Source: an optimization exercise on an open RTL-to-GDS flow (aim: a short achievable clock period and few clock cycles). Production flows keep margins and buffers that such runs may drop.
In this exercise RTL edits were held to simulation tests only and were not proved equivalent to the original.
The series may have gaps, and a smaller design here may also do less where the tests do not look.
Power is estimated from default activity; no workload was simulated.

File: design/flow/design.v
module ALU(
    input [31:0] A,
    input [31:0] B,
    input [1:0] ALUOp,
    output [31:0] res
);
assign res = (ALUOp == 2'b00) ? (A + B) :
             (ALUOp == 2'b01) ? (A - B) :
             (ALUOp == 2'b10) ? (A | B) :
             32'b000000;
endmodule
module CMP(
    input [31:0] inputA,
    input [31:0] inputB,
    input [5:0] op,
    output signal,
    output zero
);
assign zero = (inputA == inputB) ? 1'b1 : 1'b0;
assign signal = 1'b0;
endmodule
module DEreg(
    input clk,
    input reset,
    input DE_en,
    input DE_clr,
    input [31:0] D_instr,
    input [31:0] D_PCplus8,
    input [31:0] D_PC,
    input [31:0] D_RD1,
    input [31:0] D_RD2,
    input [4:0] D_A3,
    input [31:0] D_ext32,
    output reg [31:0] E_instr,
    output reg [31:0] E_PCplus8,
    output reg [31:0] E_PC,
    output reg [31:0] E_RD1,
    output reg [31:0] E_RD2,
    output reg [4:0] E_A3,
    output reg [31:0] E_ext32
);
always @(posedge clk) begin
    if(reset | DE_clr) begin
        E_instr <= 32'h00000000;
        E_PCplus8 <= 32'h00000000;
        E_PC <= 32'h00000000;
        E_RD1 <= 32'h00000000;
        E_RD2 <= 32'h00000000;
        E_A3 <= 5'b00000;
        E_ext32 <= 32'h00000000;
    end
    else if(DE_en) begin
        E_instr <= D_instr;
        E_PCplus8 <= D_PCplus8;
        E_PC <= D_PC;
        E_RD1 <= D_RD1;
        E_RD2 <= D_RD2;
        E_A3 <= D_A3;
        E_ext32 <= D_ext32;
    end
end
endmodule
module EMreg(
    input clk,
    input reset,
    input EM_en,
    input EM_clr,
    input [31:0] E_instr,
    input [31:0] E_PCplus8,
    input [31:0] E_PC,
    input [31:0] E_ALUres,
    input [31:0] E_RD2,
    input [4:0] E_A3,
    output reg [31:0] M_instr,
    output reg [31:0] M_PCplus8,
    output reg [31:0] M_PC,
    output reg [31:0] M_ALUres,
    output reg [31:0] M_RD2,
    output reg [4:0] M_A3
);
always @(posedge clk) begin
    if (reset | EM_clr) begin
        M_instr <= 32'h00000000;
        M_PCplus8 <= 32'h00000000;
        M_PC <= 32'h00000000;
        M_ALUres <= 32'h00000000;
        M_A3 <= 5'b00000;
    end
    else if(EM_en) begin
        M_instr <= E_instr;
        M_PCplus8 <= E_PCplus8;
        M_PC <= E_PC;
        M_ALUres <=E_ALUres;
        M_RD2 <= E_RD2;
        M_A3 <= E_A3;
    end
end
endmodule
module EXT(
    input [15:0] imm,
    input [1:0] Exstyle,
    output [31:0] B
);
reg [31:0] resultB;
assign B = (Exstyle == 2'b00) ? {{16{imm[15]}},imm} :
           (Exstyle == 2'b01) ? {16'b0,imm} :
           (Exstyle == 2'b10) ? {imm,16'b0} :
           32'b000000;
endmodule
module FDreg(
    input clk,
    input reset,
    input FD_en,
    input FD_clr,
    input [31:0] F_instr,
    input [31:0] F_PCplus8,
    input [31:0] F_PC,
    output reg [31:0] D_instr,
    output reg [31:0] D_PCplus8,
    output reg [31:0] D_PC
);
always @(posedge clk) begin
    if(reset | FD_clr) begin
        D_instr <= 32'h00000000;
        D_PCplus8 <= 32'h00000000;
        D_PC <= 32'h00000000;
    end
    else begin
        if(FD_en) begin
            D_instr <= F_instr;
            D_PCplus8 <= F_PCplus8;
            D_PC <=F_PC;
        end
    end
end
endmodule
module GRF(
    input clk,
    input reset,
    input WE,
    input [4:0] A1,
    input [4:0] A2,
    input [4:0] A3,
    input [31:0] WD,
    input [31:0] WPC,
    output [31:0] RD1,
    output [31:0] RD2
);
integer i;
reg [31:0] grf_regs [0:31];
reg [31:0] resultRD1;
reg [31:0] resultRD2;
always @(posedge clk) begin
    if(reset == 1'b1) begin
        for(i = 0;i < 32;i = i + 1) begin
            grf_regs[i] <= 32'h00000000;
        end
    end
    else begin
        if(WE == 1'b1) begin
            if(A3 != 5'b0) begin
                grf_regs[A3] <= WD;
            end
        end
    end
end
assign RD1 = grf_regs[A1];
assign RD2 = grf_regs[A2];
endmodule
module MWreg(
    input clk,
    input reset,
    input MW_en,
    input MW_clr,
    input [31:0] M_instr,
    input [31:0] M_PCplus8,
    input [31:0] M_PC,
    input [4:0] M_A3,
    input [31:0] M_ALUres,
    input [31:0] M_data,
    output reg [31:0] W_instr,
    output reg [31:0] W_PCplus8,
    output reg [31:0] W_PC,
    output reg [4:0] W_A3,
    output reg [31:0] W_ALUres,
    output reg [31:0] W_data 
);
always @(posedge clk) begin
    if(reset | MW_clr) begin
        W_instr <= 32'h00000000;
        W_PCplus8 <= 32'h00000000;
        W_PC <= 32'h00000000;
        W_A3 <= 5'b00000;
        W_ALUres <= 32'h00000000;
        W_data <= 32'h00000000;
    end
    else if (MW_en) begin
        W_instr <= M_instr;
        W_PCplus8 <= M_PCplus8;
        W_PC <= M_PC;
        W_A3 <= M_A3;
        W_ALUres <= M_ALUres;;
        W_data <= M_data;
    end
end
endmodule
module NPC(
    input [31:0] F_PC,
    input [25:0] imm26,
    input [31:0] GRF,
    input [15:0] imm16,
    input zero,
    input [2:0] NPCsle,
    input signal,
    output [31:0] NPC
);
wire [31:0] NPC_PCplus4;
wire [31:0] extimm26;
wire [31:0] extimm16;
wire [31:0] signimm16;
assign signimm16 = {{{14{imm16[15]}},imm16,2'b0}};
assign NPC_PCplus4 = F_PC + 4;
assign extimm26 = {F_PC[31:28],imm26,2'b0};
assign extimm16 = signimm16 + F_PC;
assign NPC = (NPCsle == 3'b000) ? NPC_PCplus4 :
             (NPCsle == 3'b001) ? extimm26 :
             (NPCsle == 3'b010) ? GRF :
             (NPCsle == 3'b011 && zero) ? extimm16 :
             NPC_PCplus4;
endmodule
module PC(
    input clk,
    input reset,
    input [31:0] npc,
    input PC_en,
    output [31:0] pc
);
reg [31:0] regPC;
always @(posedge clk) begin
    if (reset == 1'b1) begin
        regPC <= 32'h00003000;
    end
    else if(PC_en) begin
        regPC <= npc;
    end
end
assign pc = regPC;
endmodule
module control(
    input [5:0] fuc,
    input [5:0] op,
    output [2:0]NPCsle,
    output RegWrite,
    output [1:0] ALUOp,
    output Extsle,
    output [1:0] exstyle,
    output [1:0]RegDst,
    output [1:0]MemData,
    output MemWrite,
    output [3:0] t_rs,
    output [3:0] t_rt,
    output [3:0] t
);
assign add = (op == 6'b000000 && fuc == 6'b100000) ? 1'b1 : 1'b0;
assign sub = (op == 6'b000000 && fuc == 6'b100010) ? 1'b1 : 1'b0;
assign ori = (op == 6'b001101) ? 1'b1 : 1'b0;
assign lui = (op == 6'b001111) ? 1'b1 : 1'b0;
assign lw = (op == 6'b100011) ? 1'b1 : 1'b0;
assign sw = (op == 6'b101011) ? 1'b1 : 1'b0;
assign beq = (op == 6'b000100) ? 1'b1 : 1'b0;
assign j = (op == 6'b000010) ? 1'b1 : 1'b0;
assign jr = (op == 6'b000000 && fuc == 6'b001000) ? 1'b1 : 1'b0;
assign jal = (op == 6'b000011) ? 1'b1 : 1'b0;
assign nop = (op == 6'b000000 && fuc == 6'b000000) ? 1'b1 : 1'b0;
assign RegWrite = (add | sub | ori | lui | lw | jal) ? 1'b1 : 1'b0;
assign ALUOp = (sub) ? 2'b01 :
               (ori) ? 2'b10 : 2'b00;
assign RegDst = (add | sub) ? 2'b01 :
                (jal) ? 2'b10 : 2'b0;
assign NPCsle = (j | jal) ? 3'b001 :
                (jr) ? 3'b010 :
                (beq) ? 3'b011 : 3'b000;
assign Extsle = (ori | lui | lw | sw) ? 1'b1 : 1'b0;
assign exstyle = (ori) ? 2'b01 :
                 (lui) ? 2'b10 : 2'b00;
assign MemData = (lw) ? 2'b01 :
                 (jal) ? 2'b10 :
                 2'b00;
assign MemWrite = (sw) ? 1'b1 : 1'b0;
assign t_rs = (add) ? 4'd1 :
              (sub) ? 4'd1 :
              (ori) ? 4'd1 :
              (lui) ? 4'd15 :
              (lw) ? 4'd1 :
              (sw) ? 4'd1 :
              (beq) ? 4'd0 :
              (j) ? 4'd15 :
              (jal) ? 4'd0 :
              (jr) ? 4'd0 : 4'd15;
assign t_rt = (add) ? 4'd1 :
              (sub) ? 4'd1 :
              (ori) ? 4'd15 :
              (lui) ? 4'd15 :
              (lw) ? 4'd15 :
              (sw) ? 4'd2 :
              (beq) ? 4'd0 :
              (j) ? 4'd15 :
              (jal) ? 4'd15 :
              (jr) ? 4'd15 : 4'd15;
assign t = (add) ? 4'd2 :
           (sub) ? 4'd2 :
           (ori) ? 4'd2 :
           (lui) ? 4'd2 :
           (lw) ? 4'd3 :
           (sw) ? 4'd15 :
           (beq) ? 4'd15 :
           (j) ? 4'd15 :
           (jr) ? 4'd15 :
           (jal) ? 4'd0 : 4'd15;
endmodule
module mips(
    input clk,
    input reset,
    input [31:0] i_inst_rdata,
    input [31:0] m_data_rdata,
    output [31:0] i_inst_addr,
    output [31:0] m_data_addr,
    output [31:0] m_data_wdata,
    output m_data_we,
    output [31:0] m_inst_addr,
    output w_grf_we,
    output [4:0] w_grf_addr,
    output [31:0] w_grf_wdata,
    output [31:0] w_inst_addr
);
wire [31:0] F_PC;
wire [31:0] F_NPC;
wire [31:0] F_PCplus8;
wire [31:0] F_instr;
wire [2:0] D_NPCsle;
wire [1:0] D_exstyle;
wire [1:0] D_RegDst;
wire [3:0] D_t_rs;
wire [3:0] D_t_rt;
wire [3:0] D_t;
wire [31:0] D_instr;
wire [5:0] D_op;
wire [5:0] D_fuc;
wire [15:0] D_imm16;
wire [25:0] D_imm26;
wire [4:0] D_rs;
wire [4:0] D_rt;
wire [4:0] D_rd;
wire [4:0] D_shamt;
wire [4:0] D_grf_a1;
wire [4:0] D_grf_a2;
wire [31:0] D_grf_rd1;
wire [31:0] D_grf_rd2;
wire [4:0] D_grf_a3;
wire [31:0] D_ext32;
wire D_zero;
wire D_signal;
wire [31:0] D_PCplus8;
wire [31:0] D_PC;
wire [3:0] E_t_rs;
wire [3:0] E_t_rt;
wire [3:0] E_t;
wire [1:0] E_ALUOp;
wire E_Extsle;
wire [31:0] E_instr;
wire [5:0] E_op;
wire [5:0] E_fuc;
wire [15:0] E_imm16;
wire [25:0] E_imm26;
wire [4:0] E_rs;
wire [4:0] E_rt;
wire [4:0] E_rd;
wire [4:0] E_shamt;
wire [31:0] E_alu_a;
wire [31:0] E_alu_b;
wire [31:0] E_alu_res;
wire [31:0] E_PCplus8;
wire [31:0] E_PC;
wire [31:0] E_RD1;
wire [31:0] E_RD2;
wire [4:0] E_A3;
wire [31:0] E_ext32;
wire M_MemWrite;
wire [3:0] M_t_rs;
wire [3:0] M_t_rt;
wire [3:0] M_t;
wire [31:0] M_instr;
wire [5:0] M_op;
wire [5:0] M_fuc;
wire [15:0] M_imm16;
wire [25:0] M_imm26;
wire [4:0] M_rs;
wire [4:0] M_rt;
wire [4:0] M_rd;
wire [4:0] M_shamt;
wire [31:0] M_dm_addr;
wire [31:0] M_dm_data;
wire [31:0] M_dm_wd;
wire [31:0] M_PCplus8;
wire [31:0] M_PC;
wire [31:0] M_ALUres;
wire [31:0] M_RD2;
wire [4:0] M_A3;
wire W_RegWrite;
wire [1:0] W_MemData;
wire [1:0] W_RegDst;
wire [3:0] W_t_rs;
wire [3:0] W_t_rt;
wire [3:0] W_t;
wire [31:0] W_instr;
wire [5:0] W_op;
wire [5:0] W_fuc;
wire [15:0] W_imm16;
wire [25:0] W_imm26;
wire [4:0] W_rs;
wire [4:0] W_rt;
wire [4:0] W_rd;
wire [4:0] W_shamt;
wire [4:0] W_A3;
wire [31:0] W_grf_wd; 
wire [31:0] W_PCplus8;
wire [31:0] W_PC;
wire [31:0] W_ALUres;
wire [31:0] W_data; 
wire [31:0] D_fixedRD1;
wire [31:0] D_fixedRD2;
wire [31:0] E_fixedRD1;
wire [31:0] E_fixedRD2;
wire [31:0] M_fixedRD2;
wire [3:0] D_t_rsuse;
wire [3:0] D_t_rtuse;
wire [3:0] D_t_new;
wire [3:0] E_t_rsuse;
wire [3:0] E_t_rtuse;
wire [3:0] E_t_new;
wire [3:0] M_t_rsuse;
wire [3:0] M_t_rtuse;
wire [3:0] M_t_new;
wire [3:0] W_t_rsuse;
wire [3:0] W_t_rtuse;
wire [3:0] W_t_new;
wire E_isPCplus8;
wire M_isPCplus8;
wire D_RD1_from_E_PCplus8;
wire D_RD2_from_E_PCplus8;
wire D_RD1_from_M_PCplus8;
wire D_RD2_from_M_PCplus8;
wire E_RD1_from_M_PCplus8;
wire E_RD2_from_M_PCplus8;
wire D_RD1_from_M;
wire D_RD2_from_M;
wire E_RD1_from_M;
wire E_RD2_from_M;
wire D_RD1_from_W;
wire D_RD2_from_W;
wire E_RD1_from_W;
wire E_RD2_from_W;
wire M_RD2_from_W;
wire PC_en;
wire FD_en;
wire DE_en;
wire EM_en;
wire MW_en;
wire FD_clr;
wire DE_clr;
wire EM_clr;
wire MW_clr;
wire D_stall;
PC PC(.clk(clk),.reset(reset),.PC_en(PC_en),.npc(F_NPC),.pc(F_PC));
NPC NPC(.F_PC(F_PC),.imm26(D_imm26),.GRF(D_fixedRD1),.imm16(D_imm16),
        .zero(D_zero),.NPCsle(D_NPCsle),.NPC(F_NPC),.signal(D_signal));
assign i_inst_addr = F_PC;
assign F_instr = i_inst_rdata;
FDreg FDreg(.clk(clk),.reset(reset),.FD_en(FD_en),.FD_clr(FD_clr),
            .F_instr(F_instr),.F_PCplus8(F_PCplus8),.F_PC(F_PC),
            .D_instr(D_instr),.D_PCplus8(D_PCplus8),.D_PC(D_PC));
control D_control(.op(D_op),.fuc(D_fuc),.exstyle(D_exstyle),.NPCsle(D_NPCsle),
                .RegDst(D_RegDst),.t_rs(D_t_rs),.t_rt(D_t_rt),.t(D_t));
GRF GRF(.clk(clk),.reset(reset),.WE(W_RegWrite),.A1(D_grf_a1),.A2(D_grf_a2),
        .A3(W_A3),.WD(W_grf_wd),.RD1(D_grf_rd1),.RD2(D_grf_rd2),.WPC(W_PC));
EXT EXT(.imm(D_imm16),.Exstyle(D_exstyle),.B(D_ext32));
CMP CMP(.inputA(D_fixedRD1),.inputB(D_fixedRD2),
        .zero(D_zero),.op(D_op),.signal(D_signal));
DEreg DEreg(.clk(clk),.reset(reset),.DE_en(DE_en),.DE_clr(DE_clr),.D_instr(D_instr),
            .D_PCplus8(D_PCplus8),.D_PC(D_PC),.D_RD1(D_fixedRD1),.D_RD2(D_fixedRD2),
            .D_A3(D_grf_a3),.D_ext32(D_ext32),.E_instr(E_instr),.E_PCplus8(E_PCplus8),
            .E_PC(E_PC),.E_RD1(E_RD1),.E_RD2(E_RD2),.E_A3(E_A3),.E_ext32(E_ext32));
control E_control(.op(E_op),.fuc(E_fuc),.ALUOp(E_ALUOp),.t_rs(E_t_rs),.t_rt(E_t_rt),.t(E_t),.Extsle(E_Extsle));
ALU ALU(.A(E_alu_a),.B(E_alu_b),.ALUOp(E_ALUOp),.res(E_alu_res));
EMreg EMreg(.clk(clk),.reset(reset),.EM_en(EM_en),.EM_clr(EM_clr),.E_instr(E_instr),.E_PCplus8(E_PCplus8),.E_PC(E_PC),
            .E_ALUres(E_alu_res),.E_RD2(E_fixedRD2),.E_A3(E_A3),.M_instr(M_instr),.M_PCplus8(M_PCplus8),
            .M_ALUres(M_ALUres),.M_PC(M_PC),.M_RD2(M_RD2),.M_A3(M_A3));
control M_control(.op(M_op),.fuc(M_fuc),.MemWrite(M_MemWrite),.t_rs(M_t_rs),.t_rt(M_t_rt),.t(M_t));
assign m_data_addr = M_dm_addr;
assign m_data_wdata = M_dm_wd;
assign m_data_we = M_MemWrite;
assign m_inst_addr = M_PC;
assign M_dm_data = m_data_rdata;
MWreg MWreg(.clk(clk),.reset(reset),.MW_en(MW_en),.MW_clr(MW_clr),.M_instr(M_instr),.M_PCplus8(M_PCplus8),.M_PC(M_PC),
            .M_A3(M_A3),.M_ALUres(M_ALUres),.M_data(M_dm_data),.W_instr(W_instr),.W_PCplus8(W_PCplus8),.W_PC(W_PC),
            .W_A3(W_A3),.W_ALUres(W_ALUres),.W_data(W_data));
control W_control(.op(W_op),.fuc(W_fuc),.MemData(W_MemData),.RegWrite(W_RegWrite),.t_rs(W_t_rs),
                  .t_rt(W_t_rt),.t(W_t));
assign F_PCplus8 = F_PC + 32'h00000008;
assign D_op = D_instr[31:26];
assign D_fuc = D_instr[5:0];
assign D_rs = D_instr[25:21];
assign D_rt = D_instr[20:16];
assign D_rd = D_instr[15:11];
assign D_shamt = D_instr[10:6];
assign D_imm16 = D_instr[15:0];
assign D_imm26 = D_instr[25:0];
assign D_grf_a1 = D_rs;
assign D_grf_a2 = D_rt;
assign D_grf_a3 = (D_RegDst == 2'b01) ? D_rd :
                  (D_RegDst == 2'b10) ? 5'b11111 : D_rt;
assign E_op = E_instr[31:26];
assign E_fuc = E_instr[5:0];
assign E_rs = E_instr[25:21];
assign E_rt = E_instr[20:16];
assign E_rd = E_instr[15:11];
assign E_shamt = E_instr[10:6];
assign E_imm16 = E_instr[15:0];
assign E_imm26 = E_instr[25:0];
assign E_alu_a = E_fixedRD1;
assign E_alu_b = (E_Extsle) ? E_ext32 : E_fixedRD2;
assign M_op = M_instr[31:26];
assign M_fuc = M_instr[5:0];
assign M_rs = M_instr[25:21];
assign M_rt = M_instr[20:16];
assign M_rd = M_instr[15:11];
assign M_shamt = M_instr[10:6];
assign M_imm16 = M_instr[15:0];
assign M_imm26 = M_instr[25:0];
assign M_dm_addr = M_ALUres;
assign M_dm_wd = M_fixedRD2;
assign W_op = W_instr[31:26];
assign W_fuc = W_instr[5:0];
assign W_rs = W_instr[25:21];
assign W_rt = W_instr[20:16];
assign W_rd = W_instr[15:11];
assign W_shamt = W_instr[10:6];
assign W_imm16 = W_instr[15:0];
assign W_imm26 = W_instr[25:0];
assign W_grf_wd = (W_MemData == 2'b01) ? W_data :
                  (W_MemData == 2'b10) ? W_PCplus8 : W_ALUres;
assign D_fixedRD1 = (D_RD1_from_E_PCplus8) ? E_PCplus8 :
                    (D_RD1_from_M_PCplus8) ? M_PCplus8 :
                    (D_RD1_from_M) ? M_ALUres :
                    (D_RD1_from_W) ? W_grf_wd : D_grf_rd1;
assign D_fixedRD2 = (D_RD2_from_E_PCplus8) ? E_PCplus8 :
                    (D_RD2_from_M_PCplus8) ? M_PCplus8 :
                    (D_RD2_from_M) ? M_ALUres :
                    (D_RD2_from_W) ? W_grf_wd : D_grf_rd2;
assign E_fixedRD1 = (E_RD1_from_M_PCplus8) ? M_PCplus8 :
                    (E_RD1_from_M) ? M_ALUres :
                    (E_RD1_from_W) ? W_grf_wd : E_RD1;
assign E_fixedRD2 = (E_RD2_from_M_PCplus8) ? M_PCplus8 :
                    (E_RD2_from_M) ? M_ALUres :
                    (E_RD2_from_W) ? W_grf_wd : E_RD2;
assign M_fixedRD2 = (M_RD2_from_W) ? W_grf_wd : M_RD2;                 
assign D_t_rsuse = D_t_rs;
assign D_t_rtuse = D_t_rt;
assign D_t_new =D_t;
assign E_t_rsuse = (E_t_rs == 4'd15) ? 4'd15 :
                   (E_t_rs >= 4'd1) ? (E_t_rs - 4'd1) :
                   4'd0;
assign E_t_rtuse = (E_t_rt == 4'd15) ? 4'd15 :
                   (E_t_rt >= 4'd1) ? (E_t_rt - 4'd1) :
                   4'd0;
assign E_t_new = (E_t == 4'd15) ? 4'd15 :
                 (E_t >= 4'd1) ? (E_t - 4'd1) :
                 4'd0;
assign M_t_rsuse = (M_t_rs == 4'd15) ? 4'd15 :
                   (M_t_rs >= 4'd2) ? (M_t_rs - 4'd2) :
                   4'd0;
assign M_t_rtuse = (M_t_rt == 4'd15) ? 4'd15 :
                   (M_t_rt >= 4'd2) ? (M_t_rt - 4'd2) :
                   4'd0;
assign M_t_new = (M_t == 4'd15) ? 4'd15 :
                 (M_t >= 4'd2) ? (M_t - 4'd2) :
                 4'd0;
assign W_t_rsuse = (W_t_rs == 4'd15) ? 4'd15 :
                   (W_t_rs >= 4'd3) ? (W_t_rs - 4'd3) :
                   4'd0;
assign W_t_rtuse = (W_t_rt == 4'd15) ? 4'd15 :
                   (W_t_rt >= 4'd3) ? (W_t_rt - 4'd3) :
                   4'd0;
assign W_t_new = (W_t == 4'd15) ? 4'd15 :
                 (W_t >= 4'd3) ? (W_t - 4'd3) :
                 4'd0;                 
assign E_isPCplus8 = (E_op == 6'b000011) ? 1'b1 : 1'b0;
assign M_isPCplus8 = (M_op == 6'b000011) ? 1'b1 : 1'b0;
assign D_RD1_from_E_PCplus8 = (E_isPCplus8 && E_A3 != 5'b00000 
                              && D_rs == E_A3 && D_t_rsuse != 4'd15 && E_t_new != 4'd15 
                              && D_t_rsuse >= E_t_new) ? 1'b1 : 1'b0;
assign D_RD2_from_E_PCplus8 = (E_isPCplus8 && E_A3 != 5'b00000 
                              && D_rt == E_A3 && D_t_rtuse != 4'd15 && E_t_new != 4'd15 
                              && D_t_rtuse >= E_t_new) ? 1'b1 : 1'b0;
assign D_RD1_from_M_PCplus8 = (M_isPCplus8 && M_A3 != 5'b00000 
                              && D_rs == M_A3 && D_t_rsuse != 4'd15 && M_t_new != 4'd15 
                              && D_t_rsuse >= M_t_new) ? 1'b1 : 1'b0;
assign D_RD2_from_M_PCplus8 = (M_isPCplus8 && M_A3 != 5'b00000 
                              && D_rt == M_A3 && D_t_rtuse != 4'd15 && M_t_new != 4'd15 
                              && D_t_rtuse >= M_t_new) ? 1'b1 : 1'b0;
assign E_RD1_from_M_PCplus8 = (M_isPCplus8 && M_A3 != 5'b00000 
                              && E_rs == M_A3 && E_t_rsuse != 4'd15 && M_t_new != 4'd15 
                              && E_t_rsuse >= M_t_new) ? 1'b1 : 1'b0;
assign E_RD2_from_M_PCplus8 = (M_isPCplus8 && M_A3 != 5'b00000 
                              && E_rt == M_A3 && E_t_rtuse != 4'd15 && M_t_new != 4'd15 
                              && E_t_rtuse >= M_t_new) ? 1'b1 : 1'b0;
assign D_RD1_from_M = (~M_isPCplus8 && M_A3 != 5'b00000 
                      && D_rs == M_A3 && D_t_rsuse != 4'd15 && M_t_new != 4'd15 
                      && D_t_rsuse >= M_t_new) ? 1'b1 : 1'b0;
assign D_RD2_from_M = (~M_isPCplus8 && M_A3 != 5'b00000 
                      && D_rt == M_A3 && D_t_rtuse != 4'd15 && M_t_new != 4'd15 
                      && D_t_rtuse >= M_t_new) ? 1'b1 : 1'b0;
assign E_RD1_from_M = (~M_isPCplus8 && M_A3 != 5'b00000 
                      && E_rs == M_A3 && E_t_rsuse != 4'd15 && M_t_new != 4'd15 
                      && E_t_rsuse >= M_t_new) ? 1'b1 : 1'b0;
assign E_RD2_from_M = (~M_isPCplus8 && M_A3 != 5'b00000 
                      && E_rt == M_A3 && E_t_rtuse != 4'd15 && M_t_new != 4'd15 
                      && E_t_rtuse >= M_t_new) ? 1'b1 : 1'b0;
assign D_RD1_from_W = (W_A3 != 5'b00000 && D_rs == W_A3 && D_t_rsuse != 4'd15 && W_t_new != 4'd15 && D_t_rsuse >= W_t_new) ? 1'b1 : 1'b0;
assign D_RD2_from_W = (W_A3 != 5'b00000 && D_rt == W_A3 && D_t_rtuse != 4'd15 && W_t_new != 4'd15 && D_t_rtuse >= W_t_new) ? 1'b1 : 1'b0;
assign E_RD1_from_W = (W_A3 != 5'b00000 && E_rs == W_A3 && E_t_rsuse != 4'd15 && W_t_new != 4'd15 && E_t_rsuse >= W_t_new) ? 1'b1 : 1'b0;
assign E_RD2_from_W = (W_A3 != 5'b00000 && E_rt == W_A3 && E_t_rtuse != 4'd15 && W_t_new != 4'd15 && E_t_rtuse >= W_t_new) ? 1'b1 : 1'b0;
assign M_RD2_from_W = (W_A3 != 5'b00000 && M_rt == W_A3 && M_t_rtuse != 4'd15 && W_t_new != 4'd15 && M_t_rtuse >= W_t_new) ? 1'b1 : 1'b0;
assign PC_en = (D_stall) ? 1'b0 : 1'b1;
assign FD_en = (D_stall) ? 1'b0 : 1'b1;
assign DE_en = 1'b1;
assign EM_en = 1'b1;
assign MW_en = 1'b1;
assign FD_clr = 1'b0;
assign DE_clr = (D_stall) ? 1'b1 : 1'b0;
assign EM_clr = 1'b0;
assign MW_clr = 1'b0;
assign D_stall = (E_A3 != 5'b00000 && D_rs == E_A3 && D_t_rsuse != 4'd15 && E_t_new != 4'd15 && D_t_rsuse < E_t_new) ? 1'b1 :
                 (E_A3 != 5'b00000 && D_rt == E_A3 && D_t_rtuse != 4'd15 && E_t_new != 4'd15 && D_t_rtuse < E_t_new) ? 1'b1 :
                 (M_A3 != 5'b00000 && D_rs == M_A3 && D_t_rsuse != 4'd15 && M_t_new != 4'd15 && D_t_rsuse < M_t_new) ? 1'b1 :
                 (M_A3 != 5'b00000 && D_rt == M_A3 && D_t_rtuse != 4'd15 && M_t_new != 4'd15 && D_t_rtuse < M_t_new) ? 1'b1 :
                 (W_A3 != 5'b00000 && D_rs == W_A3 && D_t_rsuse != 4'd15 && W_t_new != 4'd15 && D_t_rsuse < W_t_new) ? 1'b1 :
                 (W_A3 != 5'b00000 && D_rt == W_A3 && D_t_rtuse != 4'd15 && W_t_new != 4'd15 && D_t_rtuse < W_t_new) ? 1'b1 : 1'b0;
assign w_grf_we = W_RegWrite;
assign w_grf_addr = W_A3;
assign w_grf_wdata = W_grf_wd;
assign w_inst_addr = W_PC;
endmodule
File: design/flow/run.sh
#!/bin/bash
# synth_recipe.tcl (not shown) runs the flow's synth.tcl, then flattens the netlist and writes it again
# the make line also repeats each setting of config.mk as NAME=value (left out here)
make -C /OpenROAD-flow-scripts/flow DESIGN_CONFIG=/design/flow/config.mk WORK_HOME=/design/flow/orfs CLKGATE_MAP_FILE= SYNTH_SCRIPT=/design/flow/synth_recipe.tcl finish
File: design/flow/constraint.sdc
create_clock -name core_clock -period 7.5 [get_ports {clk}]
set_input_delay 1.5000 -clock core_clock [delete_from_list [all_inputs] [get_ports {clk}]]
set_output_delay 1.5000 -clock core_clock [all_outputs]
set_load 0.01 [all_outputs]
File: design/flow/config.mk
export PLATFORM = sky130hd
export DESIGN_NAME = mips
export DESIGN_NICKNAME = mips
export VERILOG_FILES = /design/flow/design.v
export SDC_FILE = /design/flow/constraint.sdc
export NUM_CORES = 4
export LEC_CHECK = 0
export CAP_MARGIN = 20
export CORE_MARGIN = 2
export CORE_UTILIZATION = 40
export SLEW_MARGIN = 20
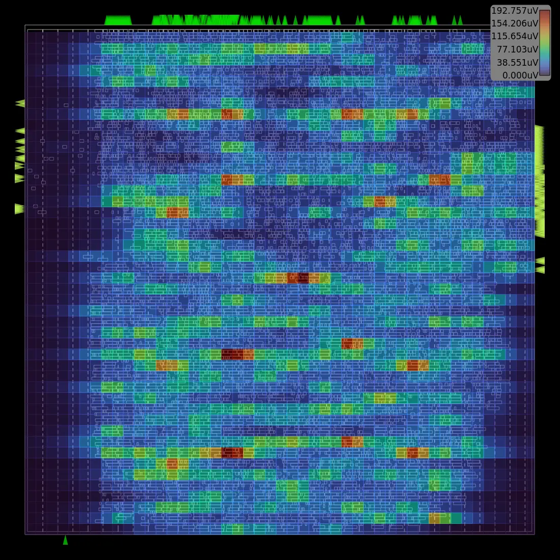
*Supply voltage drop heat map, run 1*
Cell Int Power: 16.4 mW
Final Total Pwr: 23.2 mW

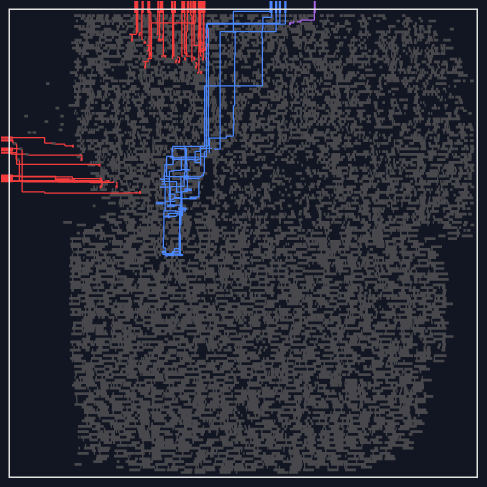
*Port wiring, run 1*
(1 px per um)
- i_inst_rdata: red (bits 32; direction input; end cells 32; buffers 32; wire 2090 um)
- w_grf_we: purple (bits 1; direction output; end cells 1; buffers 1; wire 34.5 um)
- w_grf_addr: blue (bits 5; direction output; end cells 5; buffers 8; wire 2140 um)

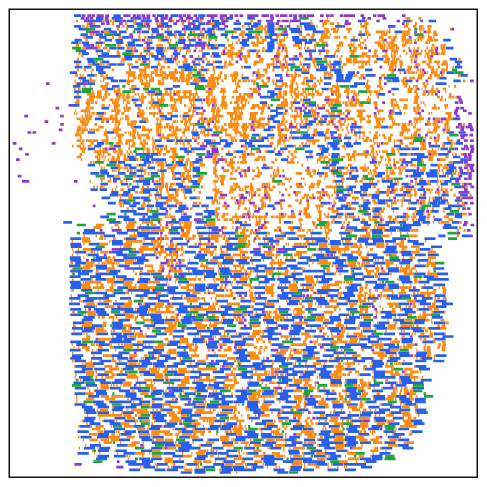
*Cells colored by class, run 1*
(1 px per um)
- remaining buffers and delay cells: purple (cells 693)
- registers: blue (cells 1630)
- remaining logic cells: orange (cells 5478)
- clock drivers and dummy loads: green (cells 324)

==> results.yml, run 1 <==
global_routing:
  grt.met2_usage: 0.502
  largest_net_degree_at_the_start_of_global_routing: 146
  first_global_vias: 66859
  grt_use_total: 0.348
  grt_busiest_layer: "met2"
  number_of_antenna_violations_at_the_first_check_in_global_routing: 33
  gr_util_met1: 0.450
min_path:
  min_path_type: "reg2reg"
worst_setup_path:
  path_buf_inv: 5
  crit_path_cell_trace: "or3b_2, a211oi_2, nor2_1, ha_1, maj3_1, inv_1, buf_4, ha_1, a211o_1, a21oi_1, buf_4, or3_1, and3_1, a211oi_1, a211oi_1, xnor2_1, nand2_1, or4_1, or4_2, buf_12, buf_12, mux2i_1, o211ai_1, a31o_1"
  worstSetupPathType: "reg2reg"
  arrival_ps: 8030
  crit_path_top_delay_cell: "or4_2"
  critPathLaunchType: "flop"
  worst_ep_required_time_ps: 8250
  critPathMaxFanout: 12
  r2r_slack_ps: 220
floorplan:
  start_util: 0.403
  core-area_um2: 212000
  design.die.area_um2: 218000
  floorplan.io_pins: 265
  die_width_um: 467
timing:
  fin_setup_tns_ps: 0
  fmax_ghz: 0.137
  period_minus_slack_ps: 7280
  worst_slew_margin_rel: 0.0848
  timing.final.crit_share: 0.971
  final_max_slew_viol_count: 0
  worst_setup_slack_final_ps: 219
  clock_skew_ps: 46.4
  final-hold-violation-count: 0
logic_synthesis:
  post_synth_instance_area_um2: 85600
  synth-adder-area-share: 0.0279
  synth_seq_cells: 1630
  yosys-mux-area-fraction: 0.169
  netlist-cell-type-count: 97
  mapped_cells: 7761
  synth_warn: 17
  synth-simple-area-share: 0.145
  yosys.area_share.xor_xnor: 0.0172
  ys_dominant_reg_cell: "edfxtp_1"
  synthArstFlopShare: 0
  main_combinational_cell_family_by_area_after_synthesis: "multiplexers"
  synth-compound-area-share: 0.0943
  edff_count_synth: 1056
  yosysSeqAreaShare: 0.505
place:
  place_congestion: 1.02
  port_buffers: 264
  postPlaceCellArea_um2: 93000
  post-place-cells: 10615
clocking:
  cts_root_buf: "clkbuf_16"
  clock_tree_from_tritoncts: "yes"
  clk_transition_reported_paths_ps: 60
  postCtsHoldBufs: 0
  cts.path.max_buffers: 3
  cts.sink_count: 1630
  cts_max_level: 4
layout:
  design_area_um2: 99200
  num-fill-cells: 19333
  fin_util: 0.467
  area_delta_synth_final_pct: 15.9
  net_count_reported_at_finish: 8231
power_and_ir_drop:
  pwr.group.clock_mw: 9.02
  cellLeakagePower_nw: 36.9
  p_sw_frac: 0.294
  power.largest_group: "sequential cells"
  pwr-share-comb: 0.164
  power.switching_mw: 6.82
  powerSeq_mw: 10.3
drt:
  top_layer: "met5"
  drt_iter0_markers: 11743
  final_antenna_net_count: 0
  via_count: 70865
  met3WireLength_mm: 56.4
  met2_length_mm: 163
  drt_drc_violations_left: 0
run_status:
  run_status: "complete, no violations"
Testbench counts for the RTL of run 1, summed over its fixed seeds: cycles 59,257.
-- run 1: cell usage in the layout, fill, tap and decap left out, types with 21 or more instances in the layout --
cell	count
nor2_1	1382
edfxtp_1	1056
dfxtp_1	563
nand2_1	542
mux4_2	459
buf_4	399
mux2i_1	378
a21oi_1	282
o21ai_0	268
clkdlybuf4s50_1	263
nor2b_1	250
ha_1	181
clkbuf_16	181
inv_1	179
and3_1	129
nor3_1	106
xnor2_1	96
a211oi_1	94
a21o_1	86
a22oi_1	86
nand3_1	76
xor2_1	72
o22ai_1	72
nand2b_1	47
nand2_2	43
nand4_1	38
a31oi_1	35
clkinv_2	33
conb_1	32
o211ai_1	32
clkinv_1	28
a221oi_1	28
mux2_2	26
buf_12	25
clkbuf_1	24
diode_2	22
nand2_4	22
or2_2	21
o21bai_1	21
-- run 1: path summary, 6_finish.rpt --
path | from | end | cells past startpoint
worst min-delay path | DEreg.E_PC[16] | EMreg.M_PC[16] | 1
worst min register to register | DEreg.E_PC[16] | EMreg.M_PC[16] | 1
worst max register to register | MWreg.W_instr[29] | PC.regPC[21] | 24
worst max-delay path | MWreg.W_instr[29] | PC.regPC[21] | 24
-- run 1: synthesized netlist by cell type, types with 13 or more instances --
| cell | n | share of area |
|---|---|---|
| nor3_1 | 107 | 0.0063 |
| a211o_1 | 13 | 0.0013 |
| mux2i_1 | 378 | 0.044 |
| o21a_1 | 18 | 0.0016 |
| buf_2 | 96 | 0.0056 |
| nor2_1 | 1387 | 0.061 |
| a221oi_1 | 28 | 0.0029 |
| nand4_1 | 38 | 0.0028 |
| a31o_2 | 20 | 0.0020 |
| edfxtp_1 | 1056 | 0.37 |
| a211oi_1 | 96 | 0.0084 |
| or2_2 | 21 | 0.0015 |
| nand3_1 | 78 | 0.0046 |
| and3_1 | 130 | 0.0095 |
| o21ai_0 | 279 | 0.016 |
| o221ai_1 | 14 | 0.0014 |
| and2_1 | 20 | 0.0015 |
| o21bai_1 | 21 | 0.0018 |
| nor4_1 | 26 | 0.0019 |
| buf_4 | 45 | 0.0039 |
| a31oi_1 | 35 | 0.0026 |
| o211ai_1 | 32 | 0.0028 |
| o22ai_1 | 72 | 0.0053 |
| or3_1 | 18 | 0.0013 |
| or4_1 | 14 | 0.0012 |
| nand2b_1 | 47 | 0.0034 |
| inv_1 | 180 | 0.0079 |
| mux4_2 | 459 | 0.12 |
| nor2b_1 | 254 | 0.019 |
| xor2_1 | 72 | 0.0074 |
| a21oi_1 | 298 | 0.017 |
| nand2_1 | 607 | 0.027 |
| clkbuf_1 | 489 | 0.021 |
| a32oi_1 | 14 | 0.0014 |
| dfxtp_1 | 574 | 0.13 |
| buf_1 | 49 | 0.0021 |
| mux2_2 | 26 | 0.0034 |
| a22oi_1 | 86 | 0.0075 |
| xnor2_1 | 96 | 0.0098 |
| a21o_1 | 87 | 0.0076 |
| ha_1 | 185 | 0.027 |
-- run 1: logic make-up (layout without fill, tap and decap cells) --
| group | after synthesis | after routing |
|---|---|---|
| buffers and inverters | 869 | 1202 |
| adder cells (fa/ha/maj) | 189 | 189 |
| AO/OA/AOI/OAI | 1241 | 1241 |
| AND/OR/NAND/NOR | 2798 | 2798 |
| multiplexers | 865 | 865 |
| other | 1 | 54 |
| flip-flops | 1630 | 1630 |
| XOR/XNOR | 168 | 168 |
-- run 1: final cells by class --
class                           instances  share of cell area
Timing Repair Buffer                  693              0.0627
Inverter                              185             0.00706
Tap cell                             2821              0.0356
Clock inverter                        108              0.0112
Sequential cell                      1630               0.436
Antenna cell                           22            0.000555
Multi-Input combinational cell       5293               0.399
Clock buffer                          216              0.0481
-- run 1: repair_timing --
action                     4_1_cts  5_1_grt
pin swaps                        0        6
resized for setup                4       47
setup buffers                    0        5
setup endpoints to repair        2       27
-- run 1: state kept, by name, summed over array words and instances, names as in the netlist, 29 cells and up, named ones only --
name and count:
GRF.grf_regs 1024, DEreg.E_PC 32, DEreg.E_RD1 32, DEreg.E_RD2 32, DEreg.E_ext32 32, EMreg.M_ALUres 32, EMreg.M_PC 32, EMreg.M_RD2 32
FDreg.D_PC 32, FDreg.D_instr 32, MWreg.W_ALUres 32, MWreg.W_PCplus8 32, MWreg.W_data 32, PC.regPC 32, DEreg.E_PCplus8 29, EMreg.M_PCplus8 29
FDreg.D_PCplus8 29, MWreg.W_PC 29
### Layout detail, run 1

Window x 223 to 243, y 317 to 337 um. Cells in gray, sequential cells in the stronger gray; small squares are vias.
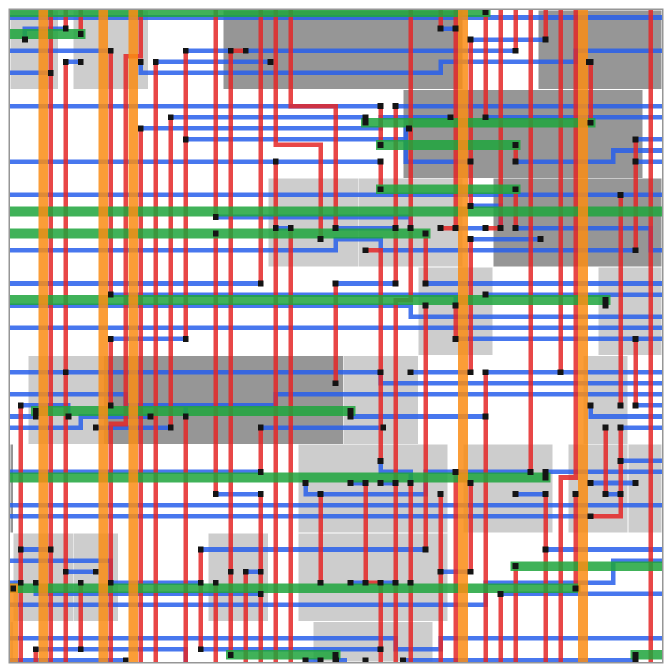

## Run 2: files that changed since run 1, shown whole
==> design/flow/design.v <==
module mips(
    input clk,
    input reset,
    input [31:0] i_inst_rdata,
    input [31:0] m_data_rdata,
    output [31:0] i_inst_addr,
    output [31:0] m_data_addr,
    output [31:0] m_data_wdata,
    output m_data_we,
    output [31:0] m_inst_addr,
    output w_grf_we,
    output [4:0] w_grf_addr,
    output [31:0] w_grf_wdata,
    output [31:0] w_inst_addr
);
reg [31:0] pc;
reg [31:0] d_ir;
reg [31:0] d_pc;
reg [31:0] d_pcp4;
reg [31:0] d_pcp8;
reg [31:0] e_a;
reg [31:0] e_b;
reg [31:0] e_sd;
reg        e_bypa;
reg        e_bypb;
reg        e_bypsd;
reg        e_sub;
reg        e_or;
reg        e_beq;       
reg        e_load;
reg        e_store;
reg        e_we;
reg [4:0]  e_dest;
reg [31:0] e_pc;
reg [31:0] e_target;
reg [31:0] m_res;
reg [31:0] m_sd;
reg        m_load;
reg        m_store;
reg        m_we;
reg [4:0]  m_dest;
reg [31:0] m_pc;
reg [31:0] w_value;
reg        w_we;
reg [4:0]  w_dest;
reg [31:0] w_pc;
reg [31:0] grf_regs [1:31];
wire [31:0] m_value = m_load ? m_data_rdata : m_res;
wire [5:0] d_op = d_ir[31:26];
wire [5:0] d_fn = d_ir[5:0];
wire [4:0] d_rs = d_ir[25:21];
wire [4:0] d_rt = d_ir[20:16];
wire [4:0] d_rd = d_ir[15:11];
wire [15:0] d_imm = d_ir[15:0];
wire d_rtype = (d_op == 6'h00);
wire d_add = d_rtype && (d_fn == 6'h20);
wire d_sub = d_rtype && (d_fn == 6'h22);
wire d_jr  = d_rtype && (d_fn == 6'h08);
wire d_ori = (d_op == 6'h0d);
wire d_lui = (d_op == 6'h0f);
wire d_lw  = (d_op == 6'h23);
wire d_sw  = (d_op == 6'h2b);
wire d_beq = (d_op == 6'h04);
wire d_j   = (d_op == 6'h02);
wire d_jal = (d_op == 6'h03);
wire d_we = d_add | d_sub | d_ori | d_lui | d_lw | d_jal;
wire [4:0] d_dest = (d_add | d_sub) ? d_rd :
                    (d_ori | d_lui | d_lw) ? d_rt :
                    d_jal ? 5'd31 : 5'd0;
wire d_rs_nz = (d_rs != 5'd0);
wire d_rt_nz = (d_rt != 5'd0);
wire rs_e = d_rs_nz && (d_rs == e_dest);
wire rs_m = d_rs_nz && (d_rs == m_dest);
wire rs_w = d_rs_nz && (d_rs == w_dest);
wire rt_e = d_rt_nz && (d_rt == e_dest);
wire rt_m = d_rt_nz && (d_rt == m_dest);
wire rt_w = d_rt_nz && (d_rt == w_dest);
wire [31:0] rf_rs = d_rs_nz ? grf_regs[d_rs] : 32'd0;
wire [31:0] rf_rt = d_rt_nz ? grf_regs[d_rt] : 32'd0;
wire [31:0] rs_val = rs_m ? m_value : rs_w ? w_value : rf_rs;
wire [31:0] rt_val = rt_m ? m_value : rt_w ? w_value : rf_rt;
wire [31:0] d_sext = {{16{d_imm[15]}}, d_imm};
wire [31:0] d_btarget = d_pcp4 + {d_sext[29:0], 2'b00};
wire [31:0] d_jtarget = {d_pcp4[31:28], d_ir[25:0], 2'b00};
wire d_beq_always = d_beq && (d_rs == d_rt);
wire stall = d_jr && rs_e;
wire d_redirect = d_j | d_jal | d_jr | d_beq_always;
wire [31:0] d_target = d_jr ? rs_val : d_beq_always ? d_btarget : d_jtarget;
wire [31:0] ea = e_bypa ? m_value : e_a;
wire [31:0] eb = e_bypb ? m_value : e_b;
wire [31:0] esd = e_bypsd ? m_value : e_sd;
wire [31:0] e_sum = ea + (eb ^ {32{e_sub}}) + {31'd0, e_sub};
wire [31:0] e_res = e_or ? (ea | eb) : e_sum;
wire e_redirect = e_beq && (ea == eb);
wire [31:0] pc_p4 = pc + 32'd4;
wire [31:0] pc_p8 = pc + 32'd8;
assign i_inst_addr = pc;
always @(posedge clk) begin
    if (reset) begin
        pc <= 32'h00003000;
        d_ir <= 32'd0;
    end else begin
        if (e_redirect)
            pc <= e_target;
        else if (!stall)
            pc <= d_redirect ? d_target : pc_p4;
        if (!stall) begin
            d_ir <= e_redirect ? 32'd0 : i_inst_rdata;
            d_pc <= pc;
            d_pcp4 <= pc_p4;
            d_pcp8 <= pc_p8;
        end
    end
end
always @(posedge clk) begin
    if (reset || stall) begin
        e_bypa <= 1'b0;
        e_bypb <= 1'b0;
        e_bypsd <= 1'b0;
        e_sub <= 1'b0;
        e_or <= 1'b0;
        e_beq <= 1'b0;
        e_load <= 1'b0;
        e_store <= 1'b0;
        e_we <= 1'b0;
        e_dest <= 5'd0;
    end else begin
        e_bypa <= rs_e && !(d_lui | d_jal);
        e_bypb <= rt_e && (d_add | d_sub | d_beq);
        e_bypsd <= rt_e && d_sw;
        e_sub <= d_sub;
        e_or <= d_ori | d_lui;
        e_beq <= d_beq && !d_beq_always;
        e_load <= d_lw;
        e_store <= d_sw;
        e_we <= d_we;
        e_dest <= d_dest;
    end
    e_a <= d_jal ? d_pcp8 : d_lui ? 32'd0 : rs_val;
    e_b <= (d_add | d_sub | d_beq) ? rt_val :
           d_ori ? {16'd0, d_imm} :
           d_lui ? {d_imm, 16'd0} :
           d_jal ? 32'd0 : d_sext;
    e_sd <= rt_val;
    e_pc <= d_pc;
    e_target <= d_btarget;
end
always @(posedge clk) begin
    if (reset) begin
        m_load <= 1'b0;
        m_store <= 1'b0;
        m_we <= 1'b0;
        m_dest <= 5'd0;
    end else begin
        m_load <= e_load;
        m_store <= e_store;
        m_we <= e_we;
        m_dest <= e_dest;
    end
    m_res <= e_res;
    m_sd <= esd;
    m_pc <= e_pc;
end
always @(posedge clk) begin
    if (reset) begin
        w_we <= 1'b0;
        w_dest <= 5'd0;
    end else begin
        w_we <= m_we;
        w_dest <= m_dest;
    end
    w_value <= m_value;
    w_pc <= m_pc;
end
integer i;
always @(posedge clk) begin
    if (reset) begin
        for (i = 1; i < 32; i = i + 1)
            grf_regs[i] <= 32'd0;
    end else if (w_dest != 5'd0) begin
        grf_regs[w_dest] <= w_value;
    end
end
assign m_data_addr = m_res;
assign m_data_wdata = m_sd;
assign m_data_we = m_store;
assign m_inst_addr = m_pc;
assign w_grf_we = w_we;
assign w_grf_addr = w_dest;
assign w_grf_wdata = w_value;
assign w_inst_addr = w_pc;
endmodule
==> design/flow/config.mk <==
export PLATFORM = sky130hd
export DESIGN_NAME = mips
export DESIGN_NICKNAME = mips
export VERILOG_FILES = /design/flow/design.v
export SDC_FILE = /design/flow/constraint.sdc
export NUM_CORES = 4
export LEC_CHECK = 0
export ABC_CLOCK_PERIOD_IN_PS = 2800
export CAP_MARGIN = 20
export CORE_MARGIN = 2
export CORE_UTILIZATION = 40
export GPL_TIMING_DRIVEN = 1
export SETUP_SLACK_MARGIN = 4.6
export SLEW_MARGIN = 20
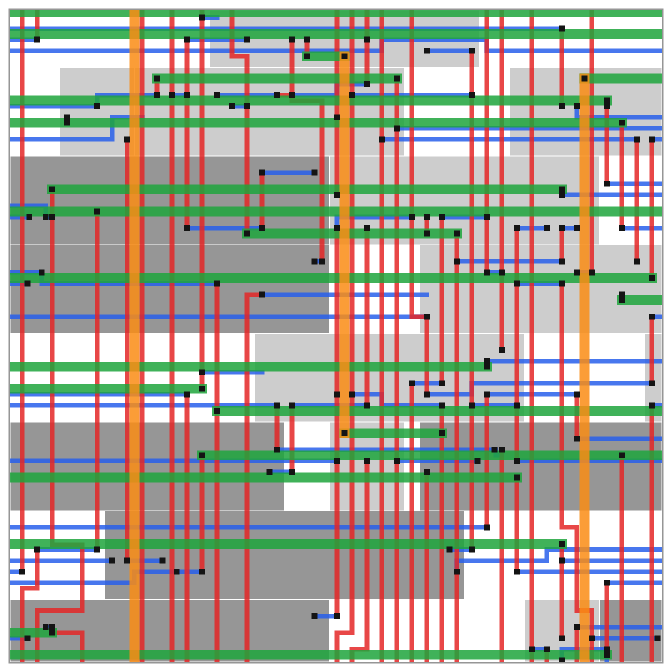
*Layout detail, run 2*
Window x 211 to 231, y 300 to 320 um. Cells in gray, sequential cells in the stronger gray; small squares are vias.
- M4: orange
- M1: blue
- M3: green
- M2: red
- netlist names of flops here include: grf_regs (6)
- sequential cells in the window: 6
- most frequent: edfxtp_1 (6), mux4_2 (5), and2_1 (3)
- cells with their middle in the window: 15

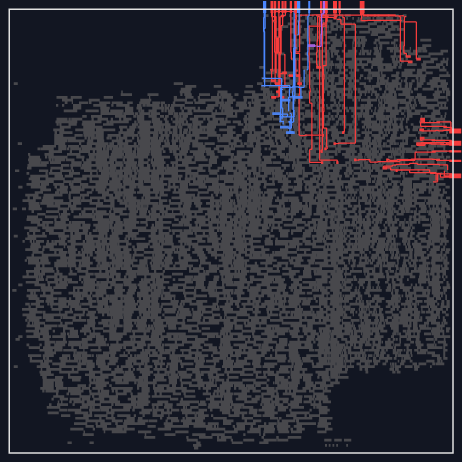
*Port wiring, run 2*
(1 px per um)
- w_grf_we: purple (bits 1; direction output; end cells 1; buffers 1; wire 45.2 um)
- w_grf_addr: blue (bits 5; direction output; end cells 5; buffers 9; wire 730 um)
- i_inst_rdata: red (bits 32; direction input; end cells 32; buffers 32; wire 3050 um)

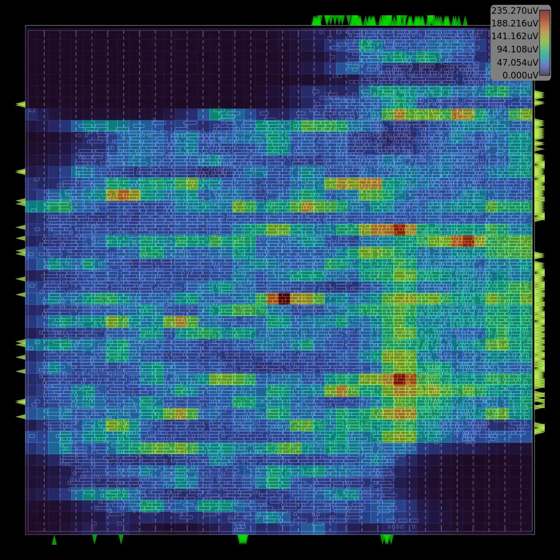
*Supply voltage drop heat map, run 2*
Final Total Pwr: 27.7 mW
Cell Int Power: 18.6 mW
PwrDens: 275 nW/um2
reported net switching power: 9.17 mW

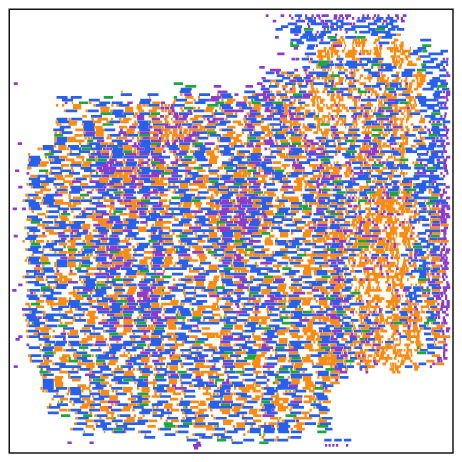
*Cells colored by class, run 2*
(1 px per um)
- remaining buffers and delay cells: purple (cells 1085)
- registers: blue (cells 1535)
- clock drivers and dummy loads: green (cells 298)
- remaining logic cells: orange (cells 3568)
floorplan core area: 191000 um2
final design instance area without fill: 101000 um2

==> run 2 against run 1 <==
Compared with the run above: still clean; via count shrank 21%; count of clock-buffer cells in the layout down 4; sequential share of layout area shrank 1.7 points; register-to-register slack better by 3300 ps; combinational power increased by 140%; non-clock buffer count rose by 392; die area is 10% lower; maximum frequency increased by 80%; sequential power is essentially flat; critical path type is now in2reg; largest cell class unchanged.
==> results.yml, run 2 <==
logic_synthesis:
  synth_seq_cells: 1535
  mapped_cells: 5546
  synthArstFlopShare: 0
  synth.largest_area_cell: "edfxtp_1"
  synth_common_cells: "1115 x edfxtp_1, 1011 x and2_1, 639 x mux4_2"
  synth_warn: 1
  yosysSeqAreaShare: 0.545
  ys_dominant_reg_cell: "edfxtp_1"
  synthMostInstantiatedCell: "edfxtp_1"
  netlist-cell-type-count: 81
  post_synth_instance_area_um2: 76800
  edff_count_synth: 1115
  post-synth-top-area-fraction: 0.436
  ys_top_cells_by_area: "edfxtp_1 44%, mux4_2 19%, dfxtp_1 11%"
clocking:
  cts_root_buf: "clkbuf_16"
  worst_skew_pair.late_latency_ps: 840
  clock_tree_from_tritoncts: "yes"
  cts.path.max_buffers: 3
  cts_max_level: 4
  cts.sink_count: 1535
  postCtsHoldBufs: 0
  clk_transition_reported_paths_ps: 60
worst_setup_path:
  critPathMaxFanout: 3
  crit_path_top_delay_cell: "a2111oi_4"
  arrival_ps: 4730
  timing.critical_path.max_delay_family: "compound AO/OA/AOI/OAI gates"
  path_buf_inv: 3
  worst_ep_required_time_ps: 8180
  critPathLaunchType: "primary input"
  crit_path_cell_trace: "buf_6, mux2i_4, nor2_2, a21oi_2, xnor2_2, inv_2, fa_2, nand2b_4, a2111oi_4, o22ai_2, a221oi_2, o211ai_1, buf_4, o21ai_4, a31oi_4, o21bai_1, xnor2_1, mux2i_1"
  worstSetupPathType: "in2reg"
timing:
  worst_slew_margin_rel: 0.172
  fmax_ghz: 0.247
  final-hold-violation-count: 0
  period_minus_slack_ps: 4050
  setup_viol_count_final: 0
  final_max_slew_viol_count: 0
  timing.final.crit_share: 0.540
  clock_skew_ps: 39.9
  worst_setup_slack_final_ps: 3450
  fin_setup_tns_ps: 0
global_routing:
  first_global_vias: 54357
  grt_use_total: 0.315
  number_of_antenna_violations_at_the_first_check_in_global_routing: 27
  largest_net_degree_at_the_start_of_global_routing: 69
place:
  port_buffers: 264
  place_congestion: 0.951
  post-place-cells: 7991
floorplan:
  floorplan.io_pins: 265
  die_width_um: 442
  start_util: 0.403
  design.die.area_um2: 196000
layout:
  mostFrequentLayoutCell: "edfxtp_1"
  fin_util: 0.530
  area_delta_synth_final_pct: 31.4
  number_of_flip_flops_in_the_largest_register: 1024
  max_flop_register: "grf_regs"
  net_count_reported_at_finish: 6516
  final_cell_mix: "1115 x edfxtp_1, 1010 x and2_1, 639 x mux4_2, 385 x buf_4, 276 x dfxtp_1"
run_status:
  run_status: "complete, no violations"
power_and_ir_drop:
  cellLeakagePower_nw: 37.9
drt:
  final_antenna_net_count: 0
  drt_iter0_markers: 7580
  via_count: 55978
  drt_drc_violations_left: 0
min_path:
  min_path_type: "reg2reg"
Testbench counts for the RTL of run 2, summed over its fixed seeds: cycles 56,752.
## run 2: cell count changes after synthesis, moves of 110 or more
| cell | change |
|---|---|
| nor2_1 | -1094 |
| and2_1 | +991 |
| nand2_1 | -476 |
| mux2i_1 | -326 |
| nor2b_1 | -209 |
| o21ai_0 | -190 |
| mux4_2 | +180 |
| dfxtp_1 | -154 |
| clkbuf_1 | -129 |
| and3_1 | -110 |
## run 2: logic make-up after synthesis
family	count (synthesis)	synth area share
DFF	1535	0.545
adders and majority gates	94	0.0155
other	1	0.0000488
AOI/OAI and AO/OA	681	0.0577
muxes	756	0.204
xor gates and xnor gates	174	0.0199
and+or+nand+nor	1715	0.126
buffers and inverters	590	0.0320
## run 2: metal layers
metal / track usage / routed length (um)
met1: 0.399 / 113000
met2: 0.476 / 140000
met3: 0.103 / 40700
met4: 0.178 / 21400
met5: 0.00195 / 123
## run 2: worst register-to-register path: stages, from the launching register on
cell and delay [ps]:
dfxtp_4 410, buf_12 160, mux2i_4 310, nor2_2 60
a21oi_2 180, xnor2_2 160, inv_2 60, fa_2 360
nand2b_4 170, a2111oi_4 410, o22ai_2 120, a221oi_2 330
o211ai_1 140, buf_4 180, o21ai_4 180, a31oi_4 140
o21bai_1 200, xnor2_1 140, mux2i_1 90
## run 2: final cells by class
class                           count  area [um2]
Multi-Input combinational cell   3479       36200
Inverter                           89         354
Antenna cell                        8        20.0
Fill cell                       15312       89700
Clock inverter                     86         850
Tap cell                         2511        3140
Clock buffer                      212        4520
Sequential cell                  1535       42300
Timing Repair Buffer             1085       13500
## run 2: power breakdown
part / switching (mW) / internal [mW]
combinational: 5.05 / 3.92
sequential: 0.527 / 9.92
clock: 3.59 / 4.74
## run 2: final timing paths
| check | startpoint | end | slack [ps] | cells past startpoint |
|---|---|---|---|---|
| worst min-delay path | e_pc[6] | m_pc[6] | 330 | 0 |
| worst max register to register | m_load | m_res[24] | 3560 | 18 |
| worst max-delay path | m_data_rdata[1] | m_res[24] | 3450 | 18 |
| worst min register to register | e_pc[6] | m_pc[6] | 330 | 0 |
## run 2: stage by stage
stage	area, um2	power, mW
after detailed placement	82700	16.0
after global routing	101000	28.4
after global placement	82700	15.9
final	101000	27.7
after floorplan	77900	13.3
after CTS	99500	27.2
## run 2: timing repair
action	in CTS	in global routing
gates resized for setup	1853	168
cloned	99	7
pin swaps	158	81
setup buffers	507	95
endpoints found under the setup margin	1531	923
--- run 3 (diff from run 2) ---
--- a/design/flow/design.v
+++ b/design/flow/design.v
@@ -1 +1,55 @@
+module ALU(
+    input [31:0] a,
+    input [31:0] b,
+    input cin,
+    input or_mode,
+    output [31:0] s
+);
+wire [31:0] ab = a & b;
+wire [31:0] g0 = ab & {32{~or_mode}};
+wire [31:0] p0 = (a | b) & ~g0;
+wire [31:0] g1, p1, g2, p2, g3, p3, g4, p4, g5, p5;
+wire [31:0] gi = {g0[31:1], g0[0] | (p0[0] & cin)};
+genvar k;
+generate
+for (k = 0; k < 32; k = k + 1) begin : lvl
+    if (k >= 1) begin : l1
+        assign g1[k] = gi[k] | (p0[k] & gi[k-1]);
+        assign p1[k] = p0[k] & p0[k-1];
+    end else begin : l1z
+        assign g1[k] = gi[k];
+        assign p1[k] = p0[k];
+    end
+    if (k >= 2) begin : l2
+        assign g2[k] = g1[k] | (p1[k] & g1[k-2]);
+        assign p2[k] = p1[k] & p1[k-2];
+    end else begin : l2z
+        assign g2[k] = g1[k];
+        assign p2[k] = p1[k];
+    end
+    if (k >= 4) begin : l3
+        assign g3[k] = g2[k] | (p2[k] & g2[k-4]);
+        assign p3[k] = p2[k] & p2[k-4];
+    end else begin : l3z
+        assign g3[k] = g2[k];
+        assign p3[k] = p2[k];
+    end
+    if (k >= 8) begin : l4
+        assign g4[k] = g3[k] | (p3[k] & g3[k-8]);
+        assign p4[k] = p3[k] & p3[k-8];
+    end else begin : l4z
+        assign g4[k] = g3[k];
+        assign p4[k] = p3[k];
+    end
+    if (k >= 16) begin : l5
+        assign g5[k] = g4[k] | (p4[k] & g4[k-16]);
+        assign p5[k] = p4[k] & p4[k-16];
+    end else begin : l5z
+        assign g5[k] = g4[k];
+        assign p5[k] = p4[k];
+    end
+end
+endgenerate
+assign s = p0 ^ {g5[30:0], cin & ~or_mode};
+endmodule
 module mips(
@@ -23,5 +77,5 @@
 reg [31:0] e_sd;
-reg        e_bypa;
-reg        e_bypb;
-reg        e_bypsd;
+reg        e_a_ld, e_a_alu, e_a_reg;
+reg        e_b_ldp, e_b_ldn, e_b_alup, e_b_alun, e_b_reg;
+reg        e_sd_ld, e_sd_alu, e_sd_reg;
 reg        e_sub;
@@ -86,10 +140,18 @@
 wire stall = d_jr && rs_e;
+wire byp_a = rs_e && !(d_lui | d_jal);
+wire byp_b = rt_e && (d_add | d_sub | d_beq);
+wire byp_sd = rt_e && d_sw;
 wire d_redirect = d_j | d_jal | d_jr | d_beq_always;
 wire [31:0] d_target = d_jr ? rs_val : d_beq_always ? d_btarget : d_jtarget;
-wire [31:0] ea = e_bypa ? m_value : e_a;
-wire [31:0] eb = e_bypb ? m_value : e_b;
-wire [31:0] esd = e_bypsd ? m_value : e_sd;
-wire [31:0] e_sum = ea + (eb ^ {32{e_sub}}) + {31'd0, e_sub};
-wire [31:0] e_res = e_or ? (ea | eb) : e_sum;
-wire e_redirect = e_beq && (ea == eb);
+wire [31:0] ea = ({32{e_a_ld}} & m_data_rdata) | ({32{e_a_alu}} & m_res) |
+                 ({32{e_a_reg}} & e_a);
+wire [31:0] eb = ({32{e_b_ldp}} & m_data_rdata) | ({32{e_b_ldn}} & ~m_data_rdata) |
+                 ({32{e_b_alup}} & m_res) | ({32{e_b_alun}} & ~m_res) |
+                 ({32{e_b_reg}} & e_b);
+wire [31:0] esd = ({32{e_sd_ld}} & m_data_rdata) | ({32{e_sd_alu}} & m_res) |
+                  ({32{e_sd_reg}} & e_sd);
+wire [31:0] e_res;
+ALU ALU(.a(ea), .b(eb), .cin(e_sub), .or_mode(e_or), .s(e_res));
+wire e_eq = &(~(ea | eb) | (ea & eb));
+wire e_redirect = e_beq && e_eq;
 wire [31:0] pc_p4 = pc + 32'd4;
@@ -116,5 +178,13 @@
     if (reset || stall) begin
-        e_bypa <= 1'b0;
-        e_bypb <= 1'b0;
-        e_bypsd <= 1'b0;
+        e_a_ld <= 1'b0;
+        e_a_alu <= 1'b0;
+        e_a_reg <= 1'b0;
+        e_b_ldp <= 1'b0;
+        e_b_ldn <= 1'b0;
+        e_b_alup <= 1'b0;
+        e_b_alun <= 1'b0;
+        e_b_reg <= 1'b0;
+        e_sd_ld <= 1'b0;
+        e_sd_alu <= 1'b0;
+        e_sd_reg <= 1'b0;
         e_sub <= 1'b0;
@@ -127,5 +197,13 @@
     end else begin
-        e_bypa <= rs_e && !(d_lui | d_jal);
-        e_bypb <= rt_e && (d_add | d_sub | d_beq);
-        e_bypsd <= rt_e && d_sw;
+        e_a_ld <= byp_a && e_load;
+        e_a_alu <= byp_a && !e_load;
+        e_a_reg <= !byp_a;
+        e_b_ldp <= byp_b && e_load && !d_sub;
+        e_b_ldn <= byp_b && e_load && d_sub;
+        e_b_alup <= byp_b && !e_load && !d_sub;
+        e_b_alun <= byp_b && !e_load && d_sub;
+        e_b_reg <= !byp_b;
+        e_sd_ld <= byp_sd && e_load;
+        e_sd_alu <= byp_sd && !e_load;
+        e_sd_reg <= !byp_sd;
         e_sub <= d_sub;
@@ -139,3 +217,4 @@
     e_a <= d_jal ? d_pcp8 : d_lui ? 32'd0 : rs_val;
-    e_b <= (d_add | d_sub | d_beq) ? rt_val :
+    e_b <= (d_add | d_beq) ? rt_val :
+           d_sub ? ~rt_val :
            d_ori ? {16'd0, d_imm} :
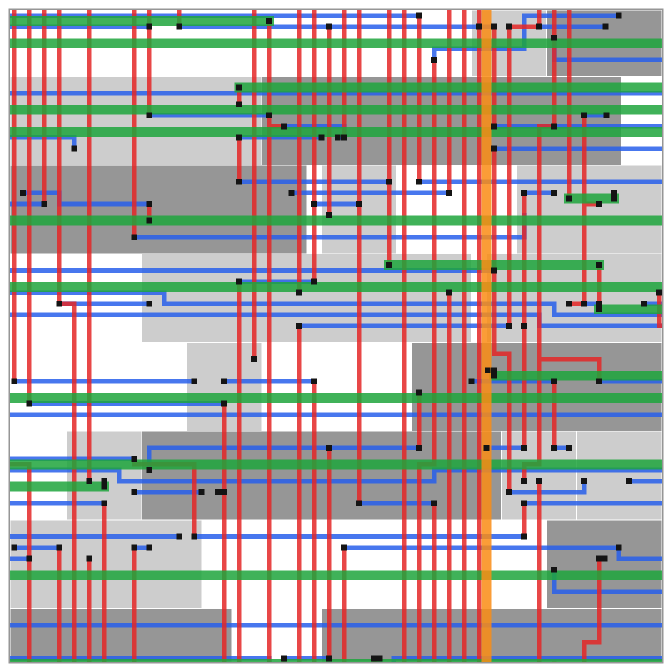
*Layout detail, run 3*
Window x 214 to 234, y 303 to 323 um. Cells in gray, sequential cells in the stronger gray; small squares are vias.
- M4: orange
- M3: green
- M1: blue
- M2: red
- most frequent: edfxtp_1 (6), and2_1 (5), mux4_2 (3)
- sequential cells in the window: 6
- netlist names of flops here include: grf_regs (6)
- cells with their middle in the window: 17

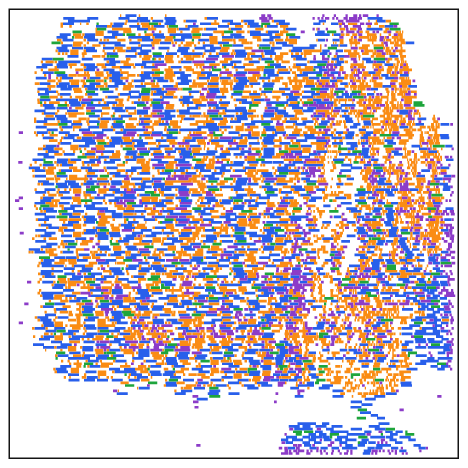
*Cells colored by class, run 3*
(1 px per um)
- clock drivers and dummy loads: green (cells 315)
- registers: blue (cells 1543)
- remaining buffers and delay cells: purple (cells 1141)
- remaining logic cells: orange (cells 3907)

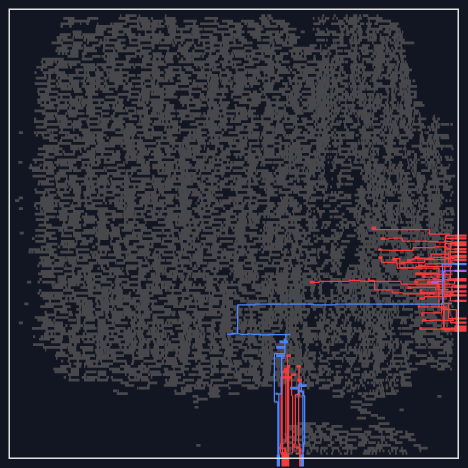
*Port wiring, run 3*
(1 px per um)
- i_inst_rdata: red (bits 32; direction input; end cells 32; buffers 32; wire 2600 um)
- w_grf_addr: blue (bits 5; direction output; end cells 5; buffers 5; wire 778 um)
- w_grf_we: purple (bits 1; direction output; end cells 1; buffers 1; wire 28.8 um)
number of ports placed on the die boundary: 265
total of buffers placed on input and output ports: 264

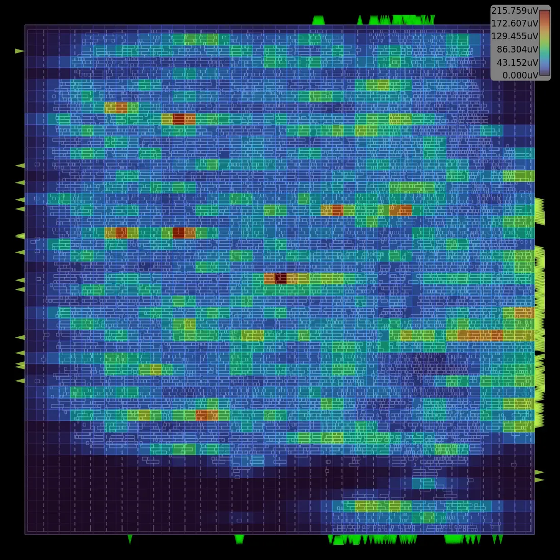
*Supply voltage drop heat map, run 3*
Cell Int Power: 17.2 mW
reported net switching power: 7.24 mW
PwrDens: 238 nW/um2
Final Total Pwr: 24.4 mW

==> run 3 against run 2 <==
Compared with the run above: count of clock-buffer cells in the layout rose by 20; non-clock buffer count rose by 56; global-route usage rose by 1.4 points; sequential power barely moved; via count rose by 7.2%; synthesized cell count rose by 7.3%; sequential cell count rose by 8; first-iteration DRC count rose by 21%; area after synthesis rose by 2.4%; clock skew rose by 12 ps; largest power group unchanged; highest routed layer unchanged.
==> results.yml, run 3 <==
worst_setup_path:
  worst_ep_required_time_ps: 8250
  path_buf_inv: 8
  critPathMaxFanout: 5
  crit_path_cell_trace: "clkdlybuf4s15_2, a222oi_1, inv_1, ha_4, nor4_4, nand4_1, buf_6, buf_6, nor4_4, clkbuf_16, nor2_4, buf_4, buf_4, buf_16, and3_1"
  endpoint_kind: "flop"
  worstSetupPathType: "in2reg"
  crit_path_top_delay_cell: "a222oi_1"
  timing.critical_path.max_delay_family: "buffers and inverters"
  critPathLaunchType: "primary input"
  arrival_ps: 4550
  cpPeakStageDelay_ps: 420
logic_synthesis:
  synth_seq_cells: 1543
  synth_warn: 1
  synthMostInstantiatedCell: "edfxtp_1"
  syn-mean-instance-area_um2: 13.2
  synthArstFlopShare: 0
  synth.largest_area_cell: "edfxtp_1"
  ys_top_cells_by_area: "edfxtp_1 43%, mux4_2 16%, dfxtp_1 11%"
  mapped_cells: 5951
  post-synth-top-area-fraction: 0.425
  synth_common_cells: "1115 x edfxtp_1, 1006 x and2_1, 573 x mux4_2"
  yosysSeqAreaShare: 0.534
  post_synth_instance_area_um2: 78700
  netlist-cell-type-count: 97
  ys_dominant_reg_cell: "edfxtp_1"
  edff_count_synth: 1115
timing:
  timing.final.crit_share: 0.507
  final_max_slew_viol_count: 0
  worst_slew_margin_rel: 0.169
  fmax_ghz: 0.263
  rsz_0062_raised_after_global_routing: "yes"
  fin_setup_tns_ps: 0
  worst_slew_pin_slew_ps: 1240
  setup_viol_count_final: 0
  clock_skew_ps: 52.3
  period_minus_slack_ps: 3800
  final-hold-violation-count: 0
layout:
  net_count_reported_at_finish: 6926
  mostFrequentLayoutCell: "edfxtp_1"
  seqCellArea_um2: 42500
  max_flop_register: "grf_regs"
  final_cell_mix: "1115 x edfxtp_1, 1002 x and2_1, 573 x mux4_2, 535 x buf_4, 283 x dfxtp_1"
  number_of_flip_flops_in_the_largest_register: 1024
  multi_input_area_um2: 37500
  num-fill-cells: 16043
  drive_above_1_share: 0.385
  area_delta_synth_final_pct: 30.2
place:
  place_congestion: 0.989
  hpwlAfterDp_mm: 188
run_status:
  run_status: "complete, no violations"
clocking:
  clock_tree_from_tritoncts: "yes"
  postCtsHoldBufs: 0
  cts_root_buf: "clkbuf_16"
  cts-buffers-inserted: 170
  cts.path.max_buffers: 3
  worst_skew_pair.late_latency_ps: 870
  cts.sink_count: 1543
  cts_max_level: 4
  clk_transition_reported_paths_ps: 70
drt:
  via_count: 60006
  vias_per_cell: 6.29
  drt_iter0_markers: 9175
  routed_wire_per_std_cell_um: 35.4
  drtPass1Iterations: 12
  drt_drc_violations_left: 0
  final_antenna_net_count: 0
  drt-total-wl_mm: 338
min_path:
  min_path_type: "reg2reg"
floorplan:
  die_width_um: 448
  placementRows: 162
  start_util: 0.403
  design.die.area_um2: 200000
  die_height_um: 448
  core-area_um2: 195000
global_routing:
  grt_overflow: 0
  largest_net_degree_at_the_start_of_global_routing: 78
  number_of_antenna_violations_at_the_first_check_in_global_routing: 27
  grt_pass1_wl_mm: 459
  first_global_vias: 57673
  grt_use_total: 0.330
power_and_ir_drop:
  worst_ir_drop_vdd_mv: 0.271
  cellLeakagePower_nw: 38.6
flow_run:
  timing.max_cap.violations: 0
Testbench counts for the RTL of run 3, summed over its fixed seeds: cycles 56,752.
-- run 3: final cells by class --
| class | count | area share |
|---|---|---|
| sequential | 1543 | 0.415 |
| multi-input combinational | 3735 | 0.365 |
| clock inverter | 83 | 0.00934 |
| inverter | 171 | 0.00660 |
| timing repair inverter | 1 | 0.0000732 |
| antenna | 8 | 0.000195 |
| timing repair buffer | 1141 | 0.124 |
| tap | 2624 | 0.0320 |
| clock buffer | 232 | 0.0472 |
-- run 3: cell families after synthesis --
family / share of synthesized area
AOI/OAI and AO/OA: 0.0723
adders and majority gates: 0.0155
DFF: 0.534
and+or+nand+nor: 0.135
buffers and inverters: 0.0372
muxes: 0.191
other: 0.0000476
xor gates and xnor gates: 0.0147
-- run 3: power breakdown --
| part | total (mW) | internal, mW | leakage [nW] | switching, mW |
|---|---|---|---|---|
| logic | 5.48 | 2.39 | 20.7 | 3.09 |
| clock network | 8.84 | 5.08 | 2.84 | 3.76 |
| registers | 10.1 | 9.71 | 15.1 | 0.401 |
-- run 3: worst paths after layout --
path	start	slack [ps]	cells past startpoint	endpoint
worst max-delay path	m_data_rdata[3]	3700	15	d_ir[0]
worst min-delay path	e_pc[20]	320	0	m_pc[20]
worst max register to register	d_ir[27]	3860	8	pc[13]
worst min register to register	e_pc[20]	320	0	m_pc[20]
-- run 3: through the flow --
step	worst slack, ps	area (um2)	hold slack (ps)	util	std cells
4_1_cts	3730	99800	321	0.511	9378
3_3_place_gp	1950	85100	311	0.436	8528
2_1_floorplan	3430	79700	310	-	5982
5_1_grt	3580	103000	327	0.525	9533
3_5_place_dp	1930	85100	312	0.436	8530
6_report	3700	103000	324	0.525	9538
-- run 3: what timing repair did --
item                       in CTS  in global routing
gates cloned                   76                 15
setup endpoints to repair    1572                951
buffers inserted              457                137
gates resized for setup      1896                310
pin swaps                     195                174
-- run 3: routing by layer --
layer,vias up,track usage,share of wire,wire length (um)
met5,-,0,0.00027,92
met4,16,0.181,0.065,21800
met3,978,0.109,0.14,45700
met2,4379,0.508,0.45,152000
met1,30521,0.408,0.35,118000
li1,24112,-,-,-
--- run 4 (diff from run 3) ---
--- a/design/flow/design.v
+++ b/design/flow/design.v
@@ -71,2 +71,3 @@
 reg [31:0] d_ir;
+reg        d_kill;      
 reg [31:0] d_pc;
@@ -74,2 +75,7 @@
 reg [31:0] d_pcp8;
+reg [31:0] d_btarget;   
+reg [31:0] d_rsv;       
+reg [31:0] d_rtv;
+reg        d_rs_e, d_rs_m, d_rs_w, d_rs_x;    
+reg        d_rt_e, d_rt_m, d_rt_w, d_rt_x;    
 reg [31:0] e_a;
@@ -82,3 +88,5 @@
 reg        e_or;
-reg        e_beq;       
+reg        e_beq_ld, e_beq_alu, e_beq_reg;   
+reg [31:0] e_cmp;
+reg        e_eq_pre;
 reg        e_load;
@@ -100,2 +108,3 @@
 reg [31:0] w_pc;
+reg [31:0] x_value;     
 reg [31:0] grf_regs [1:31];
@@ -108,3 +117,4 @@
 wire [15:0] d_imm = d_ir[15:0];
-wire d_rtype = (d_op == 6'h00);
+wire d_ok = !d_kill;
+wire d_rtype = d_ok && (d_op == 6'h00);
 wire d_add = d_rtype && (d_fn == 6'h20);
@@ -112,9 +122,9 @@
 wire d_jr  = d_rtype && (d_fn == 6'h08);
-wire d_ori = (d_op == 6'h0d);
-wire d_lui = (d_op == 6'h0f);
-wire d_lw  = (d_op == 6'h23);
-wire d_sw  = (d_op == 6'h2b);
-wire d_beq = (d_op == 6'h04);
-wire d_j   = (d_op == 6'h02);
-wire d_jal = (d_op == 6'h03);
+wire d_ori = d_ok && (d_op == 6'h0d);
+wire d_lui = d_ok && (d_op == 6'h0f);
+wire d_lw  = d_ok && (d_op == 6'h23);
+wire d_sw  = d_ok && (d_op == 6'h2b);
+wire d_beq = d_ok && (d_op == 6'h04);
+wire d_j   = d_ok && (d_op == 6'h02);
+wire d_jal = d_ok && (d_op == 6'h03);
 wire d_we = d_add | d_sub | d_ori | d_lui | d_lw | d_jal;
@@ -123,18 +133,16 @@
                     d_jal ? 5'd31 : 5'd0;
-wire d_rs_nz = (d_rs != 5'd0);
-wire d_rt_nz = (d_rt != 5'd0);
-wire rs_e = d_rs_nz && (d_rs == e_dest);
-wire rs_m = d_rs_nz && (d_rs == m_dest);
-wire rs_w = d_rs_nz && (d_rs == w_dest);
-wire rt_e = d_rt_nz && (d_rt == e_dest);
-wire rt_m = d_rt_nz && (d_rt == m_dest);
-wire rt_w = d_rt_nz && (d_rt == w_dest);
-wire [31:0] rf_rs = d_rs_nz ? grf_regs[d_rs] : 32'd0;
-wire [31:0] rf_rt = d_rt_nz ? grf_regs[d_rt] : 32'd0;
-wire [31:0] rs_val = rs_m ? m_value : rs_w ? w_value : rf_rs;
-wire [31:0] rt_val = rt_m ? m_value : rt_w ? w_value : rf_rt;
+wire rs_e = d_rs_e;
+wire rs_m = d_rs_m;
+wire rs_w = d_rs_w;
+wire rt_e = d_rt_e;
+wire rt_m = d_rt_m;
+wire rt_w = d_rt_w;
+wire rs_x = d_rs_x;
+wire rt_x = d_rt_x;
+wire [31:0] rs_val = rs_m ? m_value : rs_w ? w_value : rs_x ? x_value : d_rsv;
+wire [31:0] rt_val = rt_m ? m_value : rt_w ? w_value : rt_x ? x_value : d_rtv;
 wire [31:0] d_sext = {{16{d_imm[15]}}, d_imm};
-wire [31:0] d_btarget = d_pcp4 + {d_sext[29:0], 2'b00};
 wire [31:0] d_jtarget = {d_pcp4[31:28], d_ir[25:0], 2'b00};
 wire d_beq_always = d_beq && (d_rs == d_rt);
+wire d_beq_cond = d_beq && (d_rs != d_rt);
 wire stall = d_jr && rs_e;
@@ -154,7 +162,16 @@
 ALU ALU(.a(ea), .b(eb), .cin(e_sub), .or_mode(e_or), .s(e_res));
-wire e_eq = &(~(ea | eb) | (ea & eb));
-wire e_redirect = e_beq && e_eq;
+wire e_eq_ld = (m_data_rdata == e_cmp);
+wire e_eq_alu = (m_res == e_cmp);
+wire e_redirect = (e_beq_ld && e_eq_ld) || (e_beq_alu && e_eq_alu) ||
+                  (e_beq_reg && e_eq_pre);
 wire [31:0] pc_p4 = pc + 32'd4;
 wire [31:0] pc_p8 = pc + 32'd8;
+wire [31:0] f_btarget = pc_p4 + {{14{i_inst_rdata[15]}}, i_inst_rdata[15:0], 2'b00};
 assign i_inst_addr = pc;
+wire [4:0] f_rs = i_inst_rdata[25:21];
+wire [4:0] f_rt = i_inst_rdata[20:16];
+wire f_rs_nz = (f_rs != 5'd0);
+wire f_rt_nz = (f_rt != 5'd0);
+wire [31:0] f_rsv = f_rs_nz ? grf_regs[f_rs] : 32'd0;
+wire [31:0] f_rtv = f_rt_nz ? grf_regs[f_rt] : 32'd0;
 always @(posedge clk) begin
@@ -163,2 +180,11 @@
         d_ir <= 32'd0;
+        d_kill <= 1'b0;
+        d_rs_e <= 1'b0;
+        d_rs_m <= 1'b0;
+        d_rs_w <= 1'b0;
+        d_rs_x <= 1'b0;
+        d_rt_e <= 1'b0;
+        d_rt_m <= 1'b0;
+        d_rt_w <= 1'b0;
+        d_rt_x <= 1'b0;
     end else begin
@@ -169,3 +195,4 @@
         if (!stall) begin
-            d_ir <= e_redirect ? 32'd0 : i_inst_rdata;
+            d_ir <= i_inst_rdata;
+            d_kill <= e_redirect;
             d_pc <= pc;
@@ -173,2 +200,24 @@
             d_pcp8 <= pc_p8;
+            d_btarget <= f_btarget;
+            d_rsv <= f_rsv;
+            d_rtv <= f_rtv;
+            d_rs_e <= f_rs_nz && (f_rs == d_dest);
+            d_rs_m <= f_rs_nz && (f_rs == e_dest);
+            d_rs_w <= f_rs_nz && (f_rs == m_dest);
+            d_rs_x <= f_rs_nz && (f_rs == w_dest);
+            d_rt_e <= f_rt_nz && (f_rt == d_dest);
+            d_rt_m <= f_rt_nz && (f_rt == e_dest);
+            d_rt_w <= f_rt_nz && (f_rt == m_dest);
+            d_rt_x <= f_rt_nz && (f_rt == w_dest);
+        end else begin
+            d_rsv <= rs_val;
+            d_rtv <= rt_val;
+            d_rs_e <= 1'b0;
+            d_rs_m <= d_rs_e;
+            d_rs_w <= d_rs_m;
+            d_rs_x <= d_rs_w;
+            d_rt_e <= 1'b0;
+            d_rt_m <= d_rt_e;
+            d_rt_w <= d_rt_m;
+            d_rt_x <= d_rt_w;
         end
@@ -191,3 +240,5 @@
         e_or <= 1'b0;
-        e_beq <= 1'b0;
+        e_beq_ld <= 1'b0;
+        e_beq_alu <= 1'b0;
+        e_beq_reg <= 1'b0;
         e_load <= 1'b0;
@@ -210,3 +261,5 @@
         e_or <= d_ori | d_lui;
-        e_beq <= d_beq && !d_beq_always;
+        e_beq_ld <= d_beq_cond && (rs_e || rt_e) && e_load;
+        e_beq_alu <= d_beq_cond && (rs_e || rt_e) && !e_load;
+        e_beq_reg <= d_beq_cond && !(rs_e || rt_e);
         e_load <= d_lw;
@@ -223,2 +276,4 @@
     e_sd <= rt_val;
+    e_cmp <= rs_e ? rt_val : rs_val;
+    e_eq_pre <= (rs_val == rt_val);
     e_pc <= d_pc;
@@ -251,2 +306,3 @@
     w_value <= m_value;
+    x_value <= w_value;
     w_pc <= m_pc;
--- a/design/flow/config.mk
+++ b/design/flow/config.mk
@@ -10,4 +10,5 @@
 export CORE_MARGIN = 2
-export CORE_UTILIZATION = 40
+export CORE_UTILIZATION = 55
 export GPL_TIMING_DRIVEN = 1
+export PLACE_DENSITY = 0.65
 export SETUP_SLACK_MARGIN = 4.6
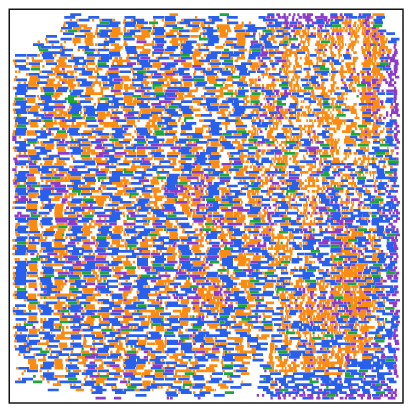
*Cells colored by class, run 4*
(1 px per um)
- remaining buffers and delay cells: purple (cells 933)
- remaining logic cells: orange (cells 4117)
- registers: blue (cells 1677)
- clock drivers and dummy loads: green (cells 315)
floorplan core area: 150000 um2
number of cell rows: 142
final design instance area without fill: 103000 um2
Final Util: 0.690

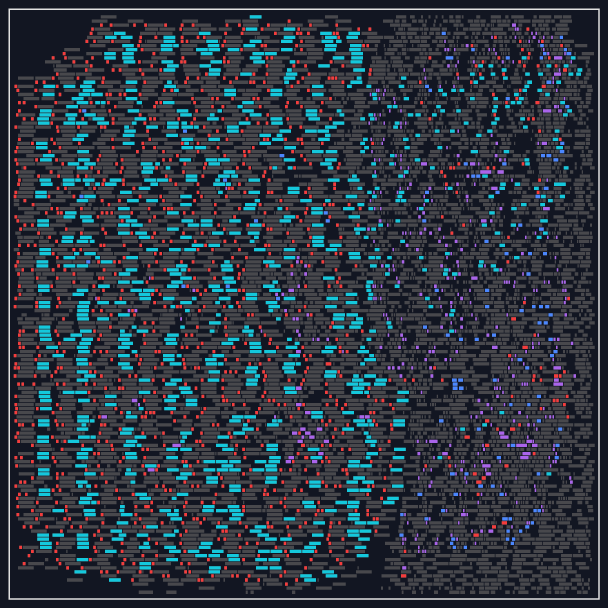
*Selected gate families, run 4*
(1.5 px per um)
- mux cells: cyan (cells 869; where all over the die)
- non-inverting ao/oa cells: blue (cells 112)
- and/or cells: red (cells 1097)
- nor cells: purple (cells 432)
fraction of standard cell area in multi-input logic: 0.370
fin cells: 9071
most common cell after layout, fill and taps aside: edfxtp_1

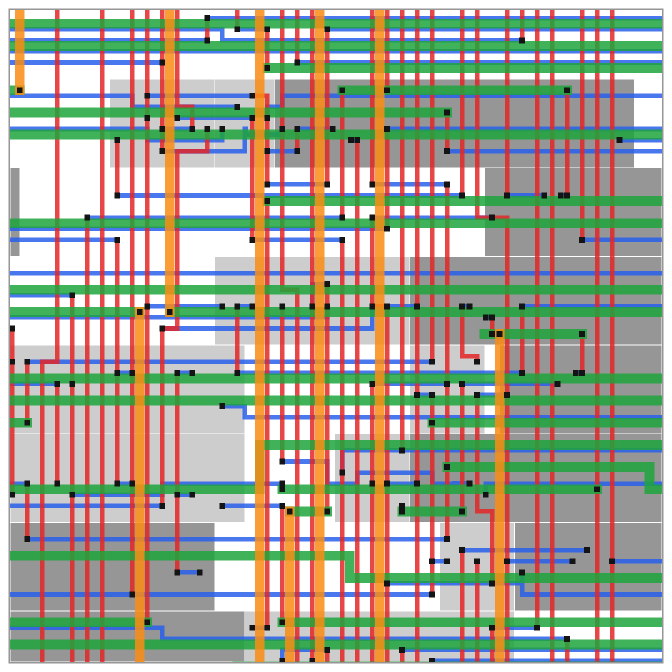
*Layout detail, run 4*
Window x 186 to 206, y 265 to 285 um. Cells in gray, sequential cells in the stronger gray; small squares are vias.
- M4: orange
- M1: blue
- M3: green
- M2: red
- sequential cells in the window: 5
- cells with their middle in the window: 14
- netlist names of flops here include: d_rtv (2), grf_regs (2)
- most frequent: edfxtp_1 (5), and2_1 (3), mux4_2 (2)

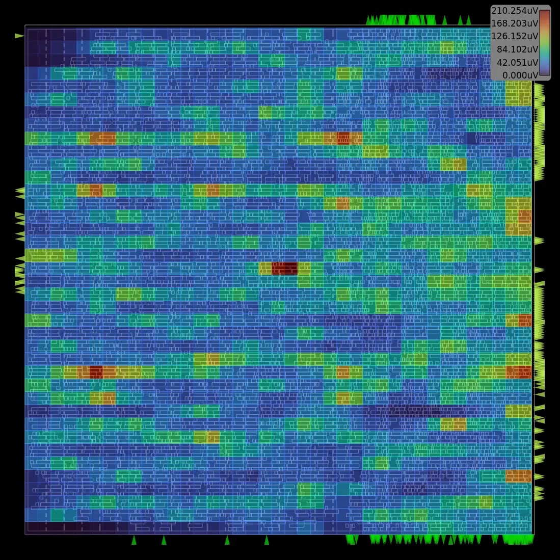
*Supply voltage drop heat map, run 4*
reported net switching power: 6.91 mW
Cell Int Power: 17.3 mW

==> run 4 against run 3 <==
Compared with the run above: hold slack worse by 1.5 ps; critical path type unchanged; still clean; maximum frequency rose by 5.5%; setup slack better by 200 ps; critical endpoint is now m_res[20]; via count increased by 4.7%; highest routed layer unchanged; sequential share of layout area up 2.9 points.
==> results.yml, run 4 <==
run_status:
  run_status: "complete, no violations"
power_and_ir_drop:
  p_sw_frac: 0.286
  power_mw: 24.2
  pwr-share-comb: 0.191
  cellLeakagePower_nw: 38.9
  worst_ir_drop_vdd_mv: 0.259
  pwr-share-seq: 0.451
  power-per-cell-area_nw_per_um2: 234
  relative_contribution_of_the_clock_network_to_total_power: 0.359
clocking:
  cts_root_buf: "clkbuf_16"
  clk_transition_reported_paths_ps: 60
  cts.path.max_buffers: 3
  cts.sink_count: 1677
  worst_skew_pair.late_latency_ps: 850
  clock_tree_from_tritoncts: "yes"
  cts_max_level: 4
  cts-buffers-inserted: 176
global_routing:
  largest_net_degree_at_the_start_of_global_routing: 76
  first_global_vias: 60508
  grt_pass1_wl_mm: 473
  number_of_antenna_violations_at_the_first_check_in_global_routing: 33
  grt_overflow: 0
  grt_use_total: 0.449
drt:
  drtPass1Iterations: 9
  drt-total-wl_mm: 346
  drt_iter0_markers: 10358
  drt_drc_violations_left: 0
  routed_wire_per_std_cell_um: 38.2
  final_antenna_net_count: 0
  via_count: 62809
  vias_per_cell: 6.92
logic_synthesis:
  syn-mean-instance-area_um2: 13.1
  synth.largest_area_cell: "edfxtp_1"
  post_synth_instance_area_um2: 82900
  synthMostInstantiatedCell: "edfxtp_1"
  post-synth-top-area-fraction: 0.428
  yosysSeqAreaShare: 0.548
  synth_seq_cells: 1677
  mapped_cells: 6314
  ys_dominant_reg_cell: "edfxtp_1"
  synth_warn: 1
  netlist-cell-type-count: 86
  ys_top_cells_by_area: "edfxtp_1 43%, mux4_2 15%, dfxtp_1 12%"
  synthArstFlopShare: 0
  edff_count_synth: 1183
  synth_common_cells: "1183 x edfxtp_1, 1006 x and2_1, 568 x mux4_2"
layout:
  final_cell_mix: "1183 x edfxtp_1, 1003 x and2_1, 568 x mux4_2, 406 x buf_4, 373 x dfxtp_1"
  area_delta_synth_final_pct: 24.7
  number_of_flip_flops_in_the_largest_register: 1024
  net_count_reported_at_finish: 7004
  max_flop_register: "grf_regs"
  drive_above_1_share: 0.322
worst_setup_path:
  arrival_ps: 4340
  critPathLaunchType: "primary input"
  worstSetupPathType: "in2reg"
  cpPeakStageDelay_ps: 330
  crit_path_top_delay_cell: "a311o_1"
  critPathMaxFanout: 4
  worst_ep_required_time_ps: 8230
  endpoint_kind: "flop"
  crit_path_cell_trace: "buf_12, buf_4, buf_6, mux2i_4, a311o_1, nand2_2, ha_4, a21oi_2, nand2_2, o221ai_4, o211ai_1, a2bb2oi_2, o221ai_2, buf_4, a21o_1, a21oi_2, o31ai_2, xor2_1"
floorplan:
  start_util: 0.554
  design.die.area_um2: 154000
  die_width_um: 392
  die_height_um: 392
  floorplan.io_pins: 265
place:
  port_buffers: 264
  place_congestion: 1.04
  detailedPlace.worstSlack_ps: 2360
  postPlaceCellArea_um2: 88600
  hpwlAfterDp_mm: 185
timing:
  fmax_ghz: 0.278
  timing.final.crit_share: 0.480
  worst_slew_margin_rel: 0.169
  period_minus_slack_ps: 3600
  rsz_0062_raised_after_global_routing: "yes"
  setup_viol_count_final: 0
  worst_setup_slack_final_ps: 3900
  final_max_slew_viol_count: 0
  fin_setup_tns_ps: 0
  holdWs_ps: 322
  clock_skew_ps: 36.1
  final-hold-violation-count: 0
  worst_slew_pin_slew_ps: 1230
flow_run:
  timing.max_cap.violations: 0
min_path:
  min_path_type: "reg2reg"
Testbench counts for the RTL of run 4, summed over its fixed seeds: cycles 56,752.
[run 4: changes by cell type after synthesis, moves of 66 or more]
cell and delta:
a21oi_1 +142, xnor2_1 +103, mux2i_1 +86, inv_1 -78, nand2_1 +70, edfxtp_1 +68
dfxtp_1 +66
[run 4: power by group through the flow]
stage	clock (mW)	combinational [mW]	sequential [mW]
2_1_floorplan	0	1.79	11.0
3_3_place_gp	0	3.15	11.1
3_5_place_dp	0	3.17	11.1
4_1_cts	8.69	4.24	10.9
5_1_grt	9.08	4.61	10.9
6_report	8.68	4.61	10.9
[run 4: kinds of logic after synthesis]
family	synth area share
and+or+nand+nor	0.129
DFF	0.548
muxes	0.192
AOI/OAI and AO/OA	0.0691
buffers and inverters	0.0301
xor gates and xnor gates	0.0264
adders and majority gates	0.00628
other	0.0000452
[run 4: through the flow]
step           cells   util
6_report        9071  0.690
3_3_place_gp    8266  0.592
2_1_floorplan   6345      -
3_5_place_dp    8266  0.592
4_1_cts         8965  0.678
5_1_grt         9061  0.690
[run 4: final timing paths]
kind	end	depth (start not counted)	slack (ps)	from
hold / removal	m_pc[22]	0	320	e_pc[22]
hold reg to reg	m_pc[22]	0	320	e_pc[22]
setup / recovery	m_res[20]	18	3900	m_data_rdata[0]
setup reg to reg	d_btarget[30]	16	3920	pc[7]
[run 4: what timing repair did]
item / CTS / global route
hold buffers: 0 / 0
pin swaps: 128 / 118
buffers inserted: 314 / 81
resized for setup: 1454 / 290
setup endpoints to repair: 2064 / 469
gates cloned: 70 / 12
[run 4: area by class of cell]
class,count,area [um2]
fillers,10433,46400
flip-flops and latches,1677,45800
multi-input cells,4025,38200
repair buffers,933,10800
clock buffers,237,5030
well taps,2016,2520
clock inverters,78,571
inverters,91,372
diodes,13,32.5
repair inverters,1,7.51
[run 4: worst max-delay path: cells and delay by family]
kind | cells | cell delay, ps
AO/OA/AOI/OAI | 9 | 1620
buffers and inverters | 4 | 500
AND/OR/NAND/NOR | 2 | 200
multiplexers | 1 | 180
adder cells (fa/ha/maj) | 1 | 160
XOR/XNOR | 1 | 160
[run 4: layer usage]
layer  GRT usage  wire (um)  part of all wire
met5           0         95           0.00027
met4       0.326      31600             0.091
met3       0.165      52700              0.15
met2       0.657     149000              0.43
met1       0.548     113000              0.33
### Port wiring, run 4

(1.5 px per um)
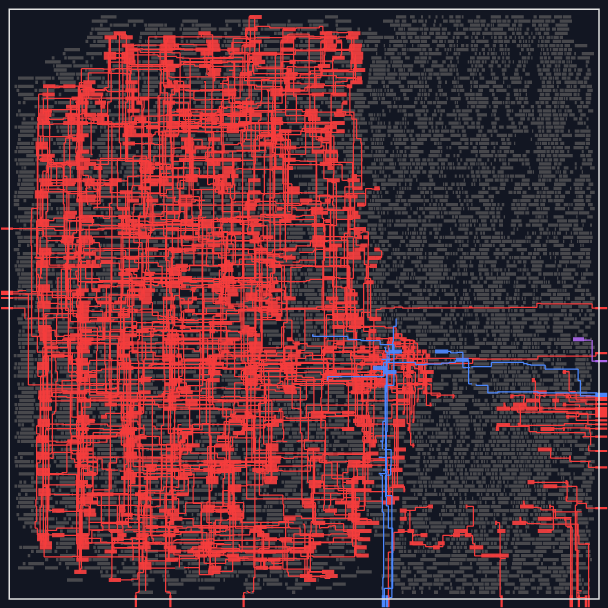

--- run 5 (changed files replaced; the others as in run 4) ---
==> design/flow/design.v <==
module ALU(
    input [31:0] a,
    input [31:0] b,
    input cin,
    input or_mode,
    output [31:0] s
);
wire [31:0] ab = a & b;
wire [31:0] g0 = ab & {32{~or_mode}};
wire [31:0] p0 = (a | b) & ~g0;
wire [31:0] g1, p1, g2, p2, g3, p3, g4, p4, g5, p5;
wire [31:0] gi = {g0[31:1], g0[0] | (p0[0] & cin)};
genvar k;
generate
for (k = 0; k < 32; k = k + 1) begin : lvl
    if (k >= 1) begin : l1
        assign g1[k] = gi[k] | (p0[k] & gi[k-1]);
        assign p1[k] = p0[k] & p0[k-1];
    end else begin : l1z
        assign g1[k] = gi[k];
        assign p1[k] = p0[k];
    end
    if (k >= 2) begin : l2
        assign g2[k] = g1[k] | (p1[k] & g1[k-2]);
        assign p2[k] = p1[k] & p1[k-2];
    end else begin : l2z
        assign g2[k] = g1[k];
        assign p2[k] = p1[k];
    end
    if (k >= 4) begin : l3
        assign g3[k] = g2[k] | (p2[k] & g2[k-4]);
        assign p3[k] = p2[k] & p2[k-4];
    end else begin : l3z
        assign g3[k] = g2[k];
        assign p3[k] = p2[k];
    end
    if (k >= 8) begin : l4
        assign g4[k] = g3[k] | (p3[k] & g3[k-8]);
        assign p4[k] = p3[k] & p3[k-8];
    end else begin : l4z
        assign g4[k] = g3[k];
        assign p4[k] = p3[k];
    end
    if (k >= 16) begin : l5
        assign g5[k] = g4[k] | (p4[k] & g4[k-16]);
        assign p5[k] = p4[k] & p4[k-16];
    end else begin : l5z
        assign g5[k] = g4[k];
        assign p5[k] = p4[k];
    end
end
endgenerate
assign s = p0 ^ {g5[30:0], cin & ~or_mode};
endmodule
module mips(
    input clk,
    input reset,
    input [31:0] i_inst_rdata,
    input [31:0] m_data_rdata,
    output [31:0] i_inst_addr,
    output [31:0] m_data_addr,
    output [31:0] m_data_wdata,
    output m_data_we,
    output [31:0] m_inst_addr,
    output w_grf_we,
    output [4:0] w_grf_addr,
    output [31:0] w_grf_wdata,
    output [31:0] w_inst_addr
);
reg [31:0] pc;
reg [31:0] d_ir;
reg        d_kill;      
reg [31:0] d_pc;
reg [31:0] d_pcp4;
reg [31:0] d_pcp8;
reg [31:0] d_rsv;       
reg [31:0] d_rtv;
reg        d_rs_e, d_rs_m, d_rs_w, d_rs_x;    
reg        d_rt_e, d_rt_m, d_rt_w, d_rt_x;    
reg [31:0] e_a;
reg [31:0] e_b;         
reg [31:0] e_sd;
reg        e_sd_ld;     
reg        e_sub;
reg        e_or;
reg        e_beq;       
reg        e_load;
reg        e_store;
reg        e_we;
reg [4:0]  e_dest;
reg [31:0] e_pc;
reg [31:0] e_target;
reg [31:0] m_res;
reg [31:0] m_sd;
reg        m_load;
reg        m_store;
reg        m_we;
reg [4:0]  m_dest;
reg [31:0] m_pc;
reg [31:0] w_value;
reg        w_we;
reg [4:0]  w_dest;
reg [31:0] w_pc;
reg [31:0] x_value;     
reg [31:0] grf_regs [1:31];
wire [31:0] m_value = m_load ? m_data_rdata : m_res;
wire [31:0] e_res;
ALU ALU(.a(e_a), .b(e_b), .cin(e_sub), .or_mode(e_or), .s(e_res));
wire e_redirect = e_beq && (e_a == e_b);
wire [31:0] esd = e_sd_ld ? m_data_rdata : e_sd;
wire [5:0] d_op = d_ir[31:26];
wire [5:0] d_fn = d_ir[5:0];
wire [4:0] d_rs = d_ir[25:21];
wire [4:0] d_rt = d_ir[20:16];
wire [4:0] d_rd = d_ir[15:11];
wire [15:0] d_imm = d_ir[15:0];
wire d_ok = !d_kill;
wire d_rtype = d_ok && (d_op == 6'h00);
wire d_add = d_rtype && (d_fn == 6'h20);
wire d_sub = d_rtype && (d_fn == 6'h22);
wire d_jr  = d_rtype && (d_fn == 6'h08);
wire d_ori = d_ok && (d_op == 6'h0d);
wire d_lui = d_ok && (d_op == 6'h0f);
wire d_lw  = d_ok && (d_op == 6'h23);
wire d_sw  = d_ok && (d_op == 6'h2b);
wire d_beq = d_ok && (d_op == 6'h04);
wire d_j   = d_ok && (d_op == 6'h02);
wire d_jal = d_ok && (d_op == 6'h03);
wire d_we = d_add | d_sub | d_ori | d_lui | d_lw | d_jal;
wire [4:0] d_dest = (d_add | d_sub) ? d_rd :
                    (d_ori | d_lui | d_lw) ? d_rt :
                    d_jal ? 5'd31 : 5'd0;
wire [31:0] rs_val = d_rs_m ? m_value : d_rs_w ? w_value : d_rs_x ? x_value : d_rsv;
wire [31:0] rt_val = d_rt_m ? m_value : d_rt_w ? w_value : d_rt_x ? x_value : d_rtv;
wire d_use_rs = d_add | d_sub | d_ori | d_lw | d_sw | d_beq;    
wire d_use_rt = d_add | d_sub | d_beq;                          
wire d_beq_always = d_beq && (d_rs == d_rt);
wire d_beq_cond = d_beq && (d_rs != d_rt);
wire stall = (d_jr && d_rs_e) ||
             (e_load && ((d_rs_e && d_use_rs) || (d_rt_e && d_use_rt)));
wire [31:0] d_sext = {{16{d_imm[15]}}, d_imm};
wire [31:0] d_btarget = d_pcp4 + {d_sext[29:0], 2'b00};
wire [31:0] d_jtarget = {d_pcp4[31:28], d_ir[25:0], 2'b00};
wire d_redirect = d_j | d_jal | d_jr | d_beq_always;
wire [31:0] d_target = d_jr ? rs_val : d_beq_always ? d_btarget : d_jtarget;
wire [31:0] a_early = d_jal ? d_pcp8 : d_lui ? 32'd0 : rs_val;
wire [31:0] b_early = d_add | d_beq ? rt_val :
                      d_sub ? ~rt_val :
                      d_ori ? {16'd0, d_imm} :
                      d_lui ? {d_imm, 16'd0} :
                      d_jal ? 32'd0 : d_sext;
wire a_from_e = d_rs_e && !(d_lui | d_jal);
wire b_from_e = d_rt_e && (d_add | d_sub | d_beq);
wire sd_from_e = d_rt_e;
wire [31:0] e_res_b = d_sub ? ~e_res : e_res;
wire [31:0] pc_p4 = pc + 32'd4;
wire [31:0] pc_p8 = pc + 32'd8;
assign i_inst_addr = pc;
wire [4:0] f_rs = i_inst_rdata[25:21];
wire [4:0] f_rt = i_inst_rdata[20:16];
wire f_rs_nz = (f_rs != 5'd0);
wire f_rt_nz = (f_rt != 5'd0);
wire [31:0] f_rsv = f_rs_nz ? grf_regs[f_rs] : 32'd0;
wire [31:0] f_rtv = f_rt_nz ? grf_regs[f_rt] : 32'd0;
always @(posedge clk) begin
    if (reset) begin
        pc <= 32'h00003000;
        d_ir <= 32'd0;
        d_kill <= 1'b0;
        d_rs_e <= 1'b0;
        d_rs_m <= 1'b0;
        d_rs_w <= 1'b0;
        d_rs_x <= 1'b0;
        d_rt_e <= 1'b0;
        d_rt_m <= 1'b0;
        d_rt_w <= 1'b0;
        d_rt_x <= 1'b0;
    end else begin
        if (e_redirect)
            pc <= e_target;
        else if (!stall)
            pc <= d_redirect ? d_target : pc_p4;
        if (!stall) begin
            d_ir <= i_inst_rdata;
            d_kill <= e_redirect;
            d_pc <= pc;
            d_pcp4 <= pc_p4;
            d_pcp8 <= pc_p8;
            d_rsv <= f_rsv;
            d_rtv <= f_rtv;
            d_rs_e <= f_rs_nz && (f_rs == d_dest);
            d_rs_m <= f_rs_nz && (f_rs == e_dest);
            d_rs_w <= f_rs_nz && (f_rs == m_dest);
            d_rs_x <= f_rs_nz && (f_rs == w_dest);
            d_rt_e <= f_rt_nz && (f_rt == d_dest);
            d_rt_m <= f_rt_nz && (f_rt == e_dest);
            d_rt_w <= f_rt_nz && (f_rt == m_dest);
            d_rt_x <= f_rt_nz && (f_rt == w_dest);
        end else begin
            d_rsv <= rs_val;
            d_rtv <= rt_val;
            d_rs_e <= 1'b0;
            d_rs_m <= d_rs_e;
            d_rs_w <= d_rs_m;
            d_rs_x <= d_rs_w;
            d_rt_e <= 1'b0;
            d_rt_m <= d_rt_e;
            d_rt_w <= d_rt_m;
            d_rt_x <= d_rt_w;
        end
    end
end
always @(posedge clk) begin
    if (reset || stall) begin
        e_sd_ld <= 1'b0;
        e_sub <= 1'b0;
        e_or <= 1'b0;
        e_beq <= 1'b0;
        e_load <= 1'b0;
        e_store <= 1'b0;
        e_we <= 1'b0;
        e_dest <= 5'd0;
    end else begin
        e_sd_ld <= sd_from_e && e_load;
        e_sub <= d_sub;
        e_or <= d_ori | d_lui;
        e_beq <= d_beq_cond;
        e_load <= d_lw;
        e_store <= d_sw;
        e_we <= d_we;
        e_dest <= d_dest;
    end
    e_a <= a_from_e ? e_res : a_early;
    e_b <= b_from_e ? e_res_b : b_early;
    e_sd <= sd_from_e ? e_res : rt_val;
    e_pc <= d_pc;
    e_target <= d_btarget;
end
always @(posedge clk) begin
    if (reset) begin
        m_load <= 1'b0;
        m_store <= 1'b0;
        m_we <= 1'b0;
        m_dest <= 5'd0;
    end else begin
        m_load <= e_load;
        m_store <= e_store;
        m_we <= e_we;
        m_dest <= e_dest;
    end
    m_res <= e_res;
    m_sd <= esd;
    m_pc <= e_pc;
end
always @(posedge clk) begin
    if (reset) begin
        w_we <= 1'b0;
        w_dest <= 5'd0;
    end else begin
        w_we <= m_we;
        w_dest <= m_dest;
    end
    w_value <= m_value;
    w_pc <= m_pc;
    x_value <= w_value;
end
integer i;
always @(posedge clk) begin
    if (reset) begin
        for (i = 1; i < 32; i = i + 1)
            grf_regs[i] <= 32'd0;
    end else if (w_dest != 5'd0) begin
        grf_regs[w_dest] <= w_value;
    end
end
assign m_data_addr = m_res;
assign m_data_wdata = m_sd;
assign m_data_we = m_store;
assign m_inst_addr = m_pc;
assign w_grf_we = w_we;
assign w_grf_addr = w_dest;
assign w_grf_wdata = w_value;
assign w_inst_addr = w_pc;
endmodule
==> design/flow/config.mk <==
export PLATFORM = sky130hd
export DESIGN_NAME = mips
export DESIGN_NICKNAME = mips
export VERILOG_FILES = /design/flow/design.v
export SDC_FILE = /design/flow/constraint.sdc
export NUM_CORES = 4
export LEC_CHECK = 0
export ABC_CLOCK_PERIOD_IN_PS = 2800
export CAP_MARGIN = 20
export CORE_MARGIN = 2
export CORE_UTILIZATION = 40
export GPL_TIMING_DRIVEN = 1
export SETUP_SLACK_MARGIN = 4.6
export SLEW_MARGIN = 20
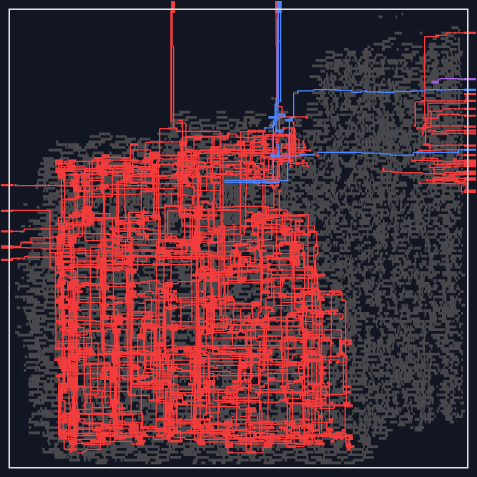
*Port wiring, run 5*
(1 px per um)
- i_inst_rdata: red (bits 32; direction input; end cells 885; buffers 135; wire 43.0 mm)
- w_grf_we: purple (bits 1; direction output; end cells 1; buffers 1; wire 29.9 um)
- w_grf_addr: blue (bits 5; direction output; end cells 5; buffers 7; wire 1060 um)

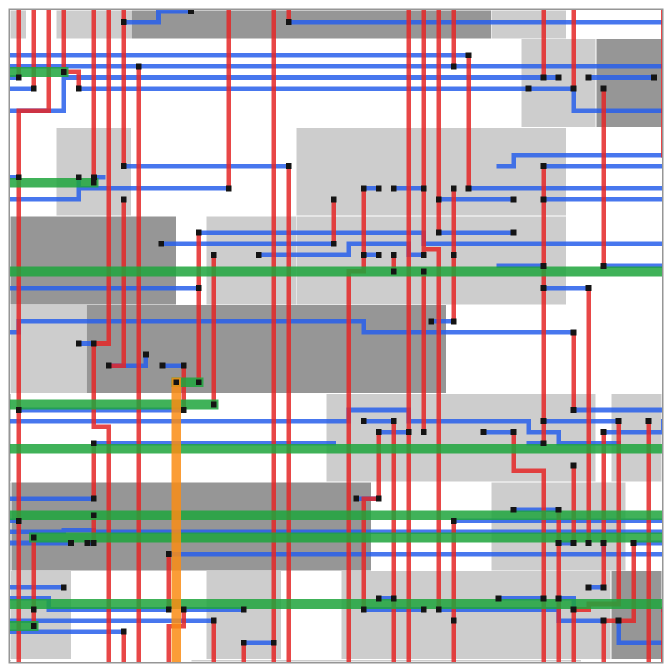
*Layout detail, run 5*
Window x 218 to 238, y 310 to 330 um. Cells in gray, sequential cells in the stronger gray; small squares are vias.
- M3: green
- M1: blue
- M2: red
- M4: orange
- cells with their middle in the window: 12
- most frequent: mux4_2 (4), and2_1 (4), edfxtp_1 (2)
- netlist names of flops here include: grf_regs (2)
- sequential cells in the window: 2

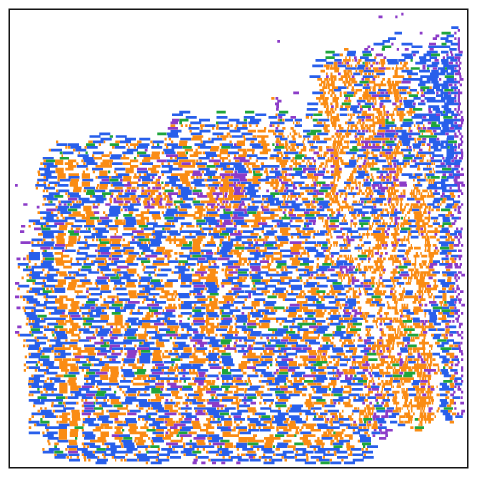
*Cells colored by class, run 5*
(1 px per um)
- registers: blue (cells 1628)
- remaining logic cells: orange (cells 4122)
- remaining buffers and delay cells: purple (cells 840)
- clock drivers and dummy loads: green (cells 333)

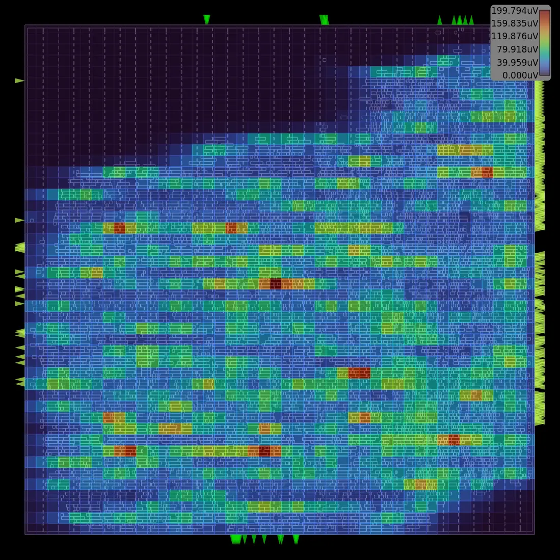
*Supply voltage drop heat map, run 5*
Final Total Pwr: 25.9 mW
Cell Int Power: 17.9 mW
PwrDens: 254 nW/um2
reported net switching power: 8.01 mW

==> run 5 against run 4 <==
Compared with the run above: final cell count grew 6.1%; sequential cell count shrank 49; still clean on timing, DRC and antenna; combinational power grew 33%; sequential share of layout area shrank 0.45 points; clock power grew 3.8%; via count shrank 2.6%.
==> results.yml, run 5 <==
logic_synthesis:
  synth_seq_cells: 1628
  netlist-cell-type-count: 99
  yosysSeqAreaShare: 0.541
  ys_dominant_reg_cell: "edfxtp_1"
  synth_warn: 1
  synthArstFlopShare: 0
  post_synth_instance_area_um2: 82100
  synth.largest_area_cell: "edfxtp_1"
  syn-mean-instance-area_um2: 13.1
  mapped_cells: 6262
  ys_top_cells_by_area: "edfxtp_1 43%, mux4_2 16%, dfxtp_1 11%"
  post-synth-top-area-fraction: 0.431
  edff_count_synth: 1179
  synth_common_cells: "1179 x edfxtp_1, 1006 x and2_1, 572 x mux4_2"
drt:
  routed_wire_per_std_cell_um: 35.9
  vias_per_cell: 6.36
  drt_iter0_markers: 10039
  drt-total-wl_mm: 345
  drt_drc_violations_left: 0
  final_antenna_net_count: 0
  drtPass1Iterations: 8
worst_setup_path:
  critPathMaxFanout: 5
  critPathLaunchType: "flop"
  endpoint_kind: "flop"
  worstSetupPathType: "reg2reg"
  worst_ep_required_time_ps: 8190
  arrival_ps: 3930
power_and_ir_drop:
  worst_ir_drop_vdd_mv: 0.239
  relative_contribution_of_the_clock_network_to_total_power: 0.348
  p_sw_frac: 0.309
  pwr-share-comb: 0.236
  pwr-share-seq: 0.416
  cellLeakagePower_nw: 38.2
layout:
  design_area_um2: 102000
  final_cell_mix: "1179 x edfxtp_1, 1004 x and2_1, 572 x mux4_2, 371 x buf_4, 320 x dfxtp_1"
  drive_above_1_share: 0.321
  net_count_reported_at_finish: 6933
  max_flop_register: "grf_regs"
  mostFrequentLayoutCell: "edfxtp_1"
floorplan:
  start_util: 0.402
  design.die.area_um2: 209000
  die_height_um: 457
  core-area_um2: 204000
  placementRows: 166
  floorplan.io_pins: 265
timing:
  worst_slew_margin_rel: 0.247
  period_minus_slack_ps: 3240
  worst_slew_pin_slew_ps: 1120
  setup_viol_count_final: 0
  timing.final.crit_share: 0.432
  rsz_0062_raised_after_global_routing: "yes"
  clock_skew_ps: 25.0
  final_max_slew_viol_count: 0
  fin_setup_tns_ps: 0
place:
  place_congestion: 0.968
  hpwlAfterDp_mm: 191
  port_buffers: 264
  postPlaceCellArea_um2: 88300
global_routing:
  first_global_vias: 57411
  number_of_antenna_violations_at_the_first_check_in_global_routing: 40
  largest_net_degree_at_the_start_of_global_routing: 73
  grt_pass1_wl_mm: 465
  grt_use_total: 0.319
clocking:
  cts.path.max_buffers: 3
  cts_root_buf: "clkbuf_16"
  cts_max_level: 4
  clk_transition_reported_paths_ps: 70
  cts.sink_count: 1628
  clock_tree_from_tritoncts: "yes"
  cts-buffers-inserted: 178
run_status:
  run_status: "complete, no violations"
flow_run:
  timing.max_cap.violations: 0
Testbench counts for the RTL of run 5, summed over its fixed seeds: cycles 57,432.
## run 5: cell count changes after synthesis, moves of 45 or more
cell,previous run,this run
xnor2_1,181,114
nand2_1,318,244
nor2_1,293,338
a222oi_1,62,0
dfxtp_1,494,449
o21ai_0,155,232
ha_1,32,96
## run 5: worst paths after layout
| kind | from | to | slack, ps | cells past startpoint |
|---|---|---|---|---|
| max | e_a[0] | e_b[30] | 4260 | 14 |
| max reg2reg | e_a[0] | e_b[30] | 4260 | 14 |
| min | e_pc[13] | m_pc[13] | 310 | 0 |
| min reg2reg | e_pc[13] | m_pc[13] | 310 | 0 |
## run 5: worst max-delay path: stages (launching register included)
cell      delay [ps]
dfxtp_4          360
ha_4             160
nor2b_4          120
or2_4            240
ha_4             170
or2_4            230
a221oi_4         330
o41ai_4          140
a31oi_4          250
buf_12           140
a21o_4           180
o21ai_4           80
o32a_1           430
xnor2_1          170
o21ai_1           80
## run 5: cells by family after synthesis
family,Yosys count,share of synthesized area
multiplexers,889,0.197
AO/OA/AOI/OAI,956,0.0733
XOR/XNOR,175,0.0191
other,1,0.0000457
AND/OR/NAND/NOR,1840,0.122
buffers and inverters,676,0.0325
adder cells (fa/ha/maj),97,0.0149
flip-flops,1628,0.541
## run 5: metal layers
metal	global-route usage	vias up	part of all wire
li1	-	24519	-
met1	0.408	30889	0.36
met2	0.469	4887	0.43
met3	0.127	892	0.16
met4	0.156	18	0.062
met5	0	-	0.00066
## run 5: power groups by stage
stage                     combinational, mW  sequential, mW  clock [mW]
after floorplan                        2.17            10.9           0
after global placement                 4.04            10.9           0
after detailed placement               4.09            10.9           0
after CTS                              5.61            10.7        9.04
after global routing                   6.19            10.8        9.39
final                                  6.12            10.8        9.01
## run 5: stage by stage
step,utilization,power [mW],hold slack (ps),worst slack [ps],instances
after global placement,0.431,14.9,310,2680,8858
after detailed placement,0.432,15.0,312,2680,8863
after global routing,0.499,26.4,315,4190,9615
after floorplan,-,13.0,310,3950,6293
final,0.499,25.9,311,4260,9622
after CTS,0.486,25.4,303,4280,9477
## run 5: repair_timing
item | 4_1_cts | 5_1_grt
endpoints found under the setup margin | 1548 | 501
setup buffers | 211 | 105
cloned | 70 | 29
pin swaps | 106 | 82
gates resized for setup | 1475 | 216
## run 5: cell type report
cell class | instances | area [um2]
diodes | 11 | 27.5
flip-flops and latches | 1628 | 44800
clock inverters | 100 | 1020
clock buffers | 233 | 4890
repair buffers | 840 | 9800
fillers | 17419 | 102000
well taps | 2688 | 3360
repair inverters | 1 | 7.51
multi-input cells | 4002 | 37700
inverters | 119 | 483
--- run 6 (diff from run 5) ---
--- a/design/flow/design.v
+++ b/design/flow/design.v
@@ -5,3 +5,4 @@
     input or_mode,
-    output [31:0] s
+    output [31:0] s,
+    output eq            
 );
@@ -52,2 +53,3 @@
 endgenerate
+assign eq = ~|p0;
 assign s = p0 ^ {g5[30:0], cin & ~or_mode};
@@ -107,4 +109,5 @@
 wire [31:0] e_res;
-ALU ALU(.a(e_a), .b(e_b), .cin(e_sub), .or_mode(e_or), .s(e_res));
-wire e_redirect = e_beq && (e_a == e_b);
+wire e_eq;
+ALU ALU(.a(e_a), .b(e_b), .cin(e_sub), .or_mode(e_or), .s(e_res), .eq(e_eq));
+wire e_redirect = e_beq && e_eq;
 wire [31:0] esd = e_sd_ld ? m_data_rdata : e_sd;
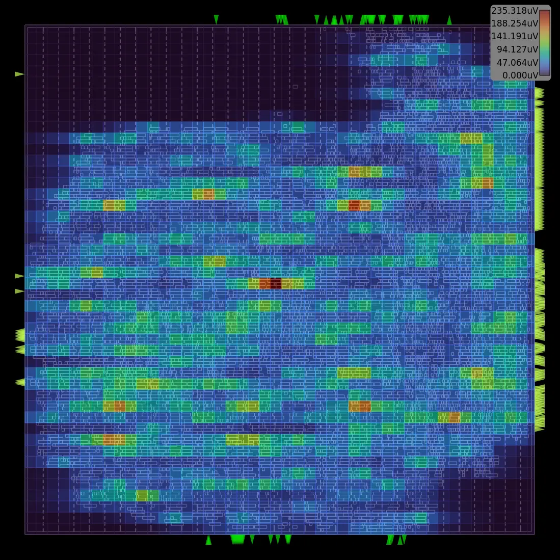
*Supply voltage drop heat map, run 6*
PwrDens: 255 nW/um2
Cell Int Power: 17.8 mW
Final Total Pwr: 25.7 mW

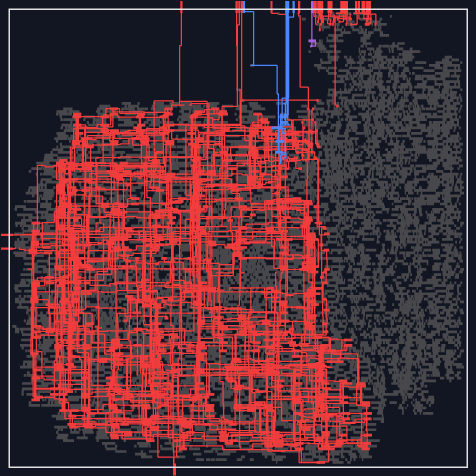
*Port wiring, run 6*
(1 px per um)
- w_grf_addr: blue (bits 5; direction output; end cells 5; buffers 7; wire 753 um)
- i_inst_rdata: red (bits 32; direction input; end cells 783; buffers 135; wire 45.4 mm)
- w_grf_we: purple (bits 1; direction output; end cells 1; buffers 1; wire 47.4 um)

==> run 6 against run 5 <==
Compared with the run above: critical endpoint is now e_sd[12]; still clean on timing, DRC and antenna; cell area fell by 0.82%; global-route usage down 0.51 points; wire length down 1.8%; combinational power increased by 1%; critical path type unchanged; critical path depth shrank 1.
==> results.yml, run 6 <==
logic_synthesis:
  netlist-cell-type-count: 97
  synth_seq_cells: 1628
  synthArstFlopShare: 0
  post-synth-top-area-fraction: 0.432
  synth_warn: 1
  synthMostInstantiatedCell: "edfxtp_1"
  mapped_cells: 6221
  post_synth_instance_area_um2: 81900
  syn-mean-instance-area_um2: 13.2
  ys_top_cells_by_area: "edfxtp_1 43%, mux4_2 18%, dfxtp_1 11%"
  yosysSeqAreaShare: 0.542
  synth_common_cells: "1179 x edfxtp_1, 1007 x and2_1, 640 x mux4_2"
  synth.largest_area_cell: "edfxtp_1"
  edff_count_synth: 1179
  ys_dominant_reg_cell: "edfxtp_1"
power_and_ir_drop:
  cellLeakagePower_nw: 37.5
  power.switching_mw: 7.94
  p_sw_frac: 0.308
  pwr-share-seq: 0.422
  relative_contribution_of_the_clock_network_to_total_power: 0.338
  worst_ir_drop_vdd_mv: 0.277
  pwr-share-comb: 0.241
clocking:
  cts.path.max_buffers: 3
  clk_transition_reported_paths_ps: 60
  cts_root_buf: "clkbuf_16"
  cts_max_level: 4
  clock_tree_from_tritoncts: "yes"
  worst_skew_pair.late_latency_ps: 860
  cts.sink_count: 1628
  cts-buffers-inserted: 177
place:
  post-place-cells: 8826
  place_congestion: 0.966
  port_buffers: 264
  detailedPlace.worstSlack_ps: 2820
  hpwlAfterDp_mm: 187
global_routing:
  first_global_vias: 57556
  number_of_antenna_violations_at_the_first_check_in_global_routing: 28
  largest_net_degree_at_the_start_of_global_routing: 66
  grt_use_total: 0.314
  grt_overflow: 0
  grt_pass1_wl_mm: 457
worst_setup_path:
  r2r-start: "e_or"
  arrival_ps: 4030
  critPathLaunch: "e_or"
  critPathLaunchType: "flop"
  worstSetupPathType: "reg2reg"
  reg2regPathDepth: 13
  endpoint_kind: "flop"
  critPathMaxFanout: 5
  crit-reg2reg-capture: "e_sd[12]"
  r2r_slack_ps: 4200
  worst_ep_required_time_ps: 8230
layout:
  net_count_reported_at_finish: 6757
  mostFrequentLayoutCell: "edfxtp_1"
  max_flop_register: "grf_regs"
  number_of_flip_flops_in_the_largest_register: 1024
  final_cell_mix: "1179 x edfxtp_1, 1006 x and2_1, 640 x mux4_2, 348 x dfxtp_1, 332 x nor2_1"
  area_delta_synth_final_pct: 23.5
  drive_above_1_share: 0.321
  final-instance-count-excl-fill: 9513
timing:
  rsz_0062_raised_after_global_routing: "yes"
  worst_slew_pin_slew_ps: 1370
  worst_slew_margin_rel: 0.0740
  fmax_ghz: 0.303
  fin_setup_tns_ps: 0
  clock_skew_ps: 31.1
  worst_setup_slack_final_ps: 4200
  final-hold-violation-count: 0
  holdWs_ps: 325
  period_minus_slack_ps: 3300
  final_max_slew_viol_count: 0
  setup_viol_count_final: 0
  timing.final.crit_share: 0.440
drt:
  drt-total-wl_mm: 339
  drt_iter0_markers: 9020
  vias_per_cell: 6.34
  via_count: 60357
  routed_wire_per_std_cell_um: 35.6
  drtPass1Iterations: 6
  drt_drc_violations_left: 0
  final_antenna_net_count: 0
min_path:
  worst_hold_path.endpoint: "m_pc[6]"
  min_path_type: "reg2reg"
  hold_path_cells: 0
  hp-start: "e_pc[6]"
run_status:
  run_status: "complete, no violations"
floorplan:
  core-area_um2: 204000
  design.die.area_um2: 208000
  start_util: 0.402
  die_height_um: 456
  floorplan.io_pins: 265
  die_width_um: 456
flow_run:
  timing.max_cap.violations: 0
Testbench counts for the RTL of run 6, summed over its fixed seeds: cycles 57,432.
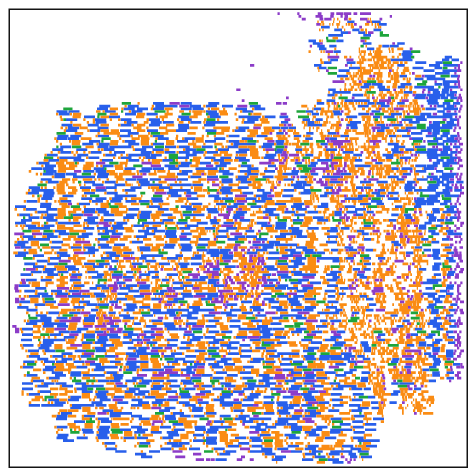
*Cells colored by class, run 6*
(1 px per um)
- clock drivers and dummy loads: green (cells 325)
- remaining buffers and delay cells: purple (cells 809)
- registers: blue (cells 1628)
- remaining logic cells: orange (cells 4042)
final design instance area without fill: 101000 um2
number of cell rows: 166
Seq area share: 0.442
Final Util: 0.496

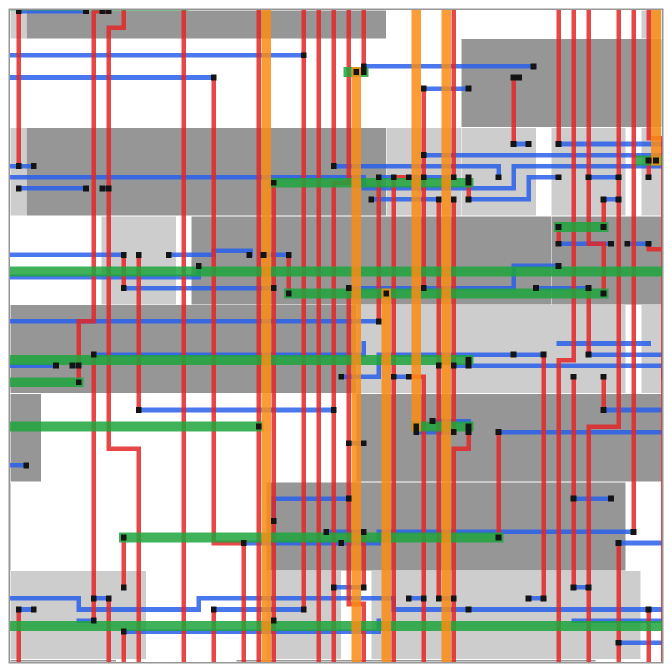
*Layout detail, run 6*
Window x 218 to 238, y 310 to 330 um. Cells in gray, sequential cells in the stronger gray; small squares are vias.
- M4: orange
- M1: blue
- M2: red
- M3: green
- most frequent: edfxtp_1 (6), and2_1 (5), mux4_2 (3)
- netlist names of flops here include: grf_regs (6)
- cells with their middle in the window: 14
- sequential cells in the window: 6

-- run 6: cell types whose count changed in the layout (fill, tap and decap cells not counted), sizes merged, moves of 42 or more --
| cell | before | now |
|---|---|---|
| inv | 130 | 76 |
| o22ai | 85 | 21 |
| a21oi | 318 | 276 |
| nand2 | 245 | 318 |
| buf | 711 | 659 |
| ha | 96 | 32 |
| mux4 | 572 | 640 |
| mux2i | 221 | 122 |
-- run 6: worst max path at each step --
stage / cells after the start / slack (ps) / to
2_1_floorplan: 6 / 3850 / e_sd_ld
3_3_place_gp: 5 / 2830 / grf_regs[28][13]
3_5_place_dp: 5 / 2820 / grf_regs[28][13]
4_1_cts: 13 / 4150 / e_sd[12]
5_1_grt: 13 / 4090 / e_sd[12]
6_report: 13 / 4200 / e_sd[12]
-- run 6: cell families (layout without fill, tap and decap cells) --
logic type,count (synthesis),in the layout,share of synthesized area
AOI/OAI and AO/OA,911,911,0.0709
and+or+nand+nor,1958,1959,0.128
muxes,838,838,0.201
other,1,53,0.0000458
adders and majority gates,42,42,0.00623
DFF,1628,1628,0.542
buffers and inverters,653,1204,0.0307
xor gates and xnor gates,190,190,0.0208
-- run 6: area by class of cell --
| cell class | instances | area (um2) |
|---|---|---|
| Clock buffer | 249 | 5020 |
| Multi-Input combinational cell | 3972 | 37400 |
| Tap cell | 2688 | 3360 |
| Sequential cell | 1628 | 44700 |
| Inverter | 70 | 279 |
| Clock inverter | 76 | 638 |
| Antenna cell | 21 | 52.6 |
| Fill cell | 17345 | 103000 |
| Timing Repair Buffer | 809 | 9730 |
-- run 6: through the flow --
stage / total power, mW / instance area, um2
2_1_floorplan: 13.2 / 83300
3_3_place_gp: 15.3 / 88200
3_5_place_dp: 15.4 / 88200
4_1_cts: 25.3 / 98800
5_1_grt: 26.3 / 101000
6_report: 25.7 / 101000
-- run 6: power by group through the flow --
stage	registers, mW	clock network [mW]	logic [mW]
after global routing	10.9	9.09	6.27
after CTS	10.8	8.75	5.71
final	10.9	8.70	6.20
after floorplan	10.9	0	2.28
after global placement	10.9	0	4.37
after detailed placement	11.0	0	4.41
-- run 6: what timing repair did --
item	CTS	global route
gates cloned	69	27
endpoints found under the setup margin	2091	747
buffers inserted	171	74
gates resized for setup	1350	256
pin swaps	45	91
hold buffers	0	0
-- run 6: per-layer routing --
layer | routed length [um] | up-vias | global-route usage
met5 | 66 | - | 0
met4 | 29000 | 10 | 0.221
met3 | 45100 | 1103 | 0.103
met2 | 150000 | 4532 | 0.471
met1 | 115000 | 30503 | 0.381
li1 | - | 24209 | -
-- run 6: worst max-delay path, cell delays in order, from the launching register on --
cell and delay [ps]:
dfxtp_4 390, buf_4 150, and3b_2 260, nor2_2 50
ha_4 160, o211a_4 230, o2111ai_4 250, o221ai_2 150
a22o_1 240, a222oi_1 390, nor2_2 120, or3_4 360
and2_4 170, mux2_4 240

## re-timing with driven ports
The flow's constraints put no driver on any port. The routed layouts listed below were extracted and timed again, unchanged, in two steps. Step 1 sets driving cells, clkbuf_16 on the clock port and buf_2 on the other inputs (assumed; they add their load-dependent delay and slew). Step 2 times the ports against the registers' clock, not the clock port: input delays grow and output delays shrink by t, the midpoint of the rising clock arrivals with the driver on. Three values: ideal, step 1, step 2; two values: the first two.
run	shift t [ns]	setup slack, ns	worst setup path at the end
run 1	0.955	0.219 / 0.169 / 0.219	register to register
run 2	0.907	3.448 / 3.495 / 2.589	input to register
run 3	0.947	3.701 / 3.766 / 2.819	input to register
run 4	0.911	3.898 / 3.925 / 3.020	input to register
run 5	0.924	4.258 / 4.258 / 3.421	input to register
run 6	0.927	4.197 / 4.171 / 3.244	input to register
After both steps setup and hold are still met in every run listed. The setup slack of run 6, which loses most, moves by -0.026 ns with the drivers and by -0.953 ns with both steps.
